Context: an optimization exercise on an open-source flow, tuned for small area. The choices shown serve that exercise and are no tape-out recipe.
Function was checked by simulation only, so behaviour that the tests miss may differ from the original.
Not every run is shown, and edits may drop behaviour that the tests do not exercise.
Power and IR drop assume default switching activity.

File: flow/design.v
module blk_mem_gen_0 (
    input  wire [6:0]  x,
    output wire [14:0] sin_o,
    output wire [14:0] cos_o
);
    wire n_new_n100;
    wire n_new_n101;
    wire n_new_n102;
    wire n_new_n103;
    wire n_new_n104;
    wire n_new_n105;
    wire n_new_n106;
    wire n_new_n107;
    wire n_new_n108;
    wire n_new_n109;
    wire n_new_n110;
    wire n_new_n111;
    wire n_new_n112;
    wire n_new_n113;
    wire n_new_n114;
    wire n_new_n115;
    wire n_new_n116;
    wire n_new_n117;
    wire n_new_n118;
    wire n_new_n119;
    wire n_new_n120;
    wire n_new_n121;
    wire n_new_n122;
    wire n_new_n123;
    wire n_new_n124;
    wire n_new_n125;
    wire n_new_n127;
    wire n_new_n128;
    wire n_new_n129;
    wire n_new_n130;
    wire n_new_n131;
    wire n_new_n132;
    wire n_new_n133;
    wire n_new_n134;
    wire n_new_n135;
    wire n_new_n136;
    wire n_new_n137;
    wire n_new_n138;
    wire n_new_n139;
    wire n_new_n140;
    wire n_new_n141;
    wire n_new_n142;
    wire n_new_n143;
    wire n_new_n144;
    wire n_new_n145;
    wire n_new_n146;
    wire n_new_n147;
    wire n_new_n148;
    wire n_new_n149;
    wire n_new_n150;
    wire n_new_n151;
    wire n_new_n152;
    wire n_new_n153;
    wire n_new_n154;
    wire n_new_n155;
    wire n_new_n156;
    wire n_new_n157;
    wire n_new_n158;
    wire n_new_n159;
    wire n_new_n160;
    wire n_new_n161;
    wire n_new_n162;
    wire n_new_n163;
    wire n_new_n164;
    wire n_new_n165;
    wire n_new_n166;
    wire n_new_n167;
    wire n_new_n169;
    wire n_new_n170;
    wire n_new_n171;
    wire n_new_n172;
    wire n_new_n173;
    wire n_new_n174;
    wire n_new_n175;
    wire n_new_n176;
    wire n_new_n177;
    wire n_new_n178;
    wire n_new_n179;
    wire n_new_n180;
    wire n_new_n181;
    wire n_new_n182;
    wire n_new_n183;
    wire n_new_n184;
    wire n_new_n185;
    wire n_new_n186;
    wire n_new_n187;
    wire n_new_n188;
    wire n_new_n189;
    wire n_new_n190;
    wire n_new_n191;
    wire n_new_n192;
    wire n_new_n193;
    wire n_new_n194;
    wire n_new_n195;
    wire n_new_n196;
    wire n_new_n197;
    wire n_new_n198;
    wire n_new_n199;
    wire n_new_n200;
    wire n_new_n201;
    wire n_new_n202;
    wire n_new_n203;
    wire n_new_n204;
    wire n_new_n205;
    wire n_new_n206;
    wire n_new_n207;
    wire n_new_n208;
    wire n_new_n209;
    wire n_new_n210;
    wire n_new_n211;
    wire n_new_n213;
    wire n_new_n214;
    wire n_new_n215;
    wire n_new_n216;
    wire n_new_n217;
    wire n_new_n218;
    wire n_new_n219;
    wire n_new_n220;
    wire n_new_n221;
    wire n_new_n222;
    wire n_new_n223;
    wire n_new_n224;
    wire n_new_n225;
    wire n_new_n226;
    wire n_new_n228;
    wire n_new_n229;
    wire n_new_n230;
    wire n_new_n231;
    wire n_new_n232;
    wire n_new_n233;
    wire n_new_n234;
    wire n_new_n235;
    wire n_new_n236;
    wire n_new_n237;
    wire n_new_n238;
    wire n_new_n239;
    wire n_new_n240;
    wire n_new_n241;
    wire n_new_n242;
    wire n_new_n243;
    wire n_new_n244;
    wire n_new_n245;
    wire n_new_n246;
    wire n_new_n247;
    wire n_new_n248;
    wire n_new_n250;
    wire n_new_n251;
    wire n_new_n252;
    wire n_new_n253;
    wire n_new_n254;
    wire n_new_n255;
    wire n_new_n256;
    wire n_new_n257;
    wire n_new_n258;
    wire n_new_n259;
    wire n_new_n260;
    wire n_new_n261;
    wire n_new_n262;
    wire n_new_n263;
    wire n_new_n264;
    wire n_new_n265;
    wire n_new_n266;
    wire n_new_n267;
    wire n_new_n268;
    wire n_new_n269;
    wire n_new_n270;
    wire n_new_n272;
    wire n_new_n273;
    wire n_new_n274;
    wire n_new_n275;
    wire n_new_n276;
    wire n_new_n277;
    wire n_new_n278;
    wire n_new_n279;
    wire n_new_n280;
    wire n_new_n281;
    wire n_new_n282;
    wire n_new_n283;
    wire n_new_n284;
    wire n_new_n285;
    wire n_new_n286;
    wire n_new_n287;
    wire n_new_n288;
    wire n_new_n289;
    wire n_new_n290;
    wire n_new_n291;
    wire n_new_n293;
    wire n_new_n294;
    wire n_new_n295;
    wire n_new_n296;
    wire n_new_n297;
    wire n_new_n298;
    wire n_new_n299;
    wire n_new_n300;
    wire n_new_n301;
    wire n_new_n302;
    wire n_new_n303;
    wire n_new_n304;
    wire n_new_n305;
    wire n_new_n306;
    wire n_new_n307;
    wire n_new_n309;
    wire n_new_n310;
    wire n_new_n311;
    wire n_new_n312;
    wire n_new_n313;
    wire n_new_n314;
    wire n_new_n315;
    wire n_new_n316;
    wire n_new_n317;
    wire n_new_n318;
    wire n_new_n319;
    wire n_new_n320;
    wire n_new_n321;
    wire n_new_n322;
    wire n_new_n323;
    wire n_new_n324;
    wire n_new_n326;
    wire n_new_n327;
    wire n_new_n328;
    wire n_new_n329;
    wire n_new_n330;
    wire n_new_n331;
    wire n_new_n332;
    wire n_new_n333;
    wire n_new_n334;
    wire n_new_n335;
    wire n_new_n336;
    wire n_new_n337;
    wire n_new_n338;
    wire n_new_n339;
    wire n_new_n340;
    wire n_new_n341;
    wire n_new_n342;
    wire n_new_n343;
    wire n_new_n345;
    wire n_new_n346;
    wire n_new_n347;
    wire n_new_n348;
    wire n_new_n349;
    wire n_new_n350;
    wire n_new_n351;
    wire n_new_n352;
    wire n_new_n353;
    wire n_new_n354;
    wire n_new_n355;
    wire n_new_n356;
    wire n_new_n357;
    wire n_new_n358;
    wire n_new_n359;
    wire n_new_n361;
    wire n_new_n362;
    wire n_new_n363;
    wire n_new_n364;
    wire n_new_n365;
    wire n_new_n366;
    wire n_new_n367;
    wire n_new_n368;
    wire n_new_n370;
    wire n_new_n372;
    wire n_new_n373;
    wire n_new_n374;
    wire n_new_n376;
    wire n_new_n378;
    wire n_new_n379;
    wire n_new_n38;
    wire n_new_n380;
    wire n_new_n381;
    wire n_new_n382;
    wire n_new_n383;
    wire n_new_n384;
    wire n_new_n385;
    wire n_new_n386;
    wire n_new_n387;
    wire n_new_n388;
    wire n_new_n389;
    wire n_new_n39;
    wire n_new_n390;
    wire n_new_n391;
    wire n_new_n392;
    wire n_new_n393;
    wire n_new_n394;
    wire n_new_n395;
    wire n_new_n396;
    wire n_new_n398;
    wire n_new_n399;
    wire n_new_n40;
    wire n_new_n400;
    wire n_new_n401;
    wire n_new_n402;
    wire n_new_n403;
    wire n_new_n404;
    wire n_new_n405;
    wire n_new_n406;
    wire n_new_n407;
    wire n_new_n408;
    wire n_new_n409;
    wire n_new_n41;
    wire n_new_n410;
    wire n_new_n411;
    wire n_new_n412;
    wire n_new_n413;
    wire n_new_n415;
    wire n_new_n416;
    wire n_new_n417;
    wire n_new_n418;
    wire n_new_n419;
    wire n_new_n42;
    wire n_new_n420;
    wire n_new_n421;
    wire n_new_n422;
    wire n_new_n423;
    wire n_new_n424;
    wire n_new_n425;
    wire n_new_n426;
    wire n_new_n427;
    wire n_new_n428;
    wire n_new_n429;
    wire n_new_n43;
    wire n_new_n430;
    wire n_new_n431;
    wire n_new_n432;
    wire n_new_n434;
    wire n_new_n435;
    wire n_new_n436;
    wire n_new_n437;
    wire n_new_n438;
    wire n_new_n439;
    wire n_new_n44;
    wire n_new_n440;
    wire n_new_n441;
    wire n_new_n442;
    wire n_new_n443;
    wire n_new_n444;
    wire n_new_n445;
    wire n_new_n447;
    wire n_new_n448;
    wire n_new_n449;
    wire n_new_n45;
    wire n_new_n450;
    wire n_new_n451;
    wire n_new_n452;
    wire n_new_n453;
    wire n_new_n454;
    wire n_new_n455;
    wire n_new_n456;
    wire n_new_n457;
    wire n_new_n458;
    wire n_new_n459;
    wire n_new_n46;
    wire n_new_n460;
    wire n_new_n462;
    wire n_new_n463;
    wire n_new_n464;
    wire n_new_n465;
    wire n_new_n466;
    wire n_new_n467;
    wire n_new_n468;
    wire n_new_n469;
    wire n_new_n47;
    wire n_new_n471;
    wire n_new_n472;
    wire n_new_n473;
    wire n_new_n474;
    wire n_new_n475;
    wire n_new_n476;
    wire n_new_n477;
    wire n_new_n478;
    wire n_new_n479;
    wire n_new_n48;
    wire n_new_n481;
    wire n_new_n482;
    wire n_new_n483;
    wire n_new_n484;
    wire n_new_n485;
    wire n_new_n486;
    wire n_new_n487;
    wire n_new_n488;
    wire n_new_n489;
    wire n_new_n49;
    wire n_new_n491;
    wire n_new_n492;
    wire n_new_n493;
    wire n_new_n494;
    wire n_new_n495;
    wire n_new_n496;
    wire n_new_n497;
    wire n_new_n498;
    wire n_new_n50;
    wire n_new_n500;
    wire n_new_n501;
    wire n_new_n502;
    wire n_new_n503;
    wire n_new_n504;
    wire n_new_n505;
    wire n_new_n506;
    wire n_new_n507;
    wire n_new_n509;
    wire n_new_n51;
    wire n_new_n510;
    wire n_new_n511;
    wire n_new_n512;
    wire n_new_n513;
    wire n_new_n515;
    wire n_new_n516;
    wire n_new_n517;
    wire n_new_n52;
    wire n_new_n53;
    wire n_new_n54;
    wire n_new_n55;
    wire n_new_n56;
    wire n_new_n57;
    wire n_new_n58;
    wire n_new_n59;
    wire n_new_n60;
    wire n_new_n61;
    wire n_new_n62;
    wire n_new_n63;
    wire n_new_n64;
    wire n_new_n65;
    wire n_new_n66;
    wire n_new_n67;
    wire n_new_n68;
    wire n_new_n69;
    wire n_new_n70;
    wire n_new_n71;
    wire n_new_n72;
    wire n_new_n73;
    wire n_new_n74;
    wire n_new_n75;
    wire n_new_n76;
    wire n_new_n77;
    wire n_new_n78;
    wire n_new_n79;
    wire n_new_n80;
    wire n_new_n81;
    wire n_new_n82;
    wire n_new_n83;
    wire n_new_n84;
    wire n_new_n85;
    wire n_new_n86;
    wire n_new_n87;
    wire n_new_n88;
    wire n_new_n89;
    wire n_new_n90;
    wire n_new_n91;
    wire n_new_n92;
    wire n_new_n93;
    wire n_new_n94;
    wire n_new_n95;
    wire n_new_n96;
    wire n_new_n97;
    wire n_new_n98;
    wire n_new_n99;
    assign n_new_n38 = (~x[0]);
    assign n_new_n39 = (~x[1]);
    assign n_new_n40 = (~x[2]);
    assign n_new_n41 = (~x[3]);
    assign n_new_n42 = (~x[4]);
    assign n_new_n43 = (~x[5]);
    assign n_new_n44 = (~x[6]);
    assign n_new_n45 = (~n_new_n39 & ~x[2]);
    assign n_new_n46 = (~n_new_n45);
    assign n_new_n47 = (~n_new_n39 & ~x[3]);
    assign n_new_n48 = (~x[3] & ~n_new_n46);
    assign n_new_n49 = (~x[4]) | (~x[3] & ~n_new_n46);
    assign n_new_n50 = (~x[3] & ~n_new_n42);
    assign n_new_n51 = (~x[0] & ~x[2]);
    assign n_new_n52 = (~n_new_n51);
    assign n_new_n53 = ~((n_new_n50 & n_new_n52));
    assign n_new_n54 = (~n_new_n38 & ~x[2]);
    assign n_new_n55 = (~n_new_n39 & ~n_new_n40);
    assign n_new_n56 = (~n_new_n55);
    assign n_new_n57 = (~x[0] & ~n_new_n39);
    assign n_new_n58 = (~n_new_n57);
    assign n_new_n59 = ~((n_new_n49) | (n_new_n56 & n_new_n58 & n_new_n53));
    assign n_new_n60 = (~x[1] & ~n_new_n40);
    assign n_new_n61 = (~n_new_n41 & ~x[4]);
    assign n_new_n62 = (~n_new_n61);
    assign n_new_n63 = (~n_new_n60 & ~n_new_n62 & ~n_new_n38);
    assign n_new_n64 = (~x[3] & ~x[4]);
    assign n_new_n65 = (~n_new_n64);
    assign n_new_n66 = (~n_new_n38 & ~n_new_n40);
    assign n_new_n67 = (~n_new_n66);
    assign n_new_n68 = (~x[0] & ~n_new_n40);
    assign n_new_n69 = (~n_new_n68);
    assign n_new_n70 = (~x[1] & ~x[2]);
    assign n_new_n71 = (~n_new_n70);
    assign n_new_n72 = (~n_new_n45 & ~n_new_n66 & ~n_new_n65);
    assign n_new_n73 = (~n_new_n44 & ~n_new_n72 & ~n_new_n63 & ~n_new_n59);
    assign n_new_n74 = (~n_new_n41 & ~n_new_n42);
    assign n_new_n75 = (~n_new_n74);
    assign n_new_n76 = (~x[0] & ~x[1]);
    assign n_new_n77 = (~n_new_n38 & ~n_new_n39);
    assign n_new_n78 = (~n_new_n76 & ~n_new_n77);
    assign n_new_n79 = (~n_new_n78);
    assign n_new_n80 = (~x[2] & ~n_new_n79);
    assign n_new_n81 = ~((x[2] & n_new_n77));
    assign n_new_n82 = (~n_new_n81);
    assign n_new_n83 = (~n_new_n40 & ~n_new_n77);
    assign n_new_n84 = (~n_new_n80 & ~n_new_n82);
    assign n_new_n85 = (~n_new_n84);
    assign n_new_n86 = (~x[0] & ~x[3]);
    assign n_new_n87 = (~x[4] & ~n_new_n86);
    assign n_new_n88 = (~n_new_n41 & ~n_new_n78);
    assign n_new_n89 = (~x[4] & ~n_new_n86 & ~n_new_n88);
    assign n_new_n90 = (~n_new_n53 & ~n_new_n78);
    assign n_new_n91 = (~n_new_n85 & ~x[6] & ~n_new_n90 & ~n_new_n89) | (~n_new_n74 & ~x[6] & ~n_new_n90 & ~n_new_n89);
    assign n_new_n92 = (~n_new_n42 & ~n_new_n86);
    assign n_new_n93 = (~x[2] & ~n_new_n42);
    assign n_new_n94 = (~n_new_n92 & ~n_new_n93);
    assign n_new_n95 = (~n_new_n54 & ~n_new_n68);
    assign n_new_n96 = (~n_new_n95);
    assign n_new_n97 = (~n_new_n40 & ~x[3]);
    assign n_new_n98 = (~n_new_n97);
    assign n_new_n99 = ~((n_new_n41 & n_new_n71));
    assign n_new_n100 = (~n_new_n99 & ~n_new_n94) | (~n_new_n95 & ~n_new_n94);
    assign n_new_n101 = (~x[4] & ~n_new_n47);
    assign n_new_n102 = (~n_new_n101);
    assign n_new_n103 = (~n_new_n38 & ~x[3]);
    assign n_new_n104 = ~((n_new_n41 & n_new_n54));
    assign n_new_n105 = (~x[0] & ~n_new_n41);
    assign n_new_n106 = (~n_new_n40 & ~n_new_n41);
    assign n_new_n107 = (~n_new_n106);
    assign n_new_n108 = (~n_new_n41 & ~n_new_n54);
    assign n_new_n109 = (~n_new_n108);
    assign n_new_n110 = (n_new_n101 & n_new_n109 & n_new_n104);
    assign n_new_n111 = (~n_new_n55 & ~n_new_n70);
    assign n_new_n112 = (~n_new_n111);
    assign n_new_n113 = (~n_new_n41 & ~n_new_n111);
    assign n_new_n114 = (~n_new_n113);
    assign n_new_n115 = (~x[0] & ~n_new_n114);
    assign n_new_n116 = ~((n_new_n41 & n_new_n80));
    assign n_new_n117 = (~n_new_n116);
    assign n_new_n118 = (~n_new_n42) | (~n_new_n115 & ~n_new_n117);
    assign n_new_n119 = (~n_new_n76 & ~n_new_n98);
    assign n_new_n120 = (~n_new_n42 & ~n_new_n119);
    assign n_new_n121 = (~n_new_n77 & ~n_new_n105);
    assign n_new_n122 = ~((n_new_n120 & n_new_n121));
    assign n_new_n123 = ~((n_new_n44 & n_new_n122 & n_new_n118));
    assign n_new_n124 = (~n_new_n123) | (~n_new_n44 & ~n_new_n110 & ~n_new_n100);
    assign n_new_n125 = ~((x[5] & n_new_n124));
    assign sin_o[0] = (~n_new_n125) | (~x[5] & ~n_new_n91 & ~n_new_n73);
    assign n_new_n127 = (~n_new_n50) | (~n_new_n39 & ~n_new_n54);
    assign n_new_n128 = (~n_new_n38 & ~x[1]);
    assign n_new_n129 = (~n_new_n128);
    assign n_new_n130 = (~n_new_n55 & ~n_new_n76);
    assign n_new_n131 = ~((n_new_n130 & x[6] & n_new_n127) | (n_new_n62 & x[6] & n_new_n127));
    assign n_new_n132 = (~n_new_n40 & ~n_new_n57);
    assign n_new_n133 = (~x[1] & ~n_new_n51);
    assign n_new_n134 = (~n_new_n66 & ~n_new_n133);
    assign n_new_n135 = (~n_new_n134);
    assign n_new_n136 = (~n_new_n42) | (~x[0] & ~x[1]);
    assign n_new_n137 = (~x[3] & ~n_new_n95);
    assign n_new_n138 = (~x[3] & ~n_new_n95 & ~n_new_n136);
    assign n_new_n139 = (~n_new_n135 & ~n_new_n138 & ~n_new_n131) | (~n_new_n74 & ~n_new_n138 & ~n_new_n131);
    assign n_new_n140 = (~n_new_n41 & ~n_new_n55);
    assign n_new_n141 = (~n_new_n140);
    assign n_new_n142 = (~n_new_n38 & ~n_new_n141);
    assign n_new_n143 = (~n_new_n42) | (~x[2] & ~x[3]);
    assign n_new_n144 = (~x[1] & ~x[3]);
    assign n_new_n145 = (~n_new_n144);
    assign n_new_n146 = (~n_new_n143 & ~n_new_n142) | (~n_new_n136 & ~n_new_n142);
    assign n_new_n147 = (~x[2] & ~n_new_n77);
    assign n_new_n148 = (~x[3] & ~n_new_n147);
    assign n_new_n149 = (~n_new_n148);
    assign n_new_n150 = (~n_new_n66 & ~n_new_n149);
    assign n_new_n151 = (~x[6] & ~n_new_n115 & ~n_new_n146 & ~n_new_n150);
    assign n_new_n152 = (~n_new_n139 & ~n_new_n151);
    assign n_new_n153 = (~n_new_n43 & ~n_new_n152);
    assign n_new_n154 = (~n_new_n69) | (~n_new_n38 & ~n_new_n111);
    assign n_new_n155 = (~x[4]) | (~n_new_n82 & ~n_new_n149);
    assign n_new_n156 = (n_new_n155) | (x[3] & n_new_n154);
    assign n_new_n157 = (~n_new_n41 & ~n_new_n70);
    assign n_new_n158 = (~n_new_n41 & ~n_new_n147);
    assign n_new_n159 = (~n_new_n158);
    assign n_new_n160 = (~n_new_n82 & ~n_new_n159);
    assign n_new_n161 = ~((n_new_n160 & n_new_n44 & n_new_n156) | (n_new_n102 & n_new_n44 & n_new_n156));
    assign n_new_n162 = (~n_new_n114 & ~n_new_n66) | (~n_new_n42 & ~n_new_n66);
    assign n_new_n163 = (~n_new_n54 & ~n_new_n145);
    assign n_new_n164 = (~n_new_n42 & ~n_new_n67);
    assign n_new_n165 = (~n_new_n39 & ~n_new_n42);
    assign n_new_n166 = (~n_new_n165 & ~n_new_n44 & ~n_new_n164) | (~n_new_n98 & ~n_new_n44 & ~n_new_n164);
    assign n_new_n167 = (~n_new_n166) | (~n_new_n48 & ~n_new_n163 & ~n_new_n162);
    assign sin_o[1] = ~((n_new_n153) | (n_new_n43 & n_new_n167 & n_new_n161));
    assign n_new_n169 = (~n_new_n41 & ~n_new_n71);
    assign n_new_n170 = (~n_new_n169);
    assign n_new_n171 = (~n_new_n38 & ~n_new_n111) | (~x[1] & ~n_new_n69);
    assign n_new_n172 = (~n_new_n147 & ~n_new_n171);
    assign n_new_n173 = (~n_new_n128 & ~n_new_n172);
    assign n_new_n174 = (~x[3]) | (~n_new_n128 & ~n_new_n172);
    assign n_new_n175 = ~((n_new_n170 & n_new_n174));
    assign n_new_n176 = (~n_new_n55 & ~n_new_n149);
    assign n_new_n177 = (~n_new_n41 & ~n_new_n81);
    assign n_new_n178 = (~x[4] & ~n_new_n177);
    assign n_new_n179 = ~((x[3] & n_new_n67));
    assign n_new_n180 = (~n_new_n76 & ~n_new_n179);
    assign n_new_n181 = (~x[4]) | (~x[2] & ~x[3]);
    assign n_new_n182 = ~((n_new_n77 & n_new_n93));
    assign n_new_n183 = ~((n_new_n181 & n_new_n182));
    assign n_new_n184 = (~n_new_n183);
    assign n_new_n185 = (~n_new_n180 & ~n_new_n184);
    assign n_new_n186 = (~n_new_n178 & ~n_new_n185) | (~n_new_n98 & ~n_new_n185);
    assign n_new_n187 = (~n_new_n87) | (~n_new_n57 & ~n_new_n179);
    assign n_new_n188 = (~n_new_n42 & ~n_new_n176 & ~n_new_n175);
    assign n_new_n189 = ~((n_new_n188) | (n_new_n129 & n_new_n187 & n_new_n42));
    assign n_new_n190 = (~n_new_n44) | (~x[5] & ~n_new_n186) | (~n_new_n43 & ~n_new_n189);
    assign n_new_n191 = (~x[4] & ~x[5]);
    assign n_new_n192 = (~n_new_n191);
    assign n_new_n193 = (~x[3] & ~n_new_n78);
    assign n_new_n194 = (~n_new_n193);
    assign n_new_n195 = (~n_new_n194) | (~n_new_n38 & ~n_new_n107);
    assign n_new_n196 = (~n_new_n136 & ~n_new_n195);
    assign n_new_n197 = (~n_new_n191 & ~n_new_n196);
    assign n_new_n198 = (~n_new_n88 & ~n_new_n140);
    assign n_new_n199 = ~((~n_new_n154 & n_new_n58));
    assign n_new_n200 = (~n_new_n199) | (~n_new_n88 & ~n_new_n140);
    assign n_new_n201 = ~((n_new_n40 & n_new_n76));
    assign n_new_n202 = ~((n_new_n41 & n_new_n201));
    assign n_new_n203 = ~((n_new_n200 & n_new_n202));
    assign n_new_n204 = (~n_new_n203 & ~n_new_n197) | (~n_new_n43 & ~n_new_n197);
    assign n_new_n205 = (~n_new_n42 & ~n_new_n43);
    assign n_new_n206 = (~n_new_n103 & ~n_new_n105);
    assign n_new_n207 = (~n_new_n205) | (~n_new_n60 & ~n_new_n77 & ~n_new_n206);
    assign n_new_n208 = (~n_new_n108) | (~x[1] & ~n_new_n69);
    assign n_new_n209 = ~((x[4] & n_new_n43));
    assign n_new_n210 = ~((x[4] & n_new_n43 & n_new_n145 & n_new_n208));
    assign n_new_n211 = ~((x[6] & n_new_n207 & n_new_n210));
    assign sin_o[2] = (~n_new_n190) | (~n_new_n204 & ~n_new_n211);
    assign n_new_n213 = ~((n_new_n42 & n_new_n206) | (n_new_n170 & n_new_n174 & n_new_n92));
    assign n_new_n214 = (~n_new_n102 & ~n_new_n158);
    assign n_new_n215 = (~n_new_n41 & ~n_new_n129);
    assign n_new_n216 = (~n_new_n147 & ~n_new_n215);
    assign n_new_n217 = (~n_new_n42 & ~n_new_n216);
    assign n_new_n218 = ~((~x[5] & ~n_new_n213) | (~n_new_n43 & ~n_new_n217 & ~n_new_n214));
    assign n_new_n219 = (~n_new_n45 & ~n_new_n179);
    assign n_new_n220 = (~n_new_n187) | (~n_new_n49 & ~n_new_n219);
    assign n_new_n221 = (~n_new_n76 & ~n_new_n83);
    assign n_new_n222 = (~n_new_n76 & ~n_new_n83 & ~n_new_n41);
    assign n_new_n223 = (~n_new_n95 & ~n_new_n145);
    assign n_new_n224 = (~n_new_n222 & ~n_new_n223);
    assign n_new_n225 = (~x[4] & ~n_new_n224) | (~n_new_n80 & ~n_new_n94);
    assign n_new_n226 = ~((x[5] & n_new_n225) | (n_new_n43 & n_new_n220));
    assign sin_o[3] = ~((~n_new_n44 & ~n_new_n226) | (~x[6] & ~n_new_n218));
    assign n_new_n228 = (~n_new_n42) | (~n_new_n41 & ~n_new_n52);
    assign n_new_n229 = (~n_new_n169 & ~n_new_n228);
    assign n_new_n230 = (n_new_n111 & n_new_n229) | (x[3] & n_new_n229);
    assign n_new_n231 = (~n_new_n140 & ~n_new_n42) | (~n_new_n67 & ~n_new_n42);
    assign n_new_n232 = (~n_new_n43 & ~n_new_n230 & ~n_new_n231);
    assign n_new_n233 = ~((x[3] & n_new_n83));
    assign n_new_n234 = ~((n_new_n170 & n_new_n233));
    assign n_new_n235 = (~n_new_n193 & ~n_new_n209 & ~n_new_n234);
    assign n_new_n236 = (~n_new_n144 & ~n_new_n192 & ~n_new_n88);
    assign n_new_n237 = (~n_new_n80 & ~n_new_n132);
    assign n_new_n238 = (~n_new_n41 & ~n_new_n237);
    assign n_new_n239 = (~n_new_n47 & ~n_new_n238);
    assign n_new_n240 = ~((n_new_n191 & n_new_n239));
    assign n_new_n241 = (~n_new_n77 & ~n_new_n109);
    assign n_new_n242 = (~n_new_n77 & ~n_new_n208);
    assign n_new_n243 = (~n_new_n96 & ~n_new_n41) | (~n_new_n46 & ~n_new_n41);
    assign n_new_n244 = (~n_new_n42 & ~n_new_n163 & ~n_new_n243);
    assign n_new_n245 = ~((n_new_n40 & n_new_n42));
    assign n_new_n246 = (~x[5]) | (~n_new_n76 & ~n_new_n245);
    assign n_new_n247 = ~((~n_new_n244 & ~n_new_n246) | (~n_new_n103 & ~n_new_n209 & ~n_new_n242));
    assign n_new_n248 = (~n_new_n235 & ~n_new_n236 & ~x[6] & ~n_new_n232);
    assign sin_o[4] = ~((n_new_n248) | (x[6] & n_new_n247 & n_new_n240));
    assign n_new_n250 = (~x[4] & ~n_new_n158);
    assign n_new_n251 = (~n_new_n74 & ~n_new_n250);
    assign n_new_n252 = (~x[3] & ~n_new_n71);
    assign n_new_n253 = (~n_new_n252);
    assign n_new_n254 = (~n_new_n42 & ~n_new_n106);
    assign n_new_n255 = (~n_new_n106 & ~n_new_n155);
    assign n_new_n256 = (~x[4] & ~n_new_n160);
    assign n_new_n257 = (~n_new_n256 & ~n_new_n255) | (~n_new_n98 & ~n_new_n255);
    assign n_new_n258 = ~((~x[5] & ~n_new_n257) | (~n_new_n43 & ~n_new_n252 & ~n_new_n251));
    assign n_new_n259 = (~x[0] & ~n_new_n46);
    assign n_new_n260 = (~n_new_n41 & ~n_new_n133);
    assign n_new_n261 = (~x[4]) | (~n_new_n41 & ~n_new_n133 & ~n_new_n259);
    assign n_new_n262 = (~x[3] & ~n_new_n96);
    assign n_new_n263 = (~n_new_n261 & ~n_new_n262);
    assign n_new_n264 = (~n_new_n179 & ~n_new_n259);
    assign n_new_n265 = (~x[0] & ~n_new_n99);
    assign n_new_n266 = (~x[4] & ~n_new_n265 & ~n_new_n264);
    assign n_new_n267 = (~n_new_n43 & ~n_new_n266 & ~n_new_n263);
    assign n_new_n268 = (~n_new_n209 & ~n_new_n239);
    assign n_new_n269 = (~n_new_n55 & ~n_new_n159);
    assign n_new_n270 = (~x[6]) | (~n_new_n97 & ~n_new_n192 & ~n_new_n269);
    assign sin_o[5] = ~((~x[6] & ~n_new_n258) | (~n_new_n268 & ~n_new_n270 & ~n_new_n267));
    assign n_new_n272 = (~x[3] & ~n_new_n199);
    assign n_new_n273 = (~n_new_n42 & ~n_new_n55);
    assign n_new_n274 = (~x[0] & ~n_new_n46) | (~x[1] & ~n_new_n67);
    assign n_new_n275 = (~n_new_n92 & ~n_new_n273) | (~n_new_n41 & ~n_new_n274);
    assign n_new_n276 = (~n_new_n272 & ~n_new_n275);
    assign n_new_n277 = (~n_new_n174 & ~n_new_n276) | (~n_new_n87 & ~n_new_n276);
    assign n_new_n278 = (~n_new_n45 & ~n_new_n109);
    assign n_new_n279 = (~n_new_n66 & ~n_new_n112);
    assign n_new_n280 = (~n_new_n95 & ~n_new_n112);
    assign n_new_n281 = (~n_new_n41) | (~n_new_n95 & ~n_new_n112);
    assign n_new_n282 = (~n_new_n163 & ~n_new_n281);
    assign n_new_n283 = (~n_new_n278 & ~n_new_n282);
    assign n_new_n284 = (~n_new_n42 & ~n_new_n283);
    assign n_new_n285 = (~n_new_n79 & ~n_new_n228);
    assign n_new_n286 = ~((~x[5] & ~n_new_n277) | (~n_new_n43 & ~n_new_n285 & ~n_new_n284));
    assign n_new_n287 = (~n_new_n68 & ~n_new_n80);
    assign n_new_n288 = (~n_new_n65 & ~n_new_n287);
    assign n_new_n289 = (~n_new_n65 & ~n_new_n43 & ~n_new_n288) | (~n_new_n38 & ~n_new_n43 & ~n_new_n288);
    assign n_new_n290 = (~n_new_n42 & ~n_new_n105 & ~n_new_n56);
    assign n_new_n291 = (~x[5] & ~n_new_n86 & ~n_new_n142 & ~n_new_n290);
    assign sin_o[6] = ~((~n_new_n44 & ~n_new_n286) | (~x[6] & ~n_new_n291 & ~n_new_n289));
    assign n_new_n293 = (~n_new_n70 & ~n_new_n78) | (~n_new_n64 & ~n_new_n78);
    assign n_new_n294 = (~x[6]) | (~n_new_n62 & ~n_new_n199);
    assign n_new_n295 = (~n_new_n65 & ~n_new_n154);
    assign n_new_n296 = (~n_new_n57 & ~n_new_n75 & ~n_new_n68);
    assign n_new_n297 = ~((~n_new_n296 & x[4]));
    assign n_new_n298 = (~x[3] & ~n_new_n77);
    assign n_new_n299 = (~x[3] & ~n_new_n77 & ~n_new_n95);
    assign n_new_n300 = (~n_new_n297 & ~n_new_n299);
    assign n_new_n301 = ~((~x[6] & ~n_new_n293) | (~n_new_n295 & ~n_new_n300 & ~n_new_n294));
    assign n_new_n302 = (~x[3] & ~n_new_n274);
    assign n_new_n303 = (~n_new_n101) | (~n_new_n79 & ~n_new_n141);
    assign n_new_n304 = (n_new_n238 & n_new_n303 & x[6]) | (n_new_n302 & n_new_n303 & x[6]) | (n_new_n42 & n_new_n303 & x[6]);
    assign n_new_n305 = (~n_new_n194) | (~x[1] & ~n_new_n103);
    assign n_new_n306 = (~n_new_n44) | (~x[4] & ~n_new_n305);
    assign n_new_n307 = (~n_new_n305 & ~n_new_n306) | (~n_new_n273 & ~n_new_n306);
    assign sin_o[7] = (~n_new_n43 & ~n_new_n301) | (~x[5] & ~n_new_n307 & ~n_new_n304);
    assign n_new_n309 = (~n_new_n49 & ~n_new_n95);
    assign n_new_n310 = (~n_new_n132 & ~n_new_n259);
    assign n_new_n311 = (~n_new_n310);
    assign n_new_n312 = (~n_new_n200) | (~x[3] & ~n_new_n310);
    assign n_new_n313 = (~n_new_n312 & ~n_new_n309) | (~n_new_n42 & ~n_new_n309);
    assign n_new_n314 = (~x[6] & ~n_new_n313);
    assign n_new_n315 = (~n_new_n75 & ~n_new_n171) | (~x[3] & ~n_new_n237);
    assign n_new_n316 = (~n_new_n171 & ~n_new_n315) | (~n_new_n42 & ~n_new_n315);
    assign n_new_n317 = (~n_new_n64 & ~n_new_n316) | (~n_new_n65 & ~n_new_n95);
    assign n_new_n318 = (~n_new_n317 & ~n_new_n314) | (~x[6] & ~n_new_n314);
    assign n_new_n319 = (~n_new_n64 & ~n_new_n311);
    assign n_new_n320 = (~n_new_n54 & ~n_new_n79 & ~n_new_n62);
    assign n_new_n321 = (~n_new_n75 & ~n_new_n133);
    assign n_new_n322 = (~n_new_n44 & ~n_new_n321 & ~n_new_n193 & ~n_new_n320);
    assign n_new_n323 = ~((n_new_n253 & n_new_n322));
    assign n_new_n324 = (~n_new_n323) | (~x[5]) | (~x[6] & ~n_new_n319 & ~n_new_n138);
    assign sin_o[8] = (~n_new_n324) | (~x[5] & ~n_new_n318);
    assign n_new_n326 = (~n_new_n43) | (~n_new_n62 & ~n_new_n280);
    assign n_new_n327 = (~n_new_n326);
    assign n_new_n328 = (~n_new_n77 & ~n_new_n279);
    assign n_new_n329 = (~n_new_n77 & ~n_new_n279 & ~n_new_n41);
    assign n_new_n330 = (~x[4]) | (~x[3] & ~n_new_n328);
    assign n_new_n331 = ~((~n_new_n329 & ~n_new_n330) | (~x[4] & ~n_new_n176));
    assign n_new_n332 = ~((n_new_n47 & n_new_n69));
    assign n_new_n333 = ~((x[5] & n_new_n332));
    assign n_new_n334 = (~n_new_n44) | (~n_new_n234 & ~n_new_n333) | (~n_new_n326 & ~n_new_n331);
    assign n_new_n335 = (~x[4] & ~n_new_n113 & ~n_new_n215);
    assign n_new_n336 = (~n_new_n335) | (~x[3] & ~n_new_n328);
    assign n_new_n337 = ~((~n_new_n42 & ~n_new_n176 & ~n_new_n222));
    assign n_new_n338 = (~x[3] & ~n_new_n279);
    assign n_new_n339 = (~n_new_n338);
    assign n_new_n340 = (~n_new_n278 & ~n_new_n338);
    assign n_new_n341 = (~x[5]) | (~n_new_n42 & ~n_new_n340);
    assign n_new_n342 = (~n_new_n339 & ~n_new_n341) | (~n_new_n256 & ~n_new_n341);
    assign n_new_n343 = ~((n_new_n342) | (n_new_n43 & n_new_n337 & n_new_n336));
    assign sin_o[9] = (~n_new_n334) | (~n_new_n44 & ~n_new_n343);
    assign n_new_n345 = (~x[3] & ~n_new_n55);
    assign n_new_n346 = (~n_new_n345);
    assign n_new_n347 = (~n_new_n42 & ~n_new_n345);
    assign n_new_n348 = (~n_new_n164 & ~n_new_n347);
    assign n_new_n349 = (~n_new_n348);
    assign n_new_n350 = (~n_new_n43 & ~n_new_n178);
    assign n_new_n351 = (n_new_n43) | (n_new_n107 & n_new_n349) | (n_new_n99 & n_new_n178);
    assign n_new_n352 = ~((n_new_n254 & n_new_n346 & n_new_n43));
    assign n_new_n353 = (n_new_n169 & n_new_n352 & n_new_n351) | (n_new_n192 & n_new_n352 & n_new_n351) | (n_new_n119 & n_new_n352 & n_new_n351);
    assign n_new_n354 = (~n_new_n68 & ~n_new_n114);
    assign n_new_n355 = (~n_new_n97 & ~n_new_n354) | (~x[5] & ~n_new_n354);
    assign n_new_n356 = ~((n_new_n250 & n_new_n346) | (n_new_n42 & x[5]));
    assign n_new_n357 = (~n_new_n355 & ~n_new_n356) | (~x[5] & ~n_new_n356);
    assign n_new_n358 = ~((n_new_n120 & n_new_n355));
    assign n_new_n359 = ~((n_new_n44 & n_new_n358));
    assign sin_o[10] = ~((~n_new_n357 & ~n_new_n359) | (~n_new_n44 & ~n_new_n353));
    assign n_new_n361 = (~x[4] & ~n_new_n157);
    assign n_new_n362 = (~n_new_n43 & ~n_new_n361);
    assign n_new_n363 = (~n_new_n362) | (~n_new_n177 & ~n_new_n181);
    assign n_new_n364 = (~n_new_n177 & ~n_new_n348);
    assign n_new_n365 = (~n_new_n250 & ~n_new_n364);
    assign n_new_n366 = (n_new_n365 & n_new_n363) | (x[5] & n_new_n363);
    assign n_new_n367 = (~n_new_n177 & ~n_new_n43 & ~n_new_n252 & ~n_new_n254) | (~n_new_n42 & ~n_new_n43 & ~n_new_n252 & ~n_new_n254);
    assign n_new_n368 = (~x[5] & ~n_new_n347 & ~n_new_n361);
    assign sin_o[11] = ~((~x[6] & ~n_new_n366) | (~n_new_n44 & ~n_new_n368 & ~n_new_n367));
    assign n_new_n370 = (~x[6]) | (~x[5] & ~n_new_n347);
    assign sin_o[14] = (~n_new_n370);
    assign n_new_n372 = (~n_new_n56 & ~n_new_n75);
    assign n_new_n373 = ~((x[0] & n_new_n372));
    assign n_new_n374 = ~((n_new_n43 & n_new_n348) | (n_new_n362 & n_new_n373));
    assign sin_o[12] = ~((~x[6] & ~n_new_n374) | (~n_new_n350 & ~n_new_n370));
    assign n_new_n376 = (~x[6] & ~n_new_n362);
    assign sin_o[13] = (~sin_o[14] & ~n_new_n376);
    assign n_new_n378 = (~n_new_n86 & ~n_new_n303);
    assign n_new_n379 = (~x[6] & ~n_new_n296 & ~n_new_n378);
    assign n_new_n380 = (~n_new_n42) | (~x[3] & ~n_new_n132);
    assign n_new_n381 = (~n_new_n380);
    assign n_new_n382 = (~n_new_n381) | (~n_new_n77 & ~n_new_n208);
    assign n_new_n383 = (~n_new_n50 & ~n_new_n165) | (~n_new_n38 & ~n_new_n346);
    assign n_new_n384 = ~((n_new_n379) | (x[6] & n_new_n383 & n_new_n382));
    assign n_new_n385 = (~n_new_n215 & ~n_new_n245);
    assign n_new_n386 = (~n_new_n112 & ~n_new_n223) | (~n_new_n41 & ~n_new_n223);
    assign n_new_n387 = (~n_new_n386) | (~n_new_n41 & ~n_new_n172);
    assign n_new_n388 = (~n_new_n387 & ~n_new_n385) | (~x[4] & ~n_new_n385);
    assign n_new_n389 = (~x[3] & ~n_new_n173);
    assign n_new_n390 = (~n_new_n389);
    assign n_new_n391 = (~n_new_n64 & ~n_new_n385);
    assign n_new_n392 = (~n_new_n389 & ~n_new_n391);
    assign n_new_n393 = (~n_new_n42 & ~n_new_n242 & ~n_new_n272);
    assign n_new_n394 = (~n_new_n44) | (~n_new_n392 & ~n_new_n393);
    assign n_new_n395 = (~n_new_n394) | (~n_new_n44 & ~n_new_n388);
    assign n_new_n396 = ~((x[5] & n_new_n395));
    assign cos_o[0] = (~n_new_n396) | (~x[5] & ~n_new_n384);
    assign n_new_n398 = (~n_new_n130 & ~n_new_n42) | (~n_new_n104 & ~n_new_n42);
    assign n_new_n399 = ~((n_new_n398) | (n_new_n42 & n_new_n233 & n_new_n253));
    assign n_new_n400 = (~n_new_n160 & ~n_new_n298);
    assign n_new_n401 = (~n_new_n42 & ~n_new_n400);
    assign n_new_n402 = (~n_new_n106 & ~n_new_n136 & ~n_new_n48);
    assign n_new_n403 = ~((~x[6] & ~n_new_n399) | (~n_new_n44 & ~n_new_n402 & ~n_new_n401));
    assign n_new_n404 = (~n_new_n76 & ~n_new_n141) | (~n_new_n40 & ~n_new_n141);
    assign n_new_n405 = (~n_new_n76 & ~n_new_n107);
    assign n_new_n406 = (~n_new_n345 & ~x[4] & ~n_new_n405) | (~n_new_n52 & ~x[4] & ~n_new_n405);
    assign n_new_n407 = (~n_new_n66 & ~n_new_n42 & ~n_new_n404) | (~n_new_n41 & ~n_new_n42 & ~n_new_n404);
    assign n_new_n408 = (~x[6] & ~n_new_n407 & ~n_new_n406);
    assign n_new_n409 = (~n_new_n66 & ~n_new_n198) | (~n_new_n39 & ~n_new_n198);
    assign n_new_n410 = (~n_new_n42 & ~n_new_n150 & ~n_new_n409);
    assign n_new_n411 = (~x[6]) | (~n_new_n65 & ~n_new_n311);
    assign n_new_n412 = (~n_new_n411);
    assign n_new_n413 = (~n_new_n311 & ~n_new_n411 & ~n_new_n410) | (~n_new_n61 & ~n_new_n411 & ~n_new_n410);
    assign cos_o[1] = ~((~x[5] & ~n_new_n403) | (~n_new_n43 & ~n_new_n413 & ~n_new_n408));
    assign n_new_n415 = (~n_new_n262 & ~n_new_n354);
    assign n_new_n416 = ~((n_new_n41 & n_new_n60));
    assign n_new_n417 = ~((x[4] & n_new_n416));
    assign n_new_n418 = (~n_new_n415 & ~n_new_n417);
    assign n_new_n419 = (~x[4] & ~n_new_n70);
    assign n_new_n420 = (~n_new_n109) | (~n_new_n38 & ~n_new_n346);
    assign n_new_n421 = ~((~n_new_n195 & x[4]));
    assign n_new_n422 = (n_new_n228) | (~n_new_n76 & ~n_new_n149);
    assign n_new_n423 = (~n_new_n420 & ~n_new_n43 & ~n_new_n418) | (~n_new_n419 & ~n_new_n43 & ~n_new_n418);
    assign n_new_n424 = ~((n_new_n423) | (n_new_n43 & n_new_n422 & n_new_n421));
    assign n_new_n425 = (~n_new_n419 & ~n_new_n64) | (~n_new_n79 & ~n_new_n64);
    assign n_new_n426 = (~n_new_n425);
    assign n_new_n427 = (~x[4]) | (~n_new_n60 & ~n_new_n298);
    assign n_new_n428 = ~((x[5] & n_new_n427));
    assign n_new_n429 = (~n_new_n426 & ~n_new_n428) | (~n_new_n386 & ~n_new_n428);
    assign n_new_n430 = (~n_new_n103 & ~n_new_n105 & ~n_new_n209 & ~n_new_n147);
    assign n_new_n431 = (~n_new_n66 & ~n_new_n252 & ~n_new_n192);
    assign n_new_n432 = ~((~n_new_n44 & ~n_new_n430 & ~n_new_n429 & ~n_new_n431));
    assign cos_o[2] = (n_new_n424 & n_new_n432) | (x[6] & n_new_n432);
    assign n_new_n434 = ~((n_new_n42 & n_new_n219));
    assign n_new_n435 = ~((n_new_n133 & n_new_n44 & n_new_n434) | (n_new_n65 & n_new_n44 & n_new_n434));
    assign n_new_n436 = ~((n_new_n435) | (n_new_n74 & n_new_n199) | (n_new_n50 & n_new_n84));
    assign n_new_n437 = (~n_new_n56 & ~n_new_n298) | (~n_new_n38 & ~n_new_n298);
    assign n_new_n438 = (~n_new_n241 & ~n_new_n380) | (~n_new_n417 & ~n_new_n437);
    assign n_new_n439 = (~n_new_n438 & ~n_new_n436) | (~x[6] & ~n_new_n436);
    assign n_new_n440 = (~n_new_n43 & ~n_new_n439);
    assign n_new_n441 = ~((n_new_n372) | (n_new_n50 & n_new_n134) | (n_new_n170 & n_new_n381));
    assign n_new_n442 = (~n_new_n260 & ~n_new_n417);
    assign n_new_n443 = ~((n_new_n42 & n_new_n345));
    assign n_new_n444 = ~((n_new_n442) | (n_new_n61 & n_new_n173) | (n_new_n42 & n_new_n345));
    assign n_new_n445 = (~x[6] & ~n_new_n441) | (~n_new_n44 & ~n_new_n444);
    assign cos_o[3] = (~n_new_n445 & ~n_new_n440) | (~n_new_n43 & ~n_new_n440);
    assign n_new_n447 = (~n_new_n150 & ~n_new_n242 & ~n_new_n252);
    assign n_new_n448 = (~x[4] & ~n_new_n447);
    assign n_new_n449 = (~x[4]) | (~n_new_n52 & ~n_new_n145);
    assign n_new_n450 = (~x[5]) | (~n_new_n180 & ~n_new_n449);
    assign n_new_n451 = (~n_new_n62 & ~n_new_n287);
    assign n_new_n452 = ~((n_new_n65 & n_new_n43 & n_new_n127) | (n_new_n56 & n_new_n43 & n_new_n127));
    assign n_new_n453 = (~n_new_n448 & ~n_new_n450) | (~n_new_n451 & ~n_new_n452);
    assign n_new_n454 = ~((x[3] & x[5] & n_new_n85));
    assign n_new_n455 = ~((n_new_n43 & n_new_n234));
    assign n_new_n456 = ~((x[4]) | (n_new_n454 & n_new_n455 & n_new_n390));
    assign n_new_n457 = (~n_new_n181 & ~n_new_n264);
    assign n_new_n458 = (~n_new_n83 & ~n_new_n281);
    assign n_new_n459 = (~n_new_n80 & ~n_new_n179);
    assign n_new_n460 = ~((~n_new_n205 & ~n_new_n457) | (~n_new_n43 & ~n_new_n459 & ~n_new_n458));
    assign cos_o[4] = ~((~x[6] & ~n_new_n453) | (~n_new_n44 & ~n_new_n460 & ~n_new_n456));
    assign n_new_n462 = (~n_new_n137 & ~n_new_n261) | (~n_new_n79 & ~n_new_n443);
    assign n_new_n463 = (~n_new_n294 & ~n_new_n462);
    assign n_new_n464 = ~((~n_new_n42 & ~n_new_n105 & ~n_new_n299));
    assign n_new_n465 = ~((n_new_n463) | (n_new_n44 & n_new_n425 & n_new_n464));
    assign n_new_n466 = (~n_new_n44) | (~n_new_n404 & ~n_new_n449);
    assign n_new_n467 = ~((n_new_n466) | (n_new_n116 & n_new_n416 & n_new_n335));
    assign n_new_n468 = ~((n_new_n229 & n_new_n332));
    assign n_new_n469 = ~((n_new_n44) | (n_new_n182 & n_new_n468 & n_new_n427));
    assign cos_o[5] = ~((~x[5] & ~n_new_n465) | (~n_new_n43 & ~n_new_n469 & ~n_new_n467));
    assign n_new_n471 = ~((~n_new_n42 & ~n_new_n269 & ~n_new_n282));
    assign n_new_n472 = ~((n_new_n61 & n_new_n135));
    assign n_new_n473 = (~n_new_n88 & ~n_new_n330);
    assign n_new_n474 = (~x[6] & ~n_new_n256 & ~n_new_n473);
    assign n_new_n475 = ~((n_new_n474) | (n_new_n412 & n_new_n472 & n_new_n471));
    assign n_new_n476 = ~((n_new_n64 & n_new_n171));
    assign n_new_n477 = (~n_new_n476) | (~n_new_n265 & ~n_new_n297);
    assign n_new_n478 = ~((x[4] & n_new_n158) | (n_new_n41 & n_new_n81 & n_new_n419));
    assign n_new_n479 = ~((~n_new_n44 & ~n_new_n478) | (~x[6] & ~n_new_n451 & ~n_new_n477));
    assign cos_o[6] = ~((~n_new_n43 & ~n_new_n479) | (~x[5] & ~n_new_n475));
    assign n_new_n481 = (~n_new_n54 & ~n_new_n279 & ~n_new_n181);
    assign n_new_n482 = (~n_new_n65 & ~n_new_n221);
    assign n_new_n483 = (~n_new_n90 & ~n_new_n321);
    assign n_new_n484 = (~n_new_n483) | (~x[5]) | (~n_new_n60 & ~n_new_n62 & ~n_new_n76);
    assign n_new_n485 = (~n_new_n482 & ~n_new_n484) | (~x[5] & ~n_new_n178 & ~n_new_n481);
    assign n_new_n486 = ~((n_new_n41 & n_new_n55));
    assign n_new_n487 = ~((n_new_n192) | (n_new_n194 & n_new_n486 & n_new_n200));
    assign n_new_n488 = (~n_new_n44 & ~n_new_n289 & ~n_new_n487);
    assign n_new_n489 = (~n_new_n488) | (~n_new_n209 & ~n_new_n252 & ~n_new_n243 & ~n_new_n389);
    assign cos_o[7] = (~n_new_n489) | (~x[6] & ~n_new_n485);
    assign n_new_n491 = (~n_new_n205) | (~n_new_n113 & ~n_new_n458);
    assign n_new_n492 = (~n_new_n405 & ~x[5]) | (~x[4] & ~x[5]);
    assign n_new_n493 = ~((n_new_n349 & n_new_n492));
    assign n_new_n494 = ~((~n_new_n143 & ~n_new_n404 & ~n_new_n43));
    assign n_new_n495 = (~n_new_n281) | (~n_new_n41 & ~n_new_n328);
    assign n_new_n496 = (~n_new_n64) | (~n_new_n54 & ~n_new_n279);
    assign n_new_n497 = (~x[1] & ~n_new_n43 & ~n_new_n138);
    assign n_new_n498 = (~n_new_n495 & ~n_new_n44 & ~n_new_n497) | (~n_new_n496 & ~n_new_n44 & ~n_new_n497) | (~n_new_n327 & ~n_new_n44 & ~n_new_n497);
    assign cos_o[8] = (n_new_n498) | (n_new_n44 & n_new_n494 & n_new_n493 & n_new_n491);
    assign n_new_n500 = ~((n_new_n67 & n_new_n140) | (n_new_n136 & n_new_n143));
    assign n_new_n501 = (~n_new_n42 & ~n_new_n405 & ~n_new_n148);
    assign n_new_n502 = ~((x[5] & n_new_n112 & n_new_n496));
    assign n_new_n503 = (~n_new_n502) | (~x[5] & ~n_new_n501 & ~n_new_n500);
    assign n_new_n504 = ~((n_new_n205) | (x[3] & x[5] & n_new_n201));
    assign n_new_n505 = (~n_new_n504);
    assign n_new_n506 = (~n_new_n157 & ~n_new_n184);
    assign n_new_n507 = (~n_new_n504 & ~n_new_n506);
    assign cos_o[9] = ~((~n_new_n44 & ~n_new_n503) | (~n_new_n492 & ~n_new_n507 & ~x[6]));
    assign n_new_n509 = (~n_new_n157 & ~x[6]) | (~x[4] & ~x[6]);
    assign n_new_n510 = (~n_new_n61 & ~n_new_n231);
    assign n_new_n511 = (~x[5] & ~n_new_n148 & ~n_new_n510);
    assign n_new_n512 = ~((n_new_n511) | (n_new_n141 & n_new_n486 & x[5]));
    assign n_new_n513 = (~n_new_n44 & ~n_new_n512);
    assign cos_o[10] = (~n_new_n509 & ~n_new_n513) | (~n_new_n505 & ~n_new_n513);
    assign n_new_n515 = (~x[6]) | (~x[5] & ~n_new_n183);
    assign n_new_n516 = (~n_new_n43 & ~n_new_n347);
    assign n_new_n517 = (~n_new_n516 & ~n_new_n515) | (~n_new_n443 & ~n_new_n515);
    assign cos_o[11] = ~((~n_new_n376 & ~n_new_n517 & ~n_new_n509));
    assign cos_o[13] = ~((x[6] & n_new_n346 & n_new_n205));
    assign cos_o[12] = ~((~n_new_n515 & cos_o[13]));
    assign cos_o[14] = 1'b1;
endmodule
`timescale 1ns / 1ps
module Nco_Single_Gen(
    input wire clk,
    input wire rst_n,
    input wire ref_pps_pedge,
    input wire [15:0] init_phase,
    input wire DDS_enable,
    input wire DDS_CH_enable,
    input wire signed [7:0] DDS_scale,
    input wire [63:0] D_i,
    output wire [31:0] DDS_IQ_o
    );
    reg        en_d1;
    reg        pps_d1;
    reg        shock;
    reg [47:0] B;         
    reg [9:0]  acc_hi;    
    wire [47:0] a = shock ? 48'd0 : B;
    wire [47:0] d = DDS_enable ? D_i[47:0] : 48'd0;
    wire [47:0] sum;
    nco_add48 add (.a(a), .b(d), .s(sum));
    always @(posedge clk or negedge rst_n)
        if (!rst_n) begin
            en_d1  <= 1'b0;
            pps_d1 <= 1'b0;
            shock  <= 1'b0;
            B      <= 48'd0;
            acc_hi <= 10'd0;
        end else begin
            en_d1  <= DDS_CH_enable;
            pps_d1 <= ref_pps_pedge;
            if (DDS_CH_enable & ~en_d1)
                shock <= 1'b1;
            else if (pps_d1)
                shock <= 1'b0;
            B      <= sum;
            acc_hi <= a[47:38];
        end
    reg [9:0] ph1;
    always @(posedge clk)
        ph1 <= acc_hi + init_phase[9:0];
    wire [7:0] j1 = ph1[7:0];
    wire [7:0] x1 = j1[7] ? (8'd0 - j1) : j1;
    reg  [7:0] x8;
    reg        swap, sq, si;
    always @(posedge clk) begin
        x8   <= x1;
        swap <= ph1[8] ^ j1[7];
        sq   <= ph1[9];
        si   <= ph1[9] ^ ph1[8];
    end
    wire [14:0] s_t, c_t;
    blk_mem_gen_0 rom (.x(x8[6:0]), .sin_o(s_t), .cos_o(c_t));
    localparam [14:0] K45 = 15'd23170;
    wire [14:0] s_o = s_t | (K45 & {15{x8[7]}});
    wire [14:0] c_o = c_t & ~(~K45 & {15{x8[7]}});
    wire [14:0] mq = swap ? c_o : s_o;
    wire [14:0] mi = swap ? s_o : c_o;
    wire signed [15:0] vq = sq ? -{1'b0, mq} : {1'b0, mq};
    wire signed [15:0] vi = si ? -{1'b0, mi} : {1'b0, mi};
    wire [3:0] sh = (DDS_scale[7:4] != 4'd0) ? 4'd15 : DDS_scale[3:0];
    wire signed [15:0] oq = vq >>> sh;
    wire signed [15:0] oi = vi >>> sh;
    assign DDS_IQ_o = DDS_CH_enable ? {oq, oi} : 32'd0;
endmodule
module nco_add48 (input [47:0] a, input [47:0] b, output [47:0] s);
    localparam K = 4;
    localparam NB = 48 / K;
    wire [47:0] p = a ^ b;
    wire [47:0] g = a & b;
    wire [K:0] gg [0:NB-1];
    wire [K:0] pp [0:NB-1];
    wire [47:0] c;
    reg  [NB-1:0] CG;    
    genvar bk, j;
    generate for (bk = 0; bk < NB; bk = bk + 1) begin: blk
        assign gg[bk][0] = 1'b0;
        assign pp[bk][0] = 1'b1;
        for (j = 0; j < K; j = j + 1) begin: bt
            assign gg[bk][j+1] = g[bk*K+j] | (p[bk*K+j] & gg[bk][j]);
            assign pp[bk][j+1] = p[bk*K+j] & pp[bk][j];
        end
    end endgenerate
    integer i, m;
    reg [NB-1:0] pg, pq;
    always @* begin
        for (i = 0; i < NB; i = i + 1) begin
            pg[i] = gg[i][K];
            pq[i] = pp[i][K];
        end
        for (i = 1; (1 << i) <= NB; i = i + 1)
            for (m = (1 << i) - 1; m < NB; m = m + (1 << i)) begin
                pg[m] = pg[m] | (pq[m] & pg[m - (1 << (i-1))]);
                pq[m] = pq[m] & pq[m - (1 << (i-1))];
            end
        for (i = 6; i > 0; i = i - 1)
            if ((1 << i) <= 2*NB)
            for (m = (1 << i) + (1 << (i-1)) - 1; m < NB; m = m + (1 << i)) begin
                pg[m] = pg[m] | (pq[m] & pg[m - (1 << (i-1))]);
                pq[m] = pq[m] & pq[m - (1 << (i-1))];
            end
        CG = pg;    
    end
    generate for (bk = 0; bk < NB; bk = bk + 1) begin: cin
        wire ci;
        if (bk == 0) begin: z
            assign ci = 1'b0;
        end else begin: nz
            assign ci = CG[bk-1];
        end
        for (j = 0; j < K; j = j + 1) begin: bt
            assign c[bk*K+j] = gg[bk][j] | (pp[bk][j] & ci);
        end
    end endgenerate
    assign s = p ^ c;
endmodule
File: flow/flow/run.sh
#!/bin/bash
# Standard layout, with one change to synthesis: technology mapping.
#  - the design is mapped with ABC script flow/area.abc (area-oriented amap)
#    instead of ORFS's abc_area.script;
#  - the carry-lookahead adder module nco_add48 (no registers) is kept apart
#    until mapping and mapped with flow/add.abc (a copy of ORFS's
#    abc_area.script), so that its lookahead structure survives; the design is
#    flattened afterwards as in the standard synthesis.
# Port buffers are sky130_fd_sc_hd__buf_1 (buffer_ports -buffer_cell) rather than
# the tool's default choice; repair may still resize them.
# Registers, flattening, renaming and floorplan-to-finish are the standard flow.
set -euo pipefail
W=$(pwd)
sed -e 's#^source $::env(SCRIPTS_DIR)/synth_preamble.tcl#&\nset abc_args_add [lreplace $abc_args 1 1 $::env(MY_ABC_ADD)]\nset abc_args [lreplace $abc_args 1 1 $::env(MY_ABC)]#' \
    -e 's#^hierarchy -check -top $::env(DESIGN_NAME)#&\nsetattr -mod -set keep_hierarchy 1 nco_add48#' \
    -e 's#^  log_cmd abc {\*}$abc_args$#  log_cmd abc {*}$abc_args_add nco_add48\n  log_cmd abc {*}$abc_args $::env(DESIGN_NAME)#' \
    "$FLOW_HOME/scripts/synth.tcl" > "$W/orfs_synth.tcl"
test "$(grep -c 'MY_ABC\|nco_add48' "$W/orfs_synth.tcl")" -eq 4
sed "s#source \$::env(SCRIPTS_DIR)/synth.tcl#source $W/orfs_synth.tcl#" synth_recipe.tcl > "$W/my_synth.tcl"
grep -q "orfs_synth.tcl" "$W/my_synth.tcl"
sed "s#$W/synth_recipe.tcl#$W/my_synth.tcl#" standard.sh > "$W/my_standard.sh"
grep -q "my_synth.tcl" "$W/my_standard.sh"
export MY_ABC="$W/flow/area.abc"
export MY_ABC_ADD="$W/flow/add.abc"
export BUFFER_PORTS_ARGS="-buffer_cell sky130_fd_sc_hd__buf_1"
bash "$W/my_standard.sh" > "$W/flow_make.log" 2>&1
File: flow/flow/add.abc
strash
dch
map -B 0.9
topo
stime -c
buffer -c
upsize -c
dnsize -c
File: flow/flow/area.abc
strash
dch -f
amap
topo
stime -c
File: flow/standard.sh
#!/bin/bash
# synth_recipe.tcl (not shown) runs the flow's synth.tcl, then flattens the netlist and writes it again
# the make line also repeats each setting of config.mk as NAME=value (left out here)
make -C /OpenROAD-flow-scripts/flow DESIGN_CONFIG=/design/flow/config.mk WORK_HOME=/design/flow/orfs CLKGATE_MAP_FILE= SYNTH_SCRIPT=/design/flow/synth_recipe.tcl "${@:-finish}"
File: flow/config.mk
export PLATFORM = sky130hd
export DESIGN_NAME = Nco_Single_Gen
export DESIGN_NICKNAME = Nco_Single_Gen
export VERILOG_FILES = /design/flow/design.v
export SDC_FILE = /design/flow/constraint.sdc
export NUM_CORES = 4
export LEC_CHECK = 0
export ABC_AREA = 1
export CAP_MARGIN = 20
export CORE_MARGIN = 2
export CORE_UTILIZATION = 55
export PLACE_DENSITY = 0.7
export SLEW_MARGIN = 20
export SYNTH_MEMORY_MAX_BITS = 32768
File: flow/constraint.sdc
create_clock -name core_clock -period 8.0 [get_ports {clk}]
set_input_delay 1.6000 -clock core_clock [delete_from_list [all_inputs] [get_ports {clk}]]
set_output_delay 1.6000 -clock core_clock [all_outputs]
set_load 0.01 [all_outputs]
==> results.toml, run 1 <==
[critical_path]
crit_fanout = 7
crit_family = "compound AO/OA/AOI/OAI gates"
path_cells = "clkinv_1 > buf_4 > ha_1 > clkinv_1 > nand2_1 > nor2_1 > buf_4 > a2111oi_0 > buf_4 > o311ai_0 > o22ai_1 > ha_1 > nand3_1 > nor3_1 > clkinv_1 > buf_4 > o41ai_1 > o21ai_0 > o22a_1 > o22ai_1 > o22ai_1 > a221oi_1 > buf_1"
critPathCaptureType = "output port"
r2r_setup_slack_ps = 4090
cp_slowest_cell = "ha_1"
worstPathArrival_ps = 5730

[pwr]
p_per_area_nw_per_um2 = 518
totalPowerFinal_mw = 5.79
p_int_mw = 2.60
p_leak_nw = 4.82
power_frac_seq = 0.117

[final_layout]
comb.multi_input.count = 1163
syn2layout_area_growth_pct = 16.8
seq_cells = 82
final_layout_size_suffix_gt1_frac = 0.0761
fillers = 1560
clkCellAreaFrac = 0.0277
final_area_um2 = 11200
multi_input_area_share = 0.629
ff_latch_area_um2 = 1950

[floorplan]
die-width_um = 136
rows = 48
start_util = 0.558
die-area_um2 = 18400

[placed_design]
port_buffers = 102
dp_hpwl_mm = 24.9
placed_area_um2 = 10900

[timing]
slew_violations = 0
worst_slew_pin_slew_ps = 815
skew_ps = 5.16
setup_viol = 0
rsz0062_at_grt = "no"
fmax_mhz = 136

[synth]
synth_area_per_cell_um2 = 6.82
yosys.area_share.simple = 0.300
synthArstFlopShare = 0.744
syn_nets = 1585
ys.flop_type = "dfrtp_1"
synth_edf_count = 0
netlist.area_leader.share = 0.160
syn_area_um2 = 9560

[route]
wl_mm = 33.3
final_antenna_net_count = 0
dr.pass1.iters = 6
drtIter0Drc = 936

[clock_network]
post_cts_resized = 0
tritoncts = "built"
postCtsSetupBuffers = 0
cts-buffers-inserted = 9
clock_path_buffers = 2
hold_buffers = 0

[worst_hold_path]
hp-start = "ph1[9]"

[outcome]
status = "timing/DRC/antenna clean"

[global_routing]
grt_overflow = 0
grt_max_degree = 62

[job]
cap_viol_max_count = 0
run 1: worst max-delay path by stage:
stage | from | endpoint | slack, ps | depth (start not counted)
floorplan | x8[4] | DDS_IQ_o[22] | 990 | 21
global placement | x8[1] | DDS_IQ_o[19] | 1270 | 24
detailed placement | x8[1] | DDS_IQ_o[19] | 1260 | 24
CTS | x8[1] | DDS_IQ_o[19] | 870 | 24
global route | x8[2] | DDS_IQ_o[22] | 260 | 26
finish | x8[1] | DDS_IQ_o[19] | 670 | 23
run 1: modules after synthesis, one instance, submodules excluded:
module	flip-flops and latches	area, µm²	cells
Nco_Single_Gen	82	7520	1099
nco_add48	0	2040	302
run 1: per-stage QoR:
step	instances	hold slack (ps)	utilization	worst slack, ps
floorplan	1401	351	-	991
detailed placement	1812	370	0.634	1260
global route	1828	391	0.652	256
CTS	1828	381	0.652	870
finish	1828	375	0.652	667
global placement	1812	358	0.634	1270
run 1: cells in the mapped netlist, types with 3 or more instances:
cell type	count
a311oi_1	3
o21bai_1	5
nand3_1	17
clkinv_1	94
a22o_1	5
nand2_4	3
a211oi_1	10
nand4_1	4
o311ai_0	4
nand2_2	9
o21a_1	7
nor2_1	290
o221ai_1	6
fa_1	15
a221oi_1	5
xor2_1	14
a31oi_1	14
xnor2_1	15
o221a_1	3
nor3_2	3
dfxtp_1	21
nor2b_1	99
a22oi_1	16
or2_0	8
o211ai_1	3
nor3_1	60
o22ai_1	78
nand2_1	126
inv_1	61
a2111oi_0	7
o32a_1	13
dfrtp_1	61
o21ai_0	81
o22a_1	33
ha_1	76
a21oi_1	93
o31ai_1	7
nor4_1	9
run 1: power by group through the flow:
stage                     Combinational, mW  Clock, mW  Sequential (mW)
final                                  4.69      0.415            0.679
after floorplan                        2.95          0            0.760
after global placement                 4.48          0            0.675
after detailed placement               4.49          0            0.686
after CTS                              4.52      0.418            0.680
after global routing                   5.08      0.434            0.701
run 1: sequential cells by signal, indices dropped and copies added (netlist names):
signal  cells
acc_hi     10
swap        1
shock       1
B          48
si          1
en_d1       1
x8          8
pps_d1      1
sq          1
ph1        10
run 1: routing by layer:
layer | wire length [µm] | global-route usage
met5 | 0 | 0
met4 | 1830 | 0.189
met2 | 14800 | 0.584
met1 | 13400 | 0.467
met3 | 3250 | 0.0720
run 1: kinds of logic after synthesis:
family / count (synthesis)
compound gates: 407
xor+xnor: 29
fa+ha+maj: 91
buf+inv: 156
flops: 82
simple gates: 636
run_1/port_trees.png
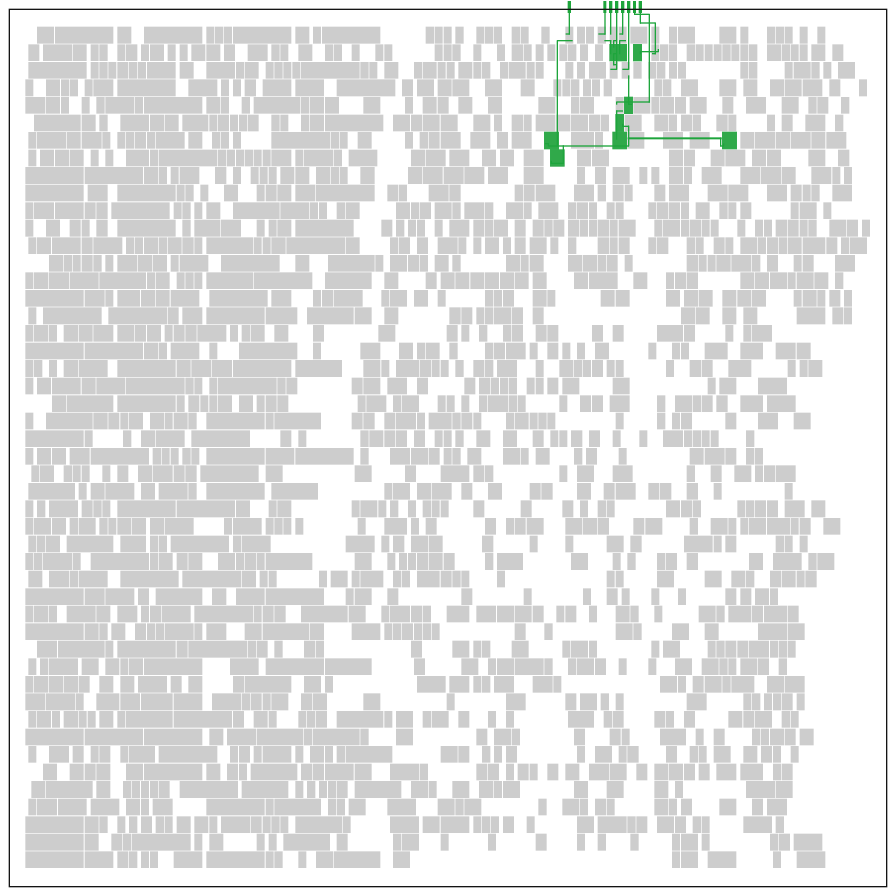
- green: DDS_scale (bits 8; direction input; end cells 8; buffers 8; wire 148 µm)

run_1/ff_map.png
Scale bar: 50 µm. Other sequential cells in the stronger gray, the rest of the logic in the fainter gray.
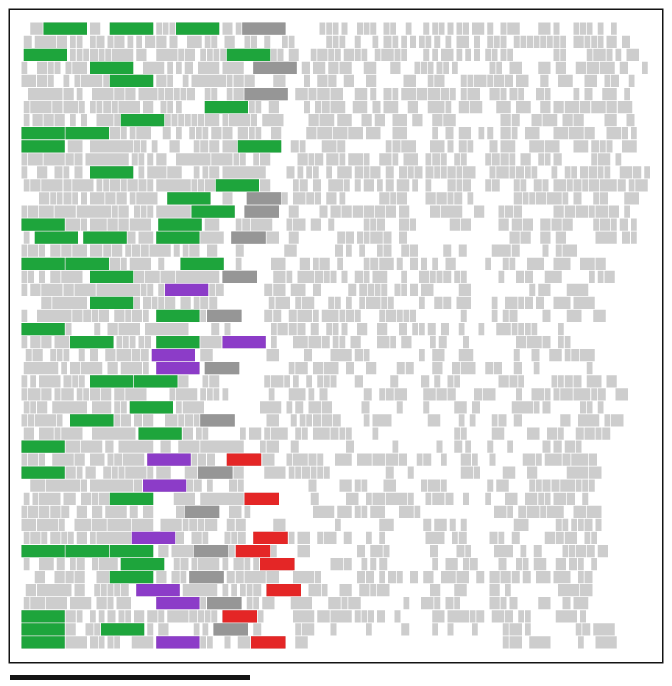
- red: x8 (flops 8; where south)
- purple: acc_hi (flops 10)
- green: B (flops 48; where a column on the left)
- not colored: 16

run_1/critical_path.png
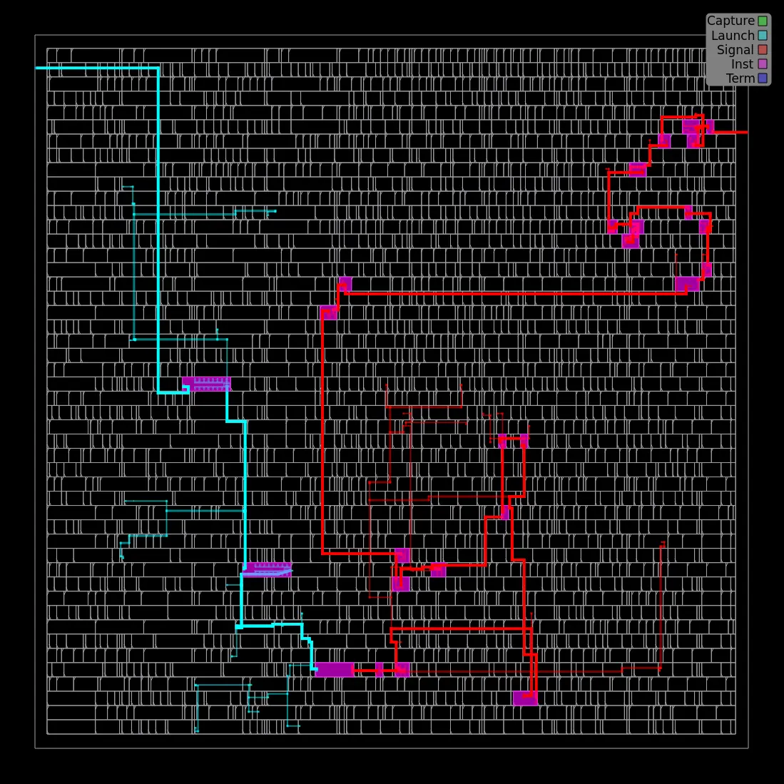
Finished Layout Cells: 1828
TNS Setup: 0 ps
final worst path period need: 7330 ps
setup ws final: 667 ps
Final Core Density: 0.652

run_1/class_map.png
Scale bar: 50 µm.
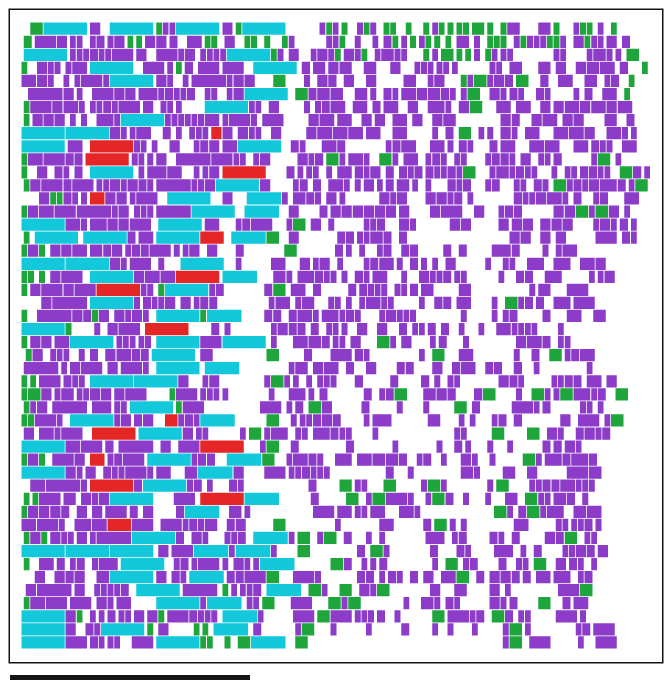
- red: clock drivers and dummy loads (cells 16)
- purple: remaining logic cells (cells 1319)
- cyan: registers (cells 82)
- green: remaining buffers and delay cells (cells 186)

==> run 2, diff against run 1 <==
--- a/flow/config.mk
+++ b/flow/config.mk
@@ -11,2 +11,3 @@
 export CORE_UTILIZATION = 55
+export GPL_TIMING_DRIVEN = 0
 export PLACE_DENSITY = 0.7
run_2/port_trees.png
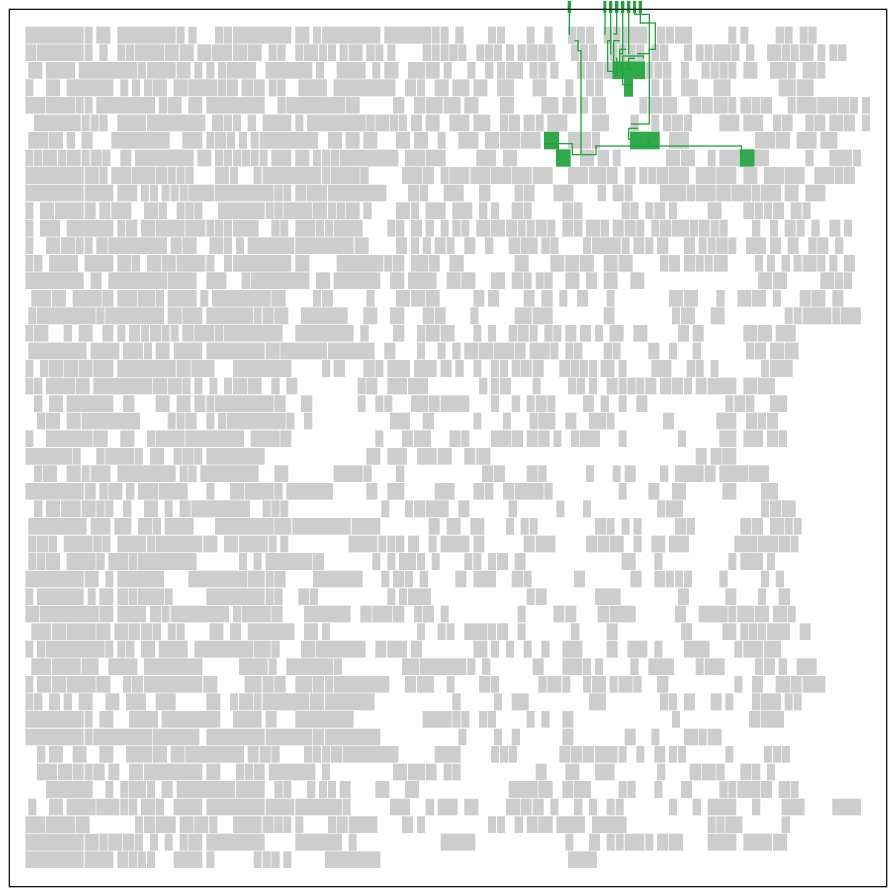
- green: DDS_scale (bits 8; direction input; end cells 8; buffers 8; wire 159 µm)

run_2/pinout.png
Scale bar: 50 µm. Pins as bars across the die edge, other pins in gray.
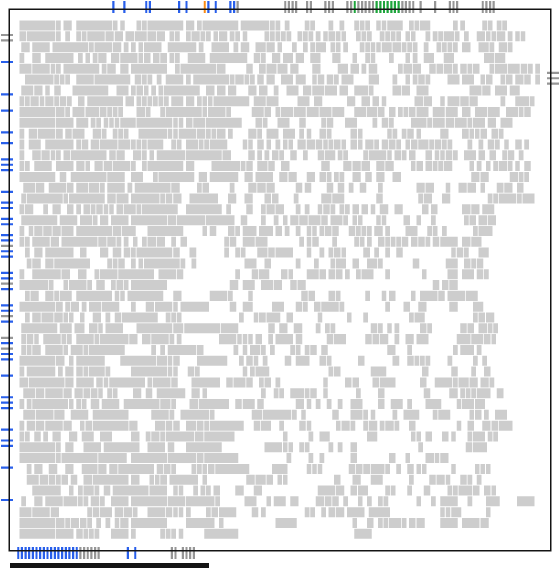
- green: DDS_scale (pins 8; direction input; edge north)
- blue: D_i (pins 64; direction input; edge 35 west, 19 south, 10 north)
- orange: ref_pps_pedge (pins 1; direction input; edge north)

==> run 2 against run 1 <==
  * Clock-buffer cell count fell by 2
  * Critical path type unchanged
  * Critical endpoint unchanged
  * Cell count shrank 4.3%
  * Still clean
  * Routed wire length is 2.6% lower
==> results.toml, run 2 <==
[route]
vias = 10900
final_antenna_net_count = 0
met2WireLength_mm = 14.4
wl_mm = 32.4
highest_layer = "met4"
drt-met1-wl_mm = 13.1
wl_met3_mm = 3.19
dr.pass1.iters = 5
drc = 0
drtIter0Drc = 926

[synth]
synth_most_common_cell = "nor2_1"
ys_ff_latch = 82
syn_inst = 1401
syn_area_um2 = 9560
ys.flop_type = "dfrtp_1"
synthArstFlopShare = 0.744
synth_common_cells = "290 x nor2_1, 126 x nand2_1, 99 x nor2b_1"
synthTopCellsByArea = "dfrtp_1 16%, nor2_1 11%, ha_1 9.9%, nor2b_1 6.5%, o22ai_1 5.1%"
synth_area_per_cell_um2 = 6.82
syn_nets = 1585
seq_area_frac_synth = 0.204
synth.distinct_cells = 53
netlist.area_leader.share = 0.160
synth_edf_count = 0

[final_layout]
largest_register_ff_count = 48
fillers = 1600
syn2layout_area_growth_pct = 11.8
ff_latch_area_um2 = 1970
n_antenna_cell = 0
final_layout_size_suffix_gt1_frac = 0.0439
final_cell_mix = "285 x nor2_1, 126 x nand2_1, 101 x buf_1"
final_area_um2 = 10700
reg_top3 = "B: 48 flops, acc_hi: 10 flops, ph1: 10 flops"
largest_register = "B"

[critical_path]
worstPathArrival_ps = 5930
cp_slowest_cell = "dfxtp_4"
critPathCaptureType = "output port"
crit_required_ps = 6400
crit_family = "compound AO/OA/AOI/OAI gates"
start_kind = "flop"
crit_fanout = 18

[pwr]
p_per_area_nw_per_um2 = 511
p_leak_nw = 4.48
ir_drop_mv = 0.268

[clock_network]
ctsHtreeMaxLevel = 3
tritoncts = "built"
hold_buffers = 0
cts-buffers-inserted = 9
clock_path_buffers = 2
postCtsSetupBuffers = 0
cts.clk_slew.worst_paths_ps = 70

[floorplan]
rows = 48
start_util = 0.558
core_area_um2 = 17100
die-width_um = 136
io_pins = 125
die_height_um = 136
die-area_um2 = 18400

[placed_design]
pre_cts_slack_ps = -384
dp_cells = 1734
port_buffers = 102
placed_area_um2 = 10300
dp_hpwl_mm = 24.1

[global_routing]
grt_overflow = 0
antenna_found_initial = 0
grt_max_degree = 49
first_global_vias = 10100

[timing]
setup_viol = 0
setup_ws_ps = 471
rsz0062_at_grt = "no"
skew_ps = 7.33
hold_ws_ps = 365
fmax_mhz = 133
slew_violations = 0
period_share = 0.941
slew_headroom = 0.375
worst_slew_pin_slew_ps = 936
finalSetupTns_ps = 0

[worst_hold_path]
hold_path.class = "flop to flop"

[job]
cap_viol_max_count = 0

[outcome]
status = "timing/DRC/antenna clean"
run_2/critical_path.png
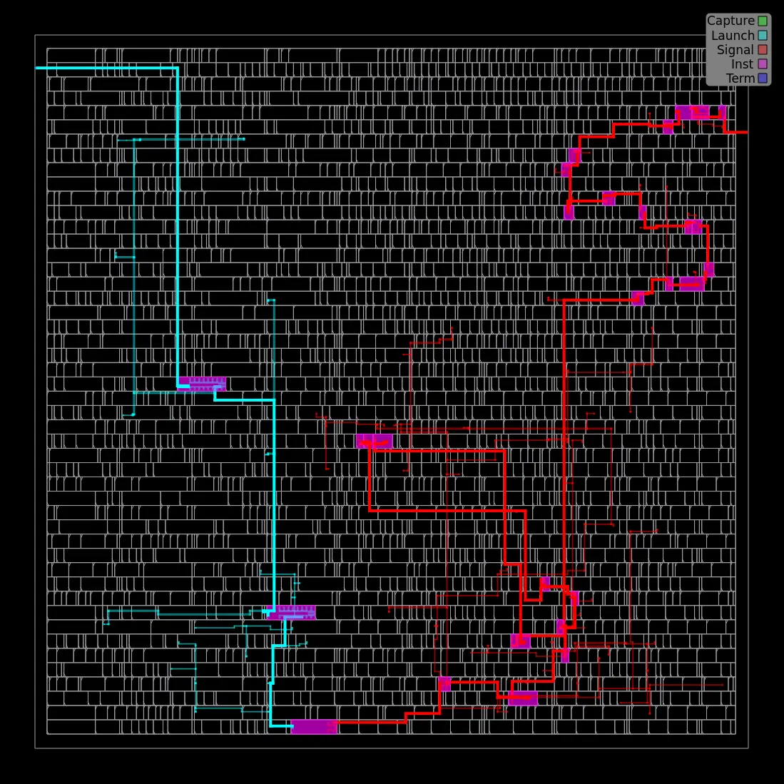
Final Core Density: 0.624
final worst path period need: 7530 ps
Finished Layout Cells: 1750

run 2: cell families after synthesis:
| group | after synthesis | share of synthesized area |
|---|---|---|
| AND/OR/NAND/NOR | 636 | 0.300 |
| AO/OA/AOI/OAI | 407 | 0.277 |
| buffers and inverters | 156 | 0.0613 |
| adder cells (fa/ha/maj) | 91 | 0.131 |
| flip-flops | 82 | 0.204 |
| XOR/XNOR | 29 | 0.0266 |
run 2: final timing paths:
check / startpoint / end / slack [ps] / cells past startpoint
setup / recovery: x8[0] / DDS_IQ_o[19] / 470 / 25
hold / removal: ph1[0] / x8[0] / 370 / 0
hold reg to reg: ph1[0] / x8[0] / 370 / 0
setup reg to reg: shock / B[45] / 4140 / 18
max in group asynchronous: rst_n / B[38] / 6190 / 3
min in group asynchronous: rst_n / B[21] / 1150 / 1
run 2: routing by layer:
metal,global-route usage,vias up
met5,0,-
met4,0.190,0
met3,0.0701,129
met2,0.550,590
met1,0.464,4998
li1,-,5223
run 2: report_power, final:
group	internal (mW)	switching, mW	total (mW)	leakage [nW]
clock	0.232	0.177	0.409	0.145
sequential	0.608	0.252	0.860	0.929
combinational	1.48	2.71	4.19	3.40
run 2: timing repair:
item	CTS	global route
endpoints found under the setup margin	31	30
gates resized for setup	10	12
pin swaps	0	0
run 2: cell type report:
cell class,count,area share
Tap cell,225,0.0263
Clock inverter,6,0.00421
Sequential cell,82,0.184
Timing Repair Buffer,108,0.0455
Multi-Input combinational cell,1163,0.660
Inverter,156,0.0565
Clock buffer,10,0.0234
run 2: metrics by stage:
step / util / total power [mW]
finish: 0.624 / 5.46
global route: 0.624 / 5.88
CTS: 0.623 / 5.29
detailed placement: 0.604 / 4.84
global placement: 0.597 / 4.82
floorplan: - / 3.71
run 2: Yosys stat by module (local to each module, per instance):
module          cells  cell area (µm²)
Nco_Single_Gen   1099             7520
nco_add48         302             2040
==> run 3, diff against run 2 <==
--- a/flow/flow/run.sh
+++ b/flow/flow/run.sh
@@ -5,4 +5,4 @@
 #  - the carry-lookahead adder module nco_add48 (no registers) is kept apart
-#    until mapping and mapped with flow/add.abc (a copy of ORFS's
-#    abc_area.script), so that its lookahead structure survives; the design is
+#    until mapping and mapped with flow/add.abc (amap without choice
+#    computation), so that its lookahead structure survives; the design is
 #    flattened afterwards as in the standard synthesis.
==> flow/flow/add.abc (replaced) <==
strash
amap
topo
stime -c
run_3/port_trees.png
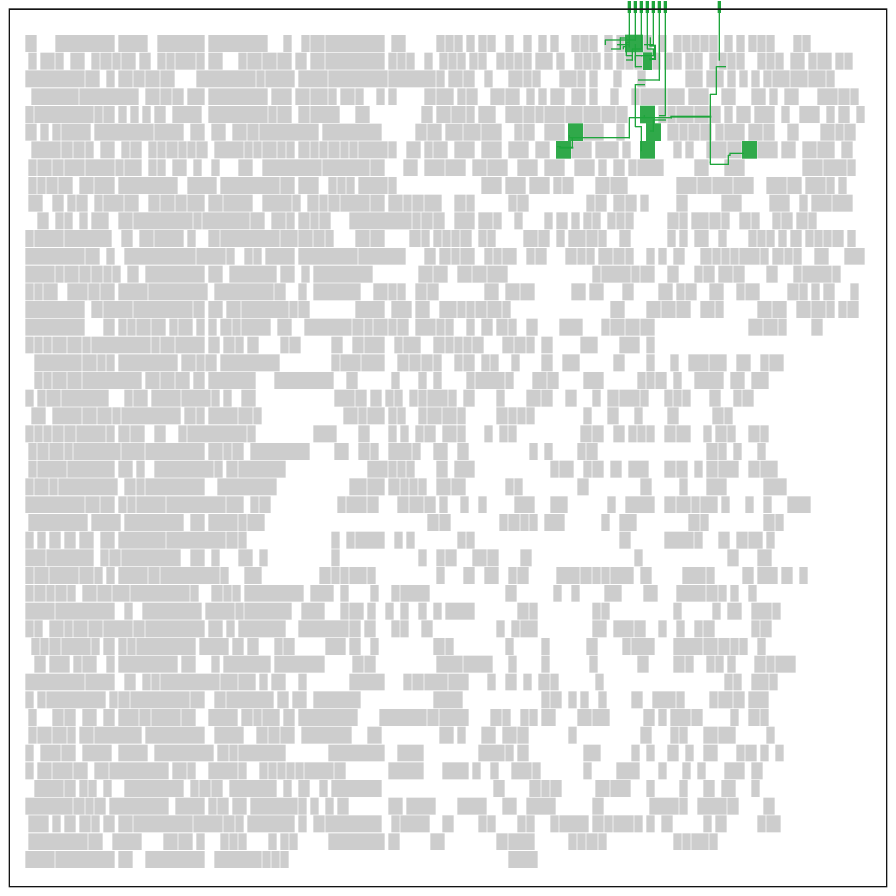
- green: DDS_scale (bits 8; direction input; end cells 8; buffers 8; wire 170 µm)

run_3/class_map.png
Scale bar: 50 µm.
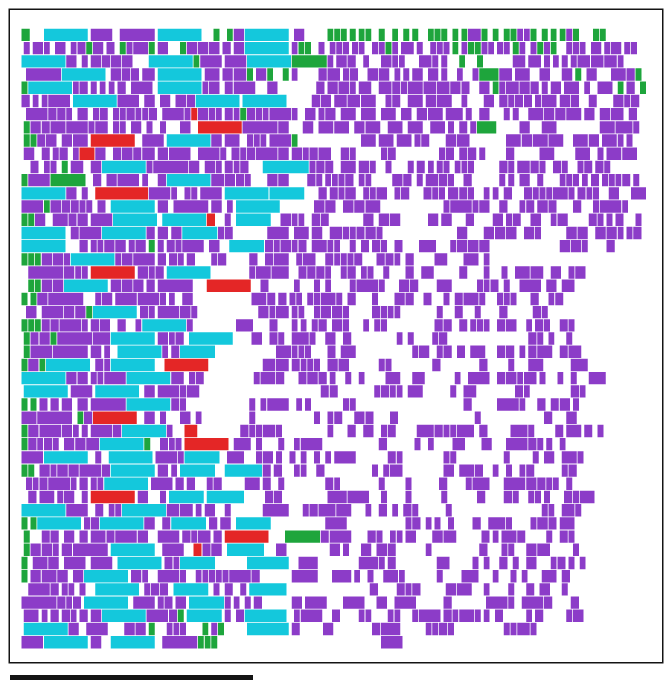
- green: remaining buffers and delay cells (cells 107)
- cyan: registers (cells 82)
- purple: remaining logic cells (cells 1280)
- red: clock drivers and dummy loads (cells 15)

==> run 3 against run 2 <==
  * Die area is 2.2% lower
  * Clock skew is 3.9 ps lower
  * Global-route usage is 1.6 points higher
  * First-iteration DRC count is 23% higher
  * Sequential share of layout area is 0.41 points higher
==> results.toml, run 3 <==
[outcome]
status = "timing/DRC/antenna clean"

[final_layout]
final_area_um2 = 10400
syn2layout_area_growth_pct = 11.7
fillers = 1520
reg_top3 = "B: 48 flops, acc_hi: 10 flops, ph1: 10 flops"
layoutNonFillerInstCount = 1704
final_layout_size_suffix_gt1_frac = 0.0303
largest_register = "B"
n_antenna_cell = 0
ff_latch_area_um2 = 1960
largest_register_ff_count = 48

[clock_network]
cts-buffers-inserted = 9
clock_path_buffers = 2
cts.clk_slew.worst_paths_ps = 60
hold_buffers = 0
tritoncts = "built"
post_cts_resized = 10
postCtsSetupBuffers = 0

[synth]
netlist.area_leader.share = 0.163
syn_nets = 1546
synthTopCellsByArea = "dfrtp_1 16%, nor2_1 12%, ha_1 10%, nor2b_1 6.7%, o21ai_0 6.4%"
synth.distinct_cells = 46
ys.flop_type = "dfrtp_1"
synth_area_per_cell_um2 = 6.86
synth_common_cells = "300 x nor2_1, 136 x clkinv_1, 119 x o21ai_0"
ys_ff_latch = 82
syn_area_um2 = 9340
synthArstFlopShare = 0.744
seq_area_frac_synth = 0.208
syn_inst = 1362

[global_routing]
antenna_found_initial = 0
grt_overflow = 0
first_global_vias = 10300

[critical_path]
start_kind = "flop"
crit_required_ps = 6400
worstPathArrival_ps = 6150
r2r_start = "shock"
critPathCaptureType = "output port"
startpoint = "x8[1]"
crit_fanout = 17

[route]
drc = 0
dr.pass1.iters = 6
vias = 11000
drtIter0Drc = 1141

[placed_design]
port_buffers = 102
dp_hpwl_mm = 24.5
placed_area_um2 = 10100

[pwr]
power_clock_mw = 0.400
power_frac_seq = 0.155
comb-power_mw = 4.22
p_clk_frac = 0.073
pwr-share-comb = 0.772
p_int_mw = 2.30
switching_share = 0.579
ir_drop_mv = 0.252
switchingPower_mw = 3.16

[timing]
worst_slew_pin_slew_ps = 1040
fmax_mhz = 129
slew_headroom = 0.299
hold_ws_ps = 367
setup_viol = 0
finalCriticalPeriod_ps = 7750

[job]
cap_viol_max_count = 0

[floorplan]
die-area_um2 = 18000
start_util = 0.563
die_height_um = 134
io_pins = 125
run_3/ff_map.png
Scale bar: 50 µm. Other sequential cells in the stronger gray, the rest of the logic in the fainter gray.
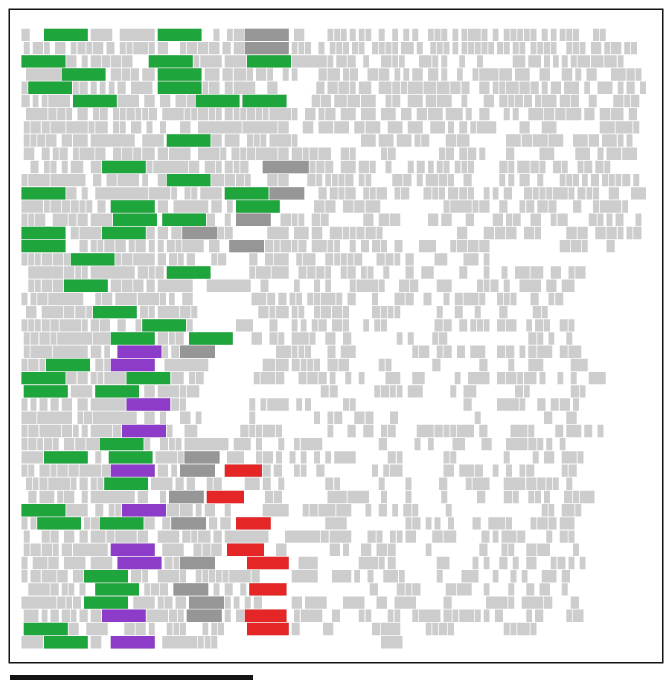
- purple: acc_hi (flops 10)
- green: B (flops 48)
- red: x8 (flops 8)
- not colored: 16

## run 3: changes by cell type in the layout (fill, tap and decap cells not counted), sizes merged, moves of 3 or more
cell,delta
o21bai,-3
o21ai,+37
nor2,+8
inv,-65
xor2,-4
nand2,-55
a31oi,+3
nand4,+5
xnor2,-13
a21o,+4
clkinv,+43
a21oi,-6
## run 3: worst paths after layout
check | endpoint | slack, ps
setup / recovery | DDS_IQ_o[21] | 250
hold / removal | sq | 370
setup reg to reg | B[47] | 2010
hold reg to reg | sq | 370
max in group asynchronous | B[43] | 6080
min in group asynchronous | B[22] | 1300
## run 3: cell families after synthesis
| family | count (synthesis) | share of synthesized area |
|---|---|---|
| AND/OR/NAND/NOR | 594 | 0.285 |
| AO/OA/AOI/OAI | 447 | 0.307 |
| buffers and inverters | 136 | 0.0546 |
| adder cells (fa/ha/maj) | 91 | 0.134 |
| flip-flops | 82 | 0.208 |
| XOR/XNOR | 12 | 0.0112 |
## run 3: layout make-up
class / instances / area share
Tap cell: 220 / 0.0264
Sequential cell: 82 / 0.188
Inverter: 136 / 0.0502
Clock inverter: 5 / 0.00539
Multi-Input combinational cell: 1144 / 0.663
Timing Repair Buffer: 107 / 0.0447
Clock buffer: 10 / 0.0219
## run 3: through the flow
| stage | power [mW] | setup WS (ps) | util |
|---|---|---|---|
| 2_1_floorplan | 3.66 | 991 | - |
| 3_3_place_gp | 4.77 | -1560 | 0.603 |
| 3_5_place_dp | 4.79 | -315 | 0.609 |
| 4_1_cts | 5.24 | 9.82 | 0.627 |
| 5_1_grt | 5.83 | 15.8 | 0.630 |
| 6_report | 5.46 | 250 | 0.630 |
## run 3: per-module statistics from Yosys, one instance, submodules excluded
module          times used  cell area, µm²  flip-flops and latches  cells inside
nco_add48                1            1820                       0           263
Nco_Single_Gen           1            7520                      82          1099
## run 3: critical path: stages (launching register included)
cell and delay (ps):
dfxtp_4 510, ha_2 390, nor2_1 230, nor2_1 290, clkinv_1 290, nor2_1 510
nor3_1 130, o221a_1 250, nor3_1 220, nor3_1 180, o22ai_1 330, clkinv_1 190
nor3_1 310, clkinv_1 170, nor2_1 170, nand4_1 130, o21ai_0 270, nor2_1 70
a21oi_1 180, o22ai_1 140, o21ai_0 280, a22oi_1 140, o22ai_1 220, nor2_1 60
buf_1 140
## run 3: layer usage
metal,global-route usage,wire (µm)
met2,0.602,15200
met4,0.188,1740
met5,0,0
met3,0.0794,3620
met1,0.462,13200
==> run 4, diff against run 3 <==
--- a/flow/config.mk
+++ b/flow/config.mk
@@ -8,8 +8,8 @@
 export ABC_AREA = 1
-export CAP_MARGIN = 20
+export CAP_MARGIN = 10
 export CORE_MARGIN = 2
-export CORE_UTILIZATION = 55
+export CORE_UTILIZATION = 65
 export GPL_TIMING_DRIVEN = 0
-export PLACE_DENSITY = 0.7
-export SLEW_MARGIN = 20
+export PLACE_DENSITY = 0.8
+export SLEW_MARGIN = 10
 export SYNTH_MEMORY_MAX_BITS = 32768
run_4/ff_map.png
Scale bar: 20 µm. Other sequential cells in the stronger gray, the rest of the logic in the fainter gray.
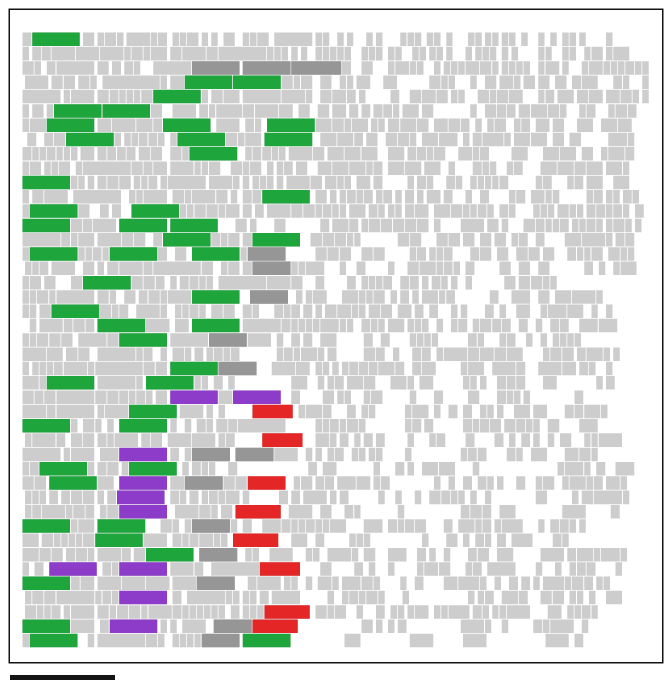
- red: x8 (flops 8; where south)
- green: B (flops 48)
- purple: acc_hi (flops 10; where south-west)

run_4/critical_path.png
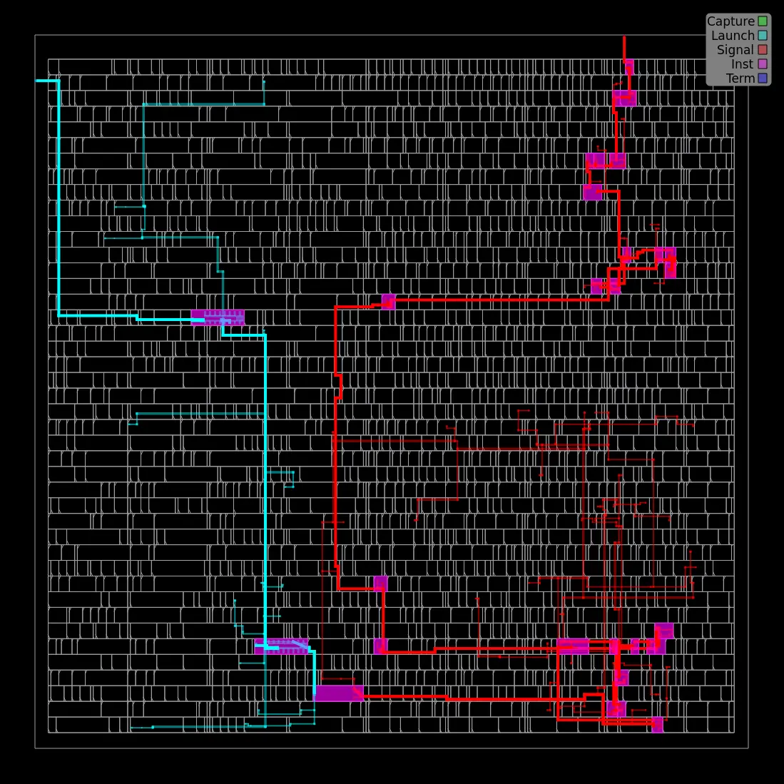
final worst path period need: 7610 ps
setup ws final: 389 ps
Final Core Density: 0.746
Finished Layout Cells: 1664

==> run 4 against run 3 <==
  * Critical path depth is 2 higher
  * Critical endpoint is now DDS_IQ_o[20]
  * Hold slack got worse by 0.62 ps
  * Still clean on timing, DRC and antenna
  * Non-clock buffer count is 1 lower
  * Routed wire length up 4.8%
  * Utilization increased by 12 points
==> results.toml, run 4 <==
[critical_path]
reg2reg_depth = 21
crit_required_ps = 6400
slowest_delay_ps = 550
r2r_setup_slack_ps = 1700
crit_fanout = 17
worstPathArrival_ps = 6010
cp_slowest_cell = "ha_2"
r2r_start = "shock"
critPathCaptureType = "output port"
worstSetupPathType = "flop to output port"
r2r-end = "B[45]"
start_kind = "flop"

[global_routing]
grt_overflow = 0
grt_max_degree = 45
grt_pass1_wl_mm = 55.4
first_global_vias = 10700
antenna_found_initial = 0
gr-usage-all-layers = 0.469

[route]
viasPerCell = 6.98
wl_per_cell_um = 21.3
dr.pass1.iters = 7
drc = 0
wl_mm = 35.4
final_antenna_net_count = 0
vias = 11600
drtIter0Drc = 1947

[placed_design]
port_buffers = 102
dp_hpwl_mm = 23.8
pre_cts_slack_ps = -454
placed_area_um2 = 10000
place_congestion = 1.17
dp_cells = 1648

[clock_network]
cts_root_buf = "clkbuf_16"
cts.clk_slew.worst_paths_ps = 60
cts-buffers-inserted = 9
hold_buffers = 0
clock_sinks = 82
clock_latency_ps = 350
postCtsSetupBuffers = 0
clock_path_buffers = 2
ctsHtreeMaxLevel = 3
tritoncts = "built"

[timing]
slew_headroom = 0.138
skew_ps = 6.16
hold_ws_ps = 367
worst_slew_pin_slew_ps = 1280
finalSetupTns_ps = 0
rsz0062_at_grt = "no"
slew_violations = 0
setup_viol = 0
period_share = 0.951
hold_violations = 0
fmax_mhz = 131

[final_layout]
final_cell_mix = "292 x nor2_1, 130 x clkinv_1, 117 x o21ai_0"
reg_top3 = "B: 48 flops, acc_hi: 10 flops, ph1: 10 flops"
final_common_cell = "nor2_1"
syn2layout_area_growth_pct = 11.2
final_area_um2 = 10400
final_layout_size_suffix_gt1_frac = 0.0317
largest_register_ff_count = 48
largest_register = "B"
final_nets = 1663
n_antenna_cell = 0

[synth]
seq_area_frac_synth = 0.208
syn_area_um2 = 9340
synthArstFlopShare = 0.744
synthTopCellsByArea = "dfrtp_1 16%, nor2_1 12%, ha_1 10%, nor2b_1 6.7%, o21ai_0 6.4%"
syn_nets = 1546
ys_ff_latch = 82
synth_warnings = 2
netlist.area_leader.share = 0.163
synth_most_common_cell = "nor2_1"
synth_edf_count = 0
syn_inst = 1362
ys.flop_type = "dfrtp_1"
synth_largest_area_cell = "dfrtp_1"
synth_common_cells = "300 x nor2_1, 136 x clkinv_1, 119 x o21ai_0"
synth.distinct_cells = 46
synth_area_per_cell_um2 = 6.86

[pwr]
ir_drop_mv = 0.268
p_per_area_nw_per_um2 = 531
totalPowerFinal_mw = 5.52
p_leak_nw = 4.09

[floorplan]
start_util = 0.670
die-area_um2 = 15300
io_pins = 125
die-width_um = 124
core_area_um2 = 13900
die_height_um = 124
rows = 43

[worst_hold_path]
hold_path.class = "flop to flop"
min_path_cells = 0
whs_endpoint = "x8[0]"
hp-start = "ph1[0]"

[outcome]
status = "timing/DRC/antenna clean"

[job]
cap_viol_max_count = 0
run_4/port_trees.png
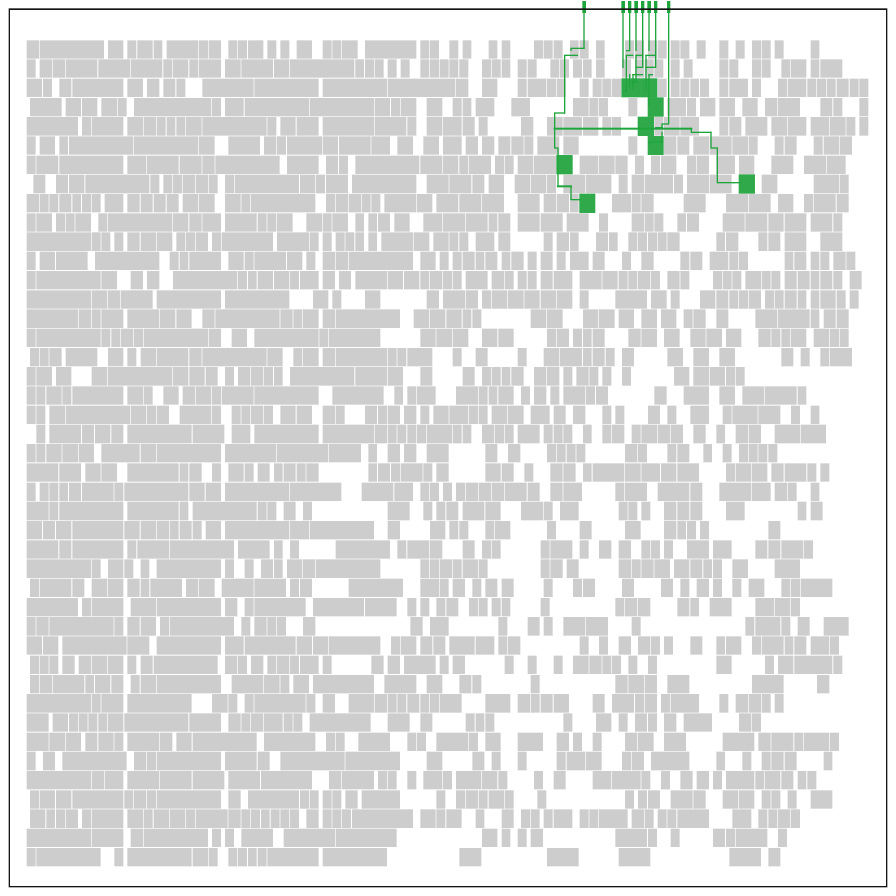
- green: DDS_scale (bits 8; direction input; end cells 8; buffers 8; wire 159 µm)

run 4: cells by family (layout without fill, tap and decap cells):
group	Yosys count	in the layout	share of synthesized area
AOI/OAI and AO/OA	447	447	0.307
xor gates and xnor gates	12	12	0.0112
adders and majority gates	91	91	0.134
buffers and inverters	136	258	0.0546
DFF	82	82	0.208
and+or+nand+nor	594	594	0.285
run 4: per-layer routing:
layer | wire [µm] | track usage | vias up
met5 | 0 | 0 | -
met2 | 15700 | 0.735 | 995
met3 | 4670 | 0.146 | 241
li1 | - | - | 5185
met4 | 2520 | 0.272 | 0
met1 | 12600 | 0.569 | 5195
run 4: how the worst max path moves through the flow:
stage                     startpoint      endpoint  slack [ps]
final                          x8[1]  DDS_IQ_o[20]         390
after global placement         x8[4]  DDS_IQ_o[22]       -1390
after global routing           x8[2]  DDS_IQ_o[20]           3
after CTS                      x8[3]  DDS_IQ_o[22]           8
after detailed placement       x8[4]  DDS_IQ_o[22]        -450
after floorplan                x8[4]  DDS_IQ_o[22]         990
run 4: worst max-delay path: cells and delay by family (launching register included):
family | cells | cell delay [ps]
buffers and inverters | 6 | 1160
adder cells (fa/ha/maj) | 1 | 550
AND/OR/NAND/NOR | 6 | 660
flip-flops | 1 | 520
AO/OA/AOI/OAI | 13 | 2770
run 4: area by class of cell:
class | instances | area, µm²
Fill cell | 1074 | 3540
Clock buffer | 13 | 250
Clock inverter | 3 | 38.8
Timing Repair Buffer | 106 | 450
Inverter | 136 | 527
Tap cell | 180 | 225
Sequential cell | 82 | 1970
Multi-Input combinational cell | 1144 | 6930
run 4: repair_timing:
| action | in CTS | in global routing |
|---|---|---|
| resized for setup | 11 | 22 |
| pin swaps | 0 | 0 |
| endpoints found under the setup margin | 31 | 31 |
run 4: per-module statistics from Yosys, one instance, submodules excluded:
| module | area [µm²] | flops+latches | copies in the design |
|---|---|---|---|
| Nco_Single_Gen | 7520 | 82 | 1 |
| nco_add48 | 1820 | 0 | 1 |
run 4: report_power, final:
group | internal (mW) | switching [mW]
clock | 0.249 | 0.165
combinational | 1.46 | 2.75
sequential | 0.605 | 0.289
==> run 5, diff against run 4 <==
--- a/flow/config.mk
+++ b/flow/config.mk
@@ -11,2 +11,3 @@
 export CORE_UTILIZATION = 65
+export CTS_BUF_LIST = sky130_fd_sc_hd__clkbuf_8
 export GPL_TIMING_DRIVEN = 0
run_5/pinout.png
Scale bar: 20 µm. Pins as bars across the die edge, other pins in gray.
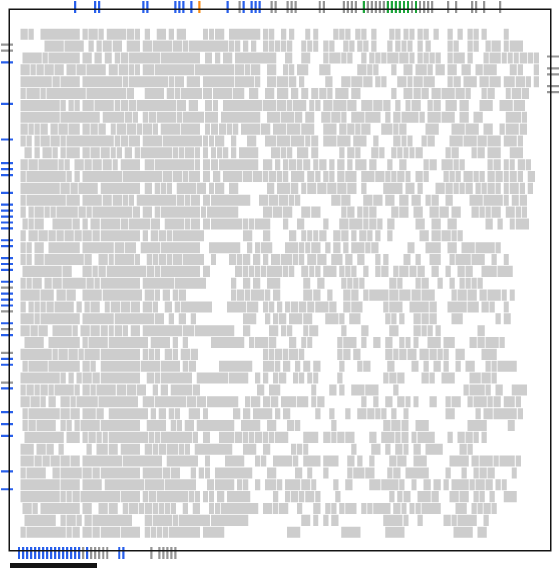
- orange: ref_pps_pedge (pins 1; direction input; edge north)
- blue: D_i (pins 64; direction input; edge 31 west, 19 south, 14 north)
- green: DDS_scale (pins 8; direction input; edge north)

run_5/critical_path.png
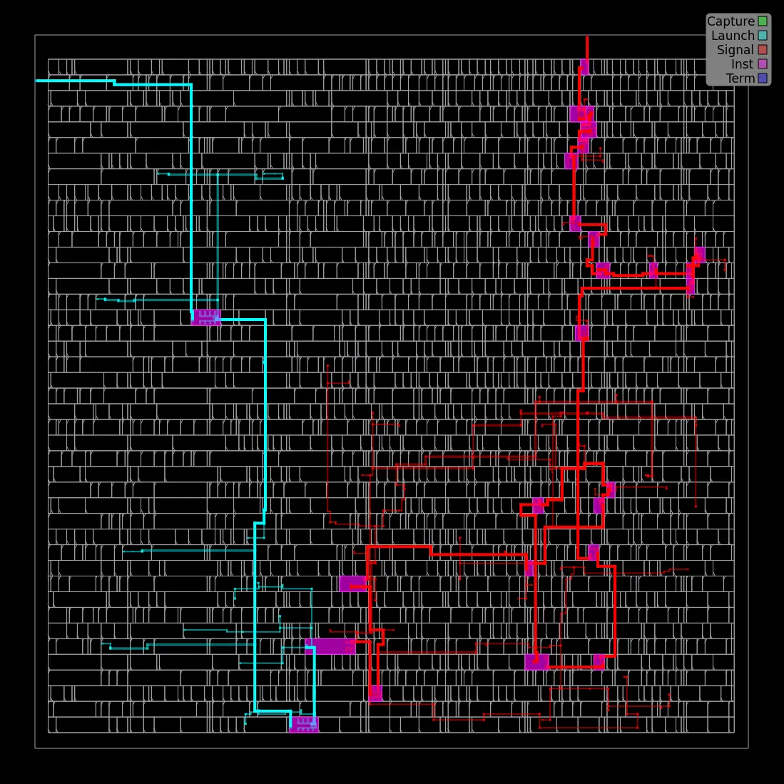
Final Core Density: 0.739
final worst path period need: 7500 ps
setup ws final: 503 ps

==> run 5 against run 4 <==
  * Non-clock buffer count unchanged
  * Design area decreased by 0.89%
  * First-iteration DRC count decreased by 12%
  * Die area unchanged
  * Still clean on timing, DRC and antenna
  * Via count decreased by 1.2%
  * Sequential power decreased by 1%
  * Critical path type unchanged
  * Clock skew increased by 2.0 ps
  * Combinational power about the same
  * Highest routed layer unchanged
  * Sequential cell count unchanged
  * Routed wire length decreased by 3.9%
==> results.toml, run 5 <==
[floorplan]
die_height_um = 124
io_pins = 125
die-area_um2 = 15300
core_area_um2 = 13900
die-width_um = 124
rows = 43
start_util = 0.670

[final_layout]
largest_register_ff_count = 48
multi_input_area_um2 = 6940
final_common_cell = "nor2_1"
final_layout_size_suffix_gt1_frac = 0.0317
largest_register = "B"
fillers = 1085
ff_latch_area_um2 = 1970
layoutNonFillerInstCount = 1664
syn2layout_area_growth_pct = 10.2
final_cell_mix = "292 x nor2_1, 130 x clkinv_1, 118 x o21ai_0"
n_antenna_cell = 0
reg_top3 = "B: 48 flops, acc_hi: 10 flops, ph1: 10 flops"
final_nets = 1663

[timing]
period_share = 0.937
slew_headroom = 0.240
worst_slew_pin_slew_ps = 1130
slew_violations = 0
skew_ps = 8.16
fmax_mhz = 133
setup_viol = 0
hold_violations = 0

[synth]
synth_most_common_cell = "nor2_1"
synthTopCellsByArea = "dfrtp_1 16%, nor2_1 12%, ha_1 10%, nor2b_1 6.7%, o21ai_0 6.4%"
syn_nets = 1546
syn_area_um2 = 9340
synth_largest_area_cell = "dfrtp_1"
synth_area_per_cell_um2 = 6.86
synth_common_cells = "300 x nor2_1, 136 x clkinv_1, 119 x o21ai_0"
synth_warnings = 2
ys.flop_type = "dfrtp_1"
syn_inst = 1362
ys_ff_latch = 82
synth_edf_count = 0
netlist.area_leader.share = 0.163
synthArstFlopShare = 0.744
synth.distinct_cells = 46
seq_area_frac_synth = 0.208

[clock_network]
tritoncts = "built"
cts_root_buf = "clkbuf_8"
ctsHtreeMaxLevel = 3
hold_buffers = 0
cts-buffers-inserted = 9
clock_sinks = 82
cts.clk_slew.worst_paths_ps = 80
clock_latency_ps = 370
clock_path_buffers = 2

[critical_path]
crit_buf_inv = 4
path_cells = "inv_4 > ha_1 > nor2_1 > o21ai_0 > nor2_1 > nor3_1 > o221a_1 > nor3_1 > nor3_1 > o22ai_1 > clkinv_1 > nor3_1 > clkinv_1 > nor2_1 > nand4_1 > o21ai_0 > a21oi_1 > o22ai_1 > o21ai_0 > a22oi_1 > nor2_1 > a211oi_1 > buf_1"
critPathCaptureType = "output port"
slowest_delay_ps = 520
crit_required_ps = 6400
worstSetupPathType = "flop to output port"
worstPathArrival_ps = 5900
start_kind = "flop"
crit_fanout = 18
cp_slowest_cell = "dfxtp_4"
crit_family = "compound AO/OA/AOI/OAI gates"

[global_routing]
grt_pass1_wl_mm = 53.5
first_global_vias = 10600
grt_overflow = 0
gr-usage-all-layers = 0.450
grt_max_degree = 45
antenna_found_initial = 0

[route]
vias = 11500
dr.pass1.iters = 8
wl_per_cell_um = 20.5
wl_mm = 34.0
final_antenna_net_count = 0
viasPerCell = 6.89
drc = 0
drtIter0Drc = 1707

[placed_design]
dp_cells = 1648
dp_hpwl_mm = 23.8
place_congestion = 1.17
port_buffers = 102

[outcome]
status = "timing/DRC/antenna clean"

[pwr]
p_per_area_nw_per_um2 = 520
p_leak_nw = 4.06
ir_drop_mv = 0.258
totalPowerFinal_mw = 5.36

[worst_hold_path]
hold_path.class = "flop to flop"

[job]
cap_viol_max_count = 0
run_5/class_map.png
Scale bar: 20 µm.
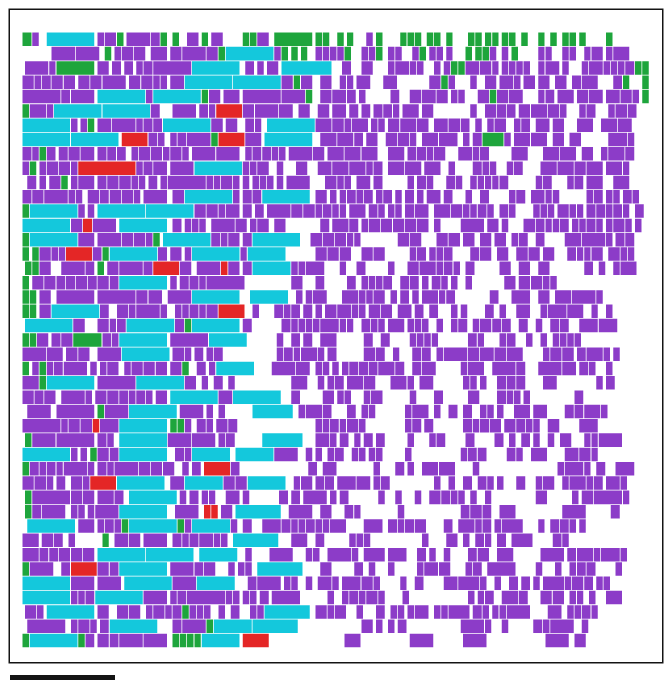
- cyan: registers (cells 82)
- green: remaining buffers and delay cells (cells 106)
- purple: remaining logic cells (cells 1280)
- red: clock drivers and dummy loads (cells 16)

==> run 5: worst paths after layout <==
| kind | cells past startpoint | slack [ps] | to | start |
|---|---|---|---|---|
| worst max-delay path | 23 | 500 | DDS_IQ_o[22] | x8[2] |
| worst min-delay path | 0 | 370 | x8[0] | ph1[0] |
| worst max register to register | 20 | 1920 | B[45] | shock |
| worst min register to register | 0 | 370 | x8[0] | ph1[0] |
| max in group asynchronous | 2 | 6130 | B[44] | rst_n |
| min in group asynchronous | 1 | 1250 | B[26] | rst_n |
==> run 5: where the power goes <==
group / internal, mW / switching, mW
clock: 0.148 / 0.149
combinational: 1.46 / 2.72
sequential: 0.604 / 0.280
total: 2.21 / 3.14
==> run 5: what timing repair did <==
item                                    4_1_cts  5_1_grt
gates cloned                                  0        0
buffers inserted                              0        0
endpoints found under the setup margin       31       30
resized for setup                            12       23
==> run 5: final cells by class <==
type                       instances  area share
timing repair buffer             106      0.0437
tap                              180      0.0219
sequential                        82       0.191
inverter                         136      0.0513
multi-input combinational       1144       0.674
clock buffer                      10      0.0134
clock inverter                     6     0.00486
==> run 5: metrics by stage <==
| step | hold WS (ps) | utilization | cell area [µm²] | worst slack (ps) | setup TNS, ps |
|---|---|---|---|---|---|
| 2_1_floorplan | 351 | - | 9340 | 991 | 0 |
| 3_3_place_gp | 365 | 0.714 | 9950 | -1390 | -39410 |
| 3_5_place_dp | 367 | 0.720 | 10000 | -454 | -9980 |
| 4_1_cts | 370 | 0.734 | 10200 | 130 | 0 |
| 5_1_grt | 377 | 0.739 | 10300 | -0.000444 | 0 |
| 6_report | 368 | 0.739 | 10300 | 503 | 0 |
==> run 5: routing by layer <==
metal	share of wire	wire (µm)	vias up	track usage
li1	-	-	5183	-
met1	0.36	12100	5125	0.535
met2	0.45	15200	907	0.705
met3	0.13	4310	256	0.157
met4	0.072	2450	0	0.267
met5	0	0	-	0
==> run 5: cells by family after synthesis <==
kind of cell	Yosys count	share of synthesized area
compound gates	447	0.307
fa+ha+maj	91	0.134
buf+inv	136	0.0546
flops	82	0.208
xor+xnor	12	0.0112
simple gates	594	0.285
==> run 5: per-module statistics from Yosys, one instance, submodules excluded <==
module | flops+latches | cells inside | area (µm²) | times used
Nco_Single_Gen | 82 | 1099 | 7520 | 1
nco_add48 | 0 | 263 | 1820 | 1
==> run 6, diff against run 5 <==
--- a/flow/flow/run.sh
+++ b/flow/flow/run.sh
@@ -1,3 +1,3 @@
 #!/bin/bash
-# Standard layout, with one change to synthesis: technology mapping.
+# Standard layout, with changes to synthesis (technology mapping) and port buffers:
 #  - the design is mapped with ABC script flow/area.abc (area-oriented amap)
@@ -8,2 +8,4 @@
 #    flattened afterwards as in the standard synthesis.
+#  - Yosys's full/half-adder extraction (extract_fa with ADDER_MAP_FILE) is
+#    skipped, so ABC maps all the logic.
 # Port buffers are sky130_fd_sc_hd__buf_1 (buffer_ports -buffer_cell) rather than
@@ -20,4 +22,5 @@
 grep -q "orfs_synth.tcl" "$W/my_synth.tcl"
-sed "s#$W/synth_recipe.tcl#$W/my_synth.tcl#" standard.sh > "$W/my_standard.sh"
+sed -e "s#$W/synth_recipe.tcl#$W/my_synth.tcl#" -e 's#^make -C #make ADDER_MAP_FILE= -C #' standard.sh > "$W/my_standard.sh"
 grep -q "my_synth.tcl" "$W/my_standard.sh"
+grep -q "^make ADDER_MAP_FILE= -C " "$W/my_standard.sh"
 export MY_ABC="$W/flow/area.abc"
--- a/flow/config.mk
+++ b/flow/config.mk
@@ -12,4 +12,5 @@
 export CTS_BUF_LIST = sky130_fd_sc_hd__clkbuf_8
-export GPL_TIMING_DRIVEN = 0
+export GPL_TIMING_DRIVEN = 1
 export PLACE_DENSITY = 0.8
+export SETUP_SLACK_MARGIN = 0.1
 export SLEW_MARGIN = 10
run_6/critical_path.png
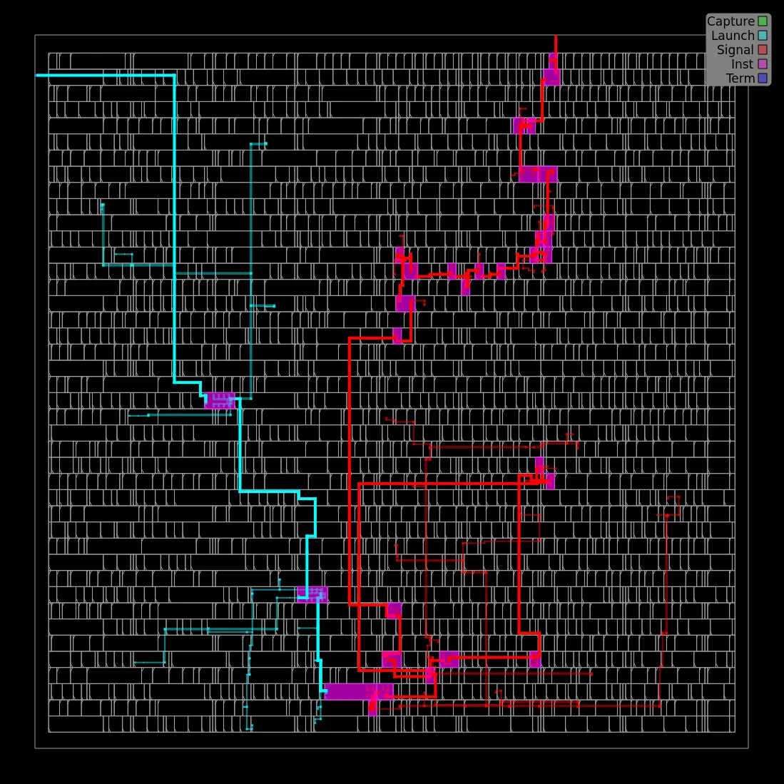
final worst path period need: 7430 ps
Finished Layout Cells: 1730

run_6/pinout.png
Scale bar: 20 µm. Pins as bars across the die edge, other pins in gray.
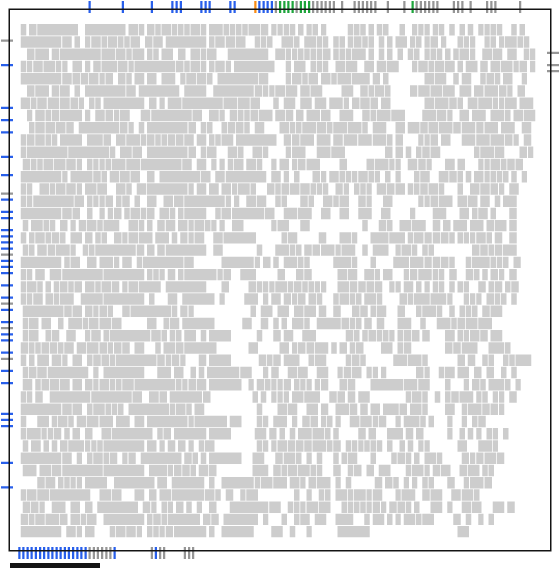
- blue: D_i (pins 64; direction input; edge 30 west, 19 south, 15 north)
- green: DDS_scale (pins 8; direction input; edge north)
- orange: ref_pps_pedge (pins 1; direction input; edge north)
- all pins by edge: 55 north, 36 west, 31 south, 3 east

==> run 6 against run 5 <==
  * Highest routed layer unchanged
  * Critical path depth up 5
  * Non-clock buffer count increased by 41
  * Setup slack better by 66 ps
  * Register-to-register slack gained 890 ps
  * Clock-buffer cell count grew 1
  * Clock power down 8.4%
  * Design area is 3.5% lower
  * Sequential power fell by 26%
  * Global-route usage shrank 2.2 points
  * Sequential share of layout area increased by 0.53 points
  * Die area down 6.2%
  * Synthesized area fell by 6.4%
  * Critical path type unchanged
==> results.toml, run 6 <==
[final_layout]
multi_input_area_um2 = 6330
finish.utilization = 0.753
fillers = 1058
reg_top3 = "B: 48 flops, acc_hi: 10 flops, ph1: 10 flops"
final_cell_mix = "315 x nor2_1, 141 x o21ai_0, 136 x clkinv_1"
largest_register = "B"
largest_register_ff_count = 48
final_nets = 1642
final_layout_size_suffix_gt1_frac = 0.0470
final_common_cell = "nor2_1"
syn2layout_area_growth_pct = 13.5
n_antenna_cell = 0

[clock_network]
tritoncts = "built"
cts_root_buf = "clkbuf_8"
clock_latency_ps = 360
cts.clk_slew.worst_paths_ps = 70
ctsHtreeMaxLevel = 3
cts-buffers-inserted = 9
clock_sinks = 82
hold_buffers = 0
clock_path_buffers = 2

[timing]
rsz0062_at_grt = "no"
hold_violations = 0
slew_violations = 0
setup_ws_ps = 569
slew_headroom = 0.356
period_share = 0.929
worst_slew_pin_slew_ps = 965
skew_ps = 8.32
finalSetupTns_ps = 0
fmax_mhz = 135
setup_viol = 0

[critical_path]
cpMostUsedCell = "nor2_1"
r2r_start = "shock"
startpoint = "x8[2]"
worstSetupPathType = "flop to output port"
crit_required_ps = 6400
start_kind = "flop"
crit_fanout = 11
slowest_delay_ps = 530
cp_slowest_cell = "nor2_1"
critPathCaptureType = "output port"
crit_family = "simple AND/OR/NAND/NOR gates"
crit_buf_inv = 4

[synth]
synth_most_common_cell = "nor2_1"
ys.flop_type = "dfrtp_1"
seq_area_frac_synth = 0.223
synthTopCellsByArea = "dfrtp_1 17%, nor2_1 14%, o22ai_1 8.4%, o21ai_0 8.1%, nor2b_1 7.0%"
synth_warnings = 2
synth_largest_area_cell = "dfrtp_1"
synthArstFlopShare = 0.744
ys_ff_latch = 82
syn_area_um2 = 8750
synth.distinct_cells = 47
synth_edf_count = 0
synth_area_per_cell_um2 = 6.29
syn_inst = 1391
netlist.area_leader.share = 0.175
synth_common_cells = "322 x nor2_1, 141 x o21ai_0, 138 x clkinv_1"

[floorplan]
start_util = 0.663
die_height_um = 120
die-width_um = 120
io_pins = 125
rows = 42
core_area_um2 = 13200
die-area_um2 = 14400

[route]
drtIter0Drc = 1791
drc = 0
viasPerCell = 6.65
wl_mm = 31.0
final_antenna_net_count = 0
dr.pass1.iters = 15
wl_per_cell_um = 17.9
vias = 11500

[pwr]
totalPowerFinal_mw = 4.79
ir_drop_mv = 0.220
p_per_area_nw_per_um2 = 483
p_leak_nw = 3.62

[outcome]
status = "timing/DRC/antenna clean"

[job]
cap_viol_max_count = 0

[placed_design]
dp_hpwl_mm = 22.0
port_buffers = 102
dp_cells = 1711
place_congestion = 1.23
pre_cts_slack_ps = 734

[worst_hold_path]
hold_path.class = "flop to flop"
hp-start = "ph1[0]"

[global_routing]
grt_max_degree = 62
grt_overflow = 0
grt_pass1_wl_mm = 49.5
antenna_found_initial = 0
first_global_vias = 10300
gr-usage-all-layers = 0.429
run_6/ff_map.png
Scale bar: 20 µm. Other sequential cells in the stronger gray, the rest of the logic in the fainter gray.
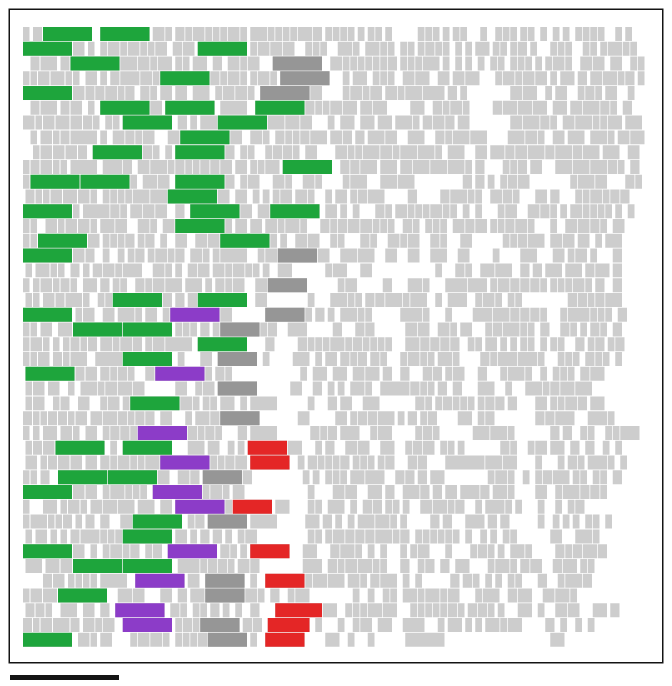
- green: B (flops 48)
- red: x8 (flops 8; where south)
- purple: acc_hi (flops 10)
- not colored: 16

==> run 6: cell count changes in the layout (fill, tap and decap cells not counted), sizes merged, moves of 6 or more <==
cell   before  now
nand2      83  116
fa         15    0
nand4       9    3
buf       106  146
o31a        0    6
nor2      300  322
o22ai      78  117
o21ai     119  141
ha         76    0
xor2       10   17
nor3       63   46
o21a        7   20
==> run 6: area by class of cell <==
class                      instances  share of cell area
tap                              176              0.0222
inverter                         138              0.0525
clock inverter                     5             0.00227
timing repair buffer             147              0.0739
clock buffer                      11              0.0152
multi-input combinational       1171               0.637
sequential                        82               0.197
==> run 6: through the flow <==
| stage | area (µm²) | hold WS [ps] |
|---|---|---|
| after floorplan | 8750 | 350 |
| after global placement | 9670 | 359 |
| after detailed placement | 9670 | 367 |
| after CTS | 9840 | 377 |
| after global routing | 9930 | 394 |
| final | 9930 | 376 |
==> run 6: power breakdown <==
| group | internal, mW | leakage (nW) | switching, mW |
|---|---|---|---|
| registers | 0.552 | 0.928 | 0.107 |
| clock network | 0.126 | 0.103 | 0.146 |
| logic | 1.37 | 2.59 | 2.49 |
==> run 6: cells by family after synthesis <==
group	share of synthesized area
simple gates	0.312
compound gates	0.389
buf+inv	0.0592
flops	0.223
xor+xnor	0.0180
==> run 6: what timing repair did <==
item	4_1_cts	5_1_grt
resized for setup	0	17
buffers inserted	0	3
setup endpoints to repair	0	30
==> run 6: per-module statistics from Yosys (local to each module, per instance) <==
module / flops+latches / area, µm² / copies in the design
Nco_Single_Gen: 82 / 7050 / 1
nco_add48: 0 / 1700 / 1
==> run 6: worst paths after layout <==
path	end	cells past startpoint	slack, ps
hold / removal	x8[0]	0	380
min in group asynchronous	B[9]	2	1390
max in group asynchronous	B[32]	2	6080
setup reg to reg	B[47]	21	2810
setup / recovery	DDS_IQ_o[22]	28	570
hold reg to reg	x8[0]	0	380
==> run 6: per-layer routing <==
metal	vias to the layer above	part of all wire	global-route usage
met5	-	0	0
met2	829	0.44	0.678
met3	241	0.12	0.150
met4	0	0.068	0.222
li1	5400	-	-
met1	5039	0.37	0.514
==> run 7, diff against run 6 <==
--- a/flow/config.mk
+++ b/flow/config.mk
@@ -12,5 +12,5 @@
 export CTS_BUF_LIST = sky130_fd_sc_hd__clkbuf_8
-export GPL_TIMING_DRIVEN = 1
+export GPL_TIMING_DRIVEN = 0
 export PLACE_DENSITY = 0.8
-export SETUP_SLACK_MARGIN = 0.1
+export SETUP_SLACK_MARGIN = 0.2
 export SLEW_MARGIN = 10
run_7/class_map.png
Scale bar: 20 µm.
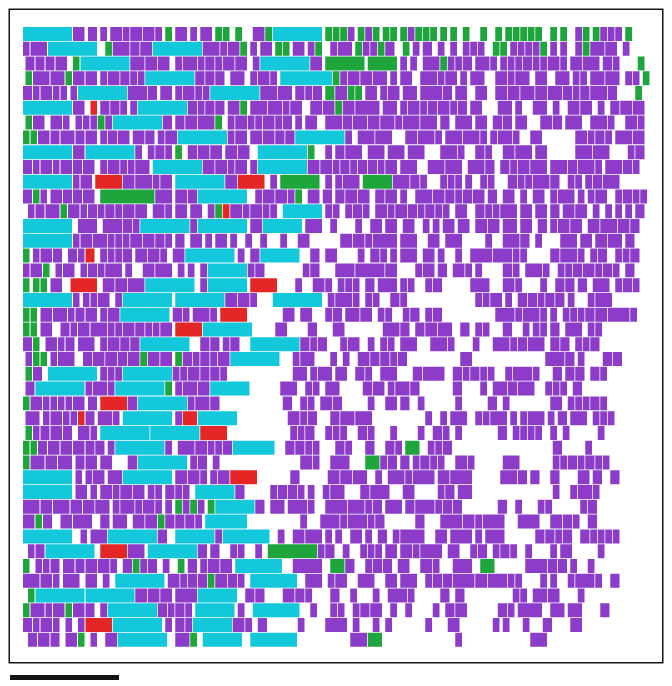
- cyan: registers (cells 82)
- purple: remaining logic cells (cells 1309)
- red: clock drivers and dummy loads (cells 16)
- green: remaining buffers and delay cells (cells 113)

run_7/pinout.png
Scale bar: 20 µm. Pins as bars across the die edge, other pins in gray.
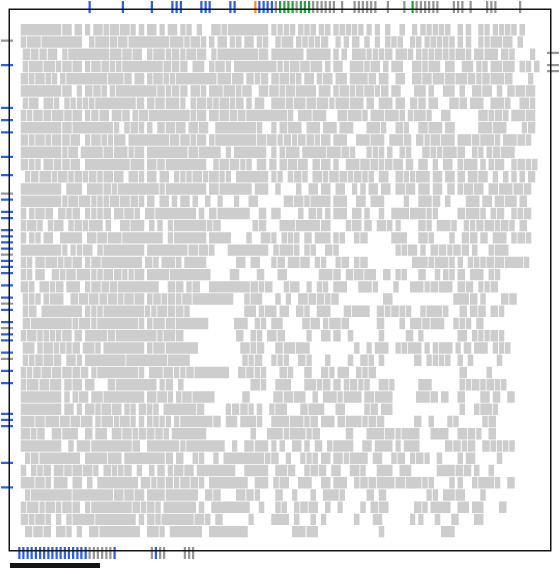
- blue: D_i (pins 64; direction input; edge 30 west, 19 south, 15 north)
- orange: ref_pps_pedge (pins 1; direction input; edge north)
- green: DDS_scale (pins 8; direction input; edge north)
- all pins by edge: 55 north, 36 west, 31 south, 3 east

==> run 7 against run 6 <==
  * Still clean
  * First-iteration DRC count up 5.5%
  * Non-clock buffer count is 34 lower
  * Combinational power decreased by 1%
  * Sequential share of layout area rose by 0.19 points
  * Hold slack got worse by 2.1 ps
==> results.toml, run 7 <==
[clock_network]
ctsHtreeMaxLevel = 3
tritoncts = "built"
clock_path_buffers = 2
hold_buffers = 0
clock_sinks = 82
cts-buffers-inserted = 9
cts.clk_slew.worst_paths_ps = 70
clock_latency_ps = 360

[synth]
synth_common_cells = "322 x nor2_1, 141 x o21ai_0, 138 x clkinv_1"
syn_area_um2 = 8750
synth_largest_area_cell = "dfrtp_1"
seq_area_frac_synth = 0.223
synthArstFlopShare = 0.744
synth.distinct_cells = 47
ys_ff_latch = 82
netlist.area_leader.share = 0.175
synth_edf_count = 0
synth_area_per_cell_um2 = 6.29
synthTopCellsByArea = "dfrtp_1 17%, nor2_1 14%, o22ai_1 8.4%, o21ai_0 8.1%, nor2b_1 7.0%"
syn_nets = 1484
synth_warnings = 2
syn_inst = 1391
synth_most_common_cell = "nor2_1"

[timing]
hold_violations = 0
period_share = 0.941
rsz0062_at_grt = "no"
fmax_mhz = 133
worst_slew_pin_slew_ps = 1230
finalSetupTns_ps = 0
slew_headroom = 0.169
slew_violations = 0
skew_ps = 19.3
setup_viol = 0

[pwr]
power_frac_seq = 0.166
ir_drop_mv = 0.218
pwr-share-comb = 0.777
p_per_area_nw_per_um2 = 493
switchingPower_mw = 2.90
switching_share = 0.591
p_leak_nw = 3.51
p_int_mw = 2.00
p_clk_frac = 0.057

[global_routing]
use_met2 = 0.758
first_global_vias = 11000
grt_max_degree = 46
antenna_found_initial = 1
busiest_layer = "met2"
grt_pass1_wl_mm = 54.9
grt_overflow = 0
use_met1 = 0.575
gr-usage-all-layers = 0.474

[critical_path]
worstSetupPathType = "flop to output port"
r2r_setup_slack_ps = 2060
worstPathArrival_ps = 5920
r2r-end = "B[45]"
start_kind = "flop"
crit_required_ps = 6400
crit_fanout = 10
r2r_start = "shock"
reg2reg_depth = 20
critPathCaptureType = "output port"

[route]
wl_met3_mm = 4.98
wl_per_cell_um = 20.9
viasPerCell = 7.20
wl_mm = 35.4
drt-met1-wl_mm = 12.1
final_antenna_net_count = 0
highest_layer = "met4"
drtIter0Drc = 1890
drc = 0
dr.pass1.iters = 11
met2WireLength_mm = 15.5

[worst_hold_path]
hold_path.class = "flop to flop"
hp-start = "ph1[0]"
whs_endpoint = "x8[0]"
min_path_cells = 0

[final_layout]
final_common_cell = "nor2_1"
largest_register = "B"
final_area_um2 = 9930
n_antenna_cell = 0
reg_top3 = "B: 48 flops, acc_hi: 10 flops, ph1: 10 flops"
final_cell_mix = "293 x nor2_1, 139 x o21ai_0, 127 x clkinv_1"
final_nets = 1608
syn2layout_area_growth_pct = 13.5
largest_register_ff_count = 48
final_layout_size_suffix_gt1_frac = 0.0553

[placed_design]
place_congestion = 1.17
dp_hpwl_mm = 23.6
port_buffers = 102
placed_area_um2 = 9460

[floorplan]
core_area_um2 = 13200
io_pins = 125
rows = 42
start_util = 0.663
die-area_um2 = 14400
die_height_um = 120
die-width_um = 120

[job]
cap_viol_max_count = 0

[outcome]
status = "timing/DRC/antenna clean"
run_7/critical_path.png
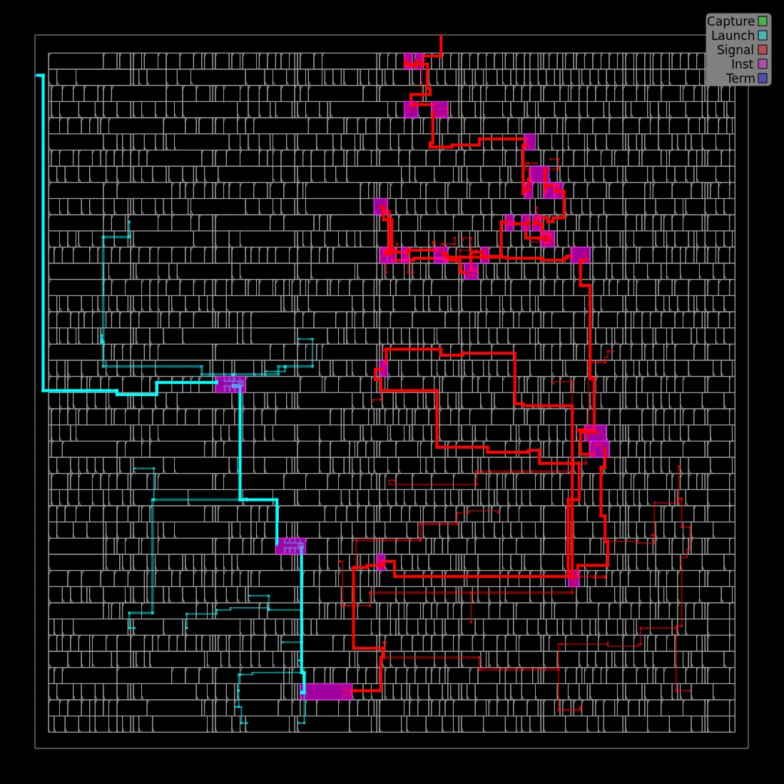
Finished Layout Cells: 1696
setup ws final: 475 ps
Final Core Density: 0.753
final worst path period need: 7520 ps

-- run 7: cell counts after synthesis --
Identical to the previous run, type by type.
-- run 7: cell type report --
cell class	instances	area [µm²]
clock buffer	11	151
sequential	82	1970
timing repair buffer	113	544
multi-input combinational	1171	6460
tap	176	220
clock inverter	5	23.8
inverter	138	553
fill	976	3260
-- run 7: Yosys stat by module (local to each module, per instance) --
module | copies in the design | area (µm²) | cells inside | flip-flops and latches
Nco_Single_Gen | 1 | 7050 | 1058 | 82
nco_add48 | 1 | 1700 | 333 | 0
-- run 7: power by group through the flow --
stage	clock (mW)	sequential, mW	combinational [mW]
floorplan	0	0.697	2.54
global placement	0	0.777	3.32
detailed placement	0	0.778	3.37
CTS	0.272	0.786	3.42
global route	0.293	0.820	4.04
finish	0.279	0.812	3.81
-- run 7: metrics by stage --
stage                     total power, mW  hold slack (ps)  cells  setup WS (ps)
after global routing                 5.15              382   1696            171
after detailed placement             4.14              370   1674           -522
final                                4.90              374   1696            475
after CTS                            4.48              375   1690            210
after floorplan                      3.23              350   1391            828
after global placement               4.10              357   1669          -1310
-- run 7: cells by family (layout without fill, tap and decap cells) --
group,Yosys count,in the layout,synth area share
simple gates,622,622,0.312
compound gates,531,531,0.389
flops,82,82,0.223
xor+xnor,18,18,0.0180
buf+inv,138,267,0.0592
-- run 7: worst max-delay path by stage --
| stage | from | to | slack [ps] |
|---|---|---|---|
| finish | x8[2] | DDS_IQ_o[20] | 480 |
| global route | x8[2] | DDS_IQ_o[22] | 170 |
| CTS | x8[2] | DDS_IQ_o[22] | 210 |
| detailed placement | x8[0] | DDS_IQ_o[22] | -520 |
| global placement | x8[3] | DDS_IQ_o[5] | -1310 |
| floorplan | x8[4] | DDS_IQ_o[22] | 830 |
-- run 7: what timing repair did --
item,CTS,global route
setup buffers,0,6
setup endpoints to repair,32,30
gates resized for setup,30,51
pin swaps,0,4
-- run 7: critical path, stage by stage, from the launching register on --
cell and delay (ps):
dfxtp_4 420, nor2_1 700, inv_2 310, o21ai_0 530, a2111oi_0 220, o32a_1 380, o22a_1 260, nor2_2 140
nand2_1 80, nor2_1 180, and2_0 190, nand2_1 110, nor2_2 170, nand2_1 90, nor2_1 130, nand2_1 90
nor2_2 160, nor2_1 100, nor2_1 100, a21oi_1 60, o22a_1 230, nor2_1 110, a21oi_1 100, a22oi_1 260
o22ai_1 130, nor2_1 120, buf_1 170

[afterwards: timing with drivers on the ports]
Ports are ideal in the flow. The routed layouts listed here were re-timed in OpenROAD.
Step 1 assumes that a clkbuf_16 drives the clock port and a buf_2 every other input.
Step 2 adds t to the input delays and takes it off the output delays; t is the mean of the earliest and latest rising clock arrival at the registers after step 1. Input paths then give back, and output paths get back, about the clock's delay inside the block.
a / b / c = ideal ports / drivers / drivers and shift; a / b = the first two.
| run | shift t [ns] | setup WS [ns] | worst hold slack (ns) | worst data-port slew with drivers (ns) |
|---|---|---|---|---|
| run 1 | 0.372 | 0.667 / 0.626 / 0.998 | 0.375 / 0.375 / 0.375 | 0.05 |
| run 2 | 0.382 | 0.471 / 0.431 / 0.813 | 0.365 / 0.365 / 0.365 | 0.05 |
| run 3 | 0.372 | 0.250 / 0.209 / 0.581 | 0.367 / 0.367 / 0.367 | 0.05 |
| run 4 | 0.381 | 0.389 / 0.351 / 0.189 | 0.367 / 0.367 / 0.367 | 0.07 |
| run 5 | 0.394 | 0.503 / 0.472 / 0.382 | 0.368 / 0.368 / 0.368 | 0.07 |
| run 6 | 0.393 | 0.569 / 0.535 / 0.928 | 0.376 / 0.376 / 0.376 | 0.06 |
| run 7 | 0.387 | 0.475 / 0.441 / 0.130 | 0.374 / 0.374 / 0.374 | 0.07 |
After both steps every run listed still meets setup and hold. For run 7, which loses most, drivers alone change the setup slack by -0.034 ns; drivers and shift together by -0.345 ns.
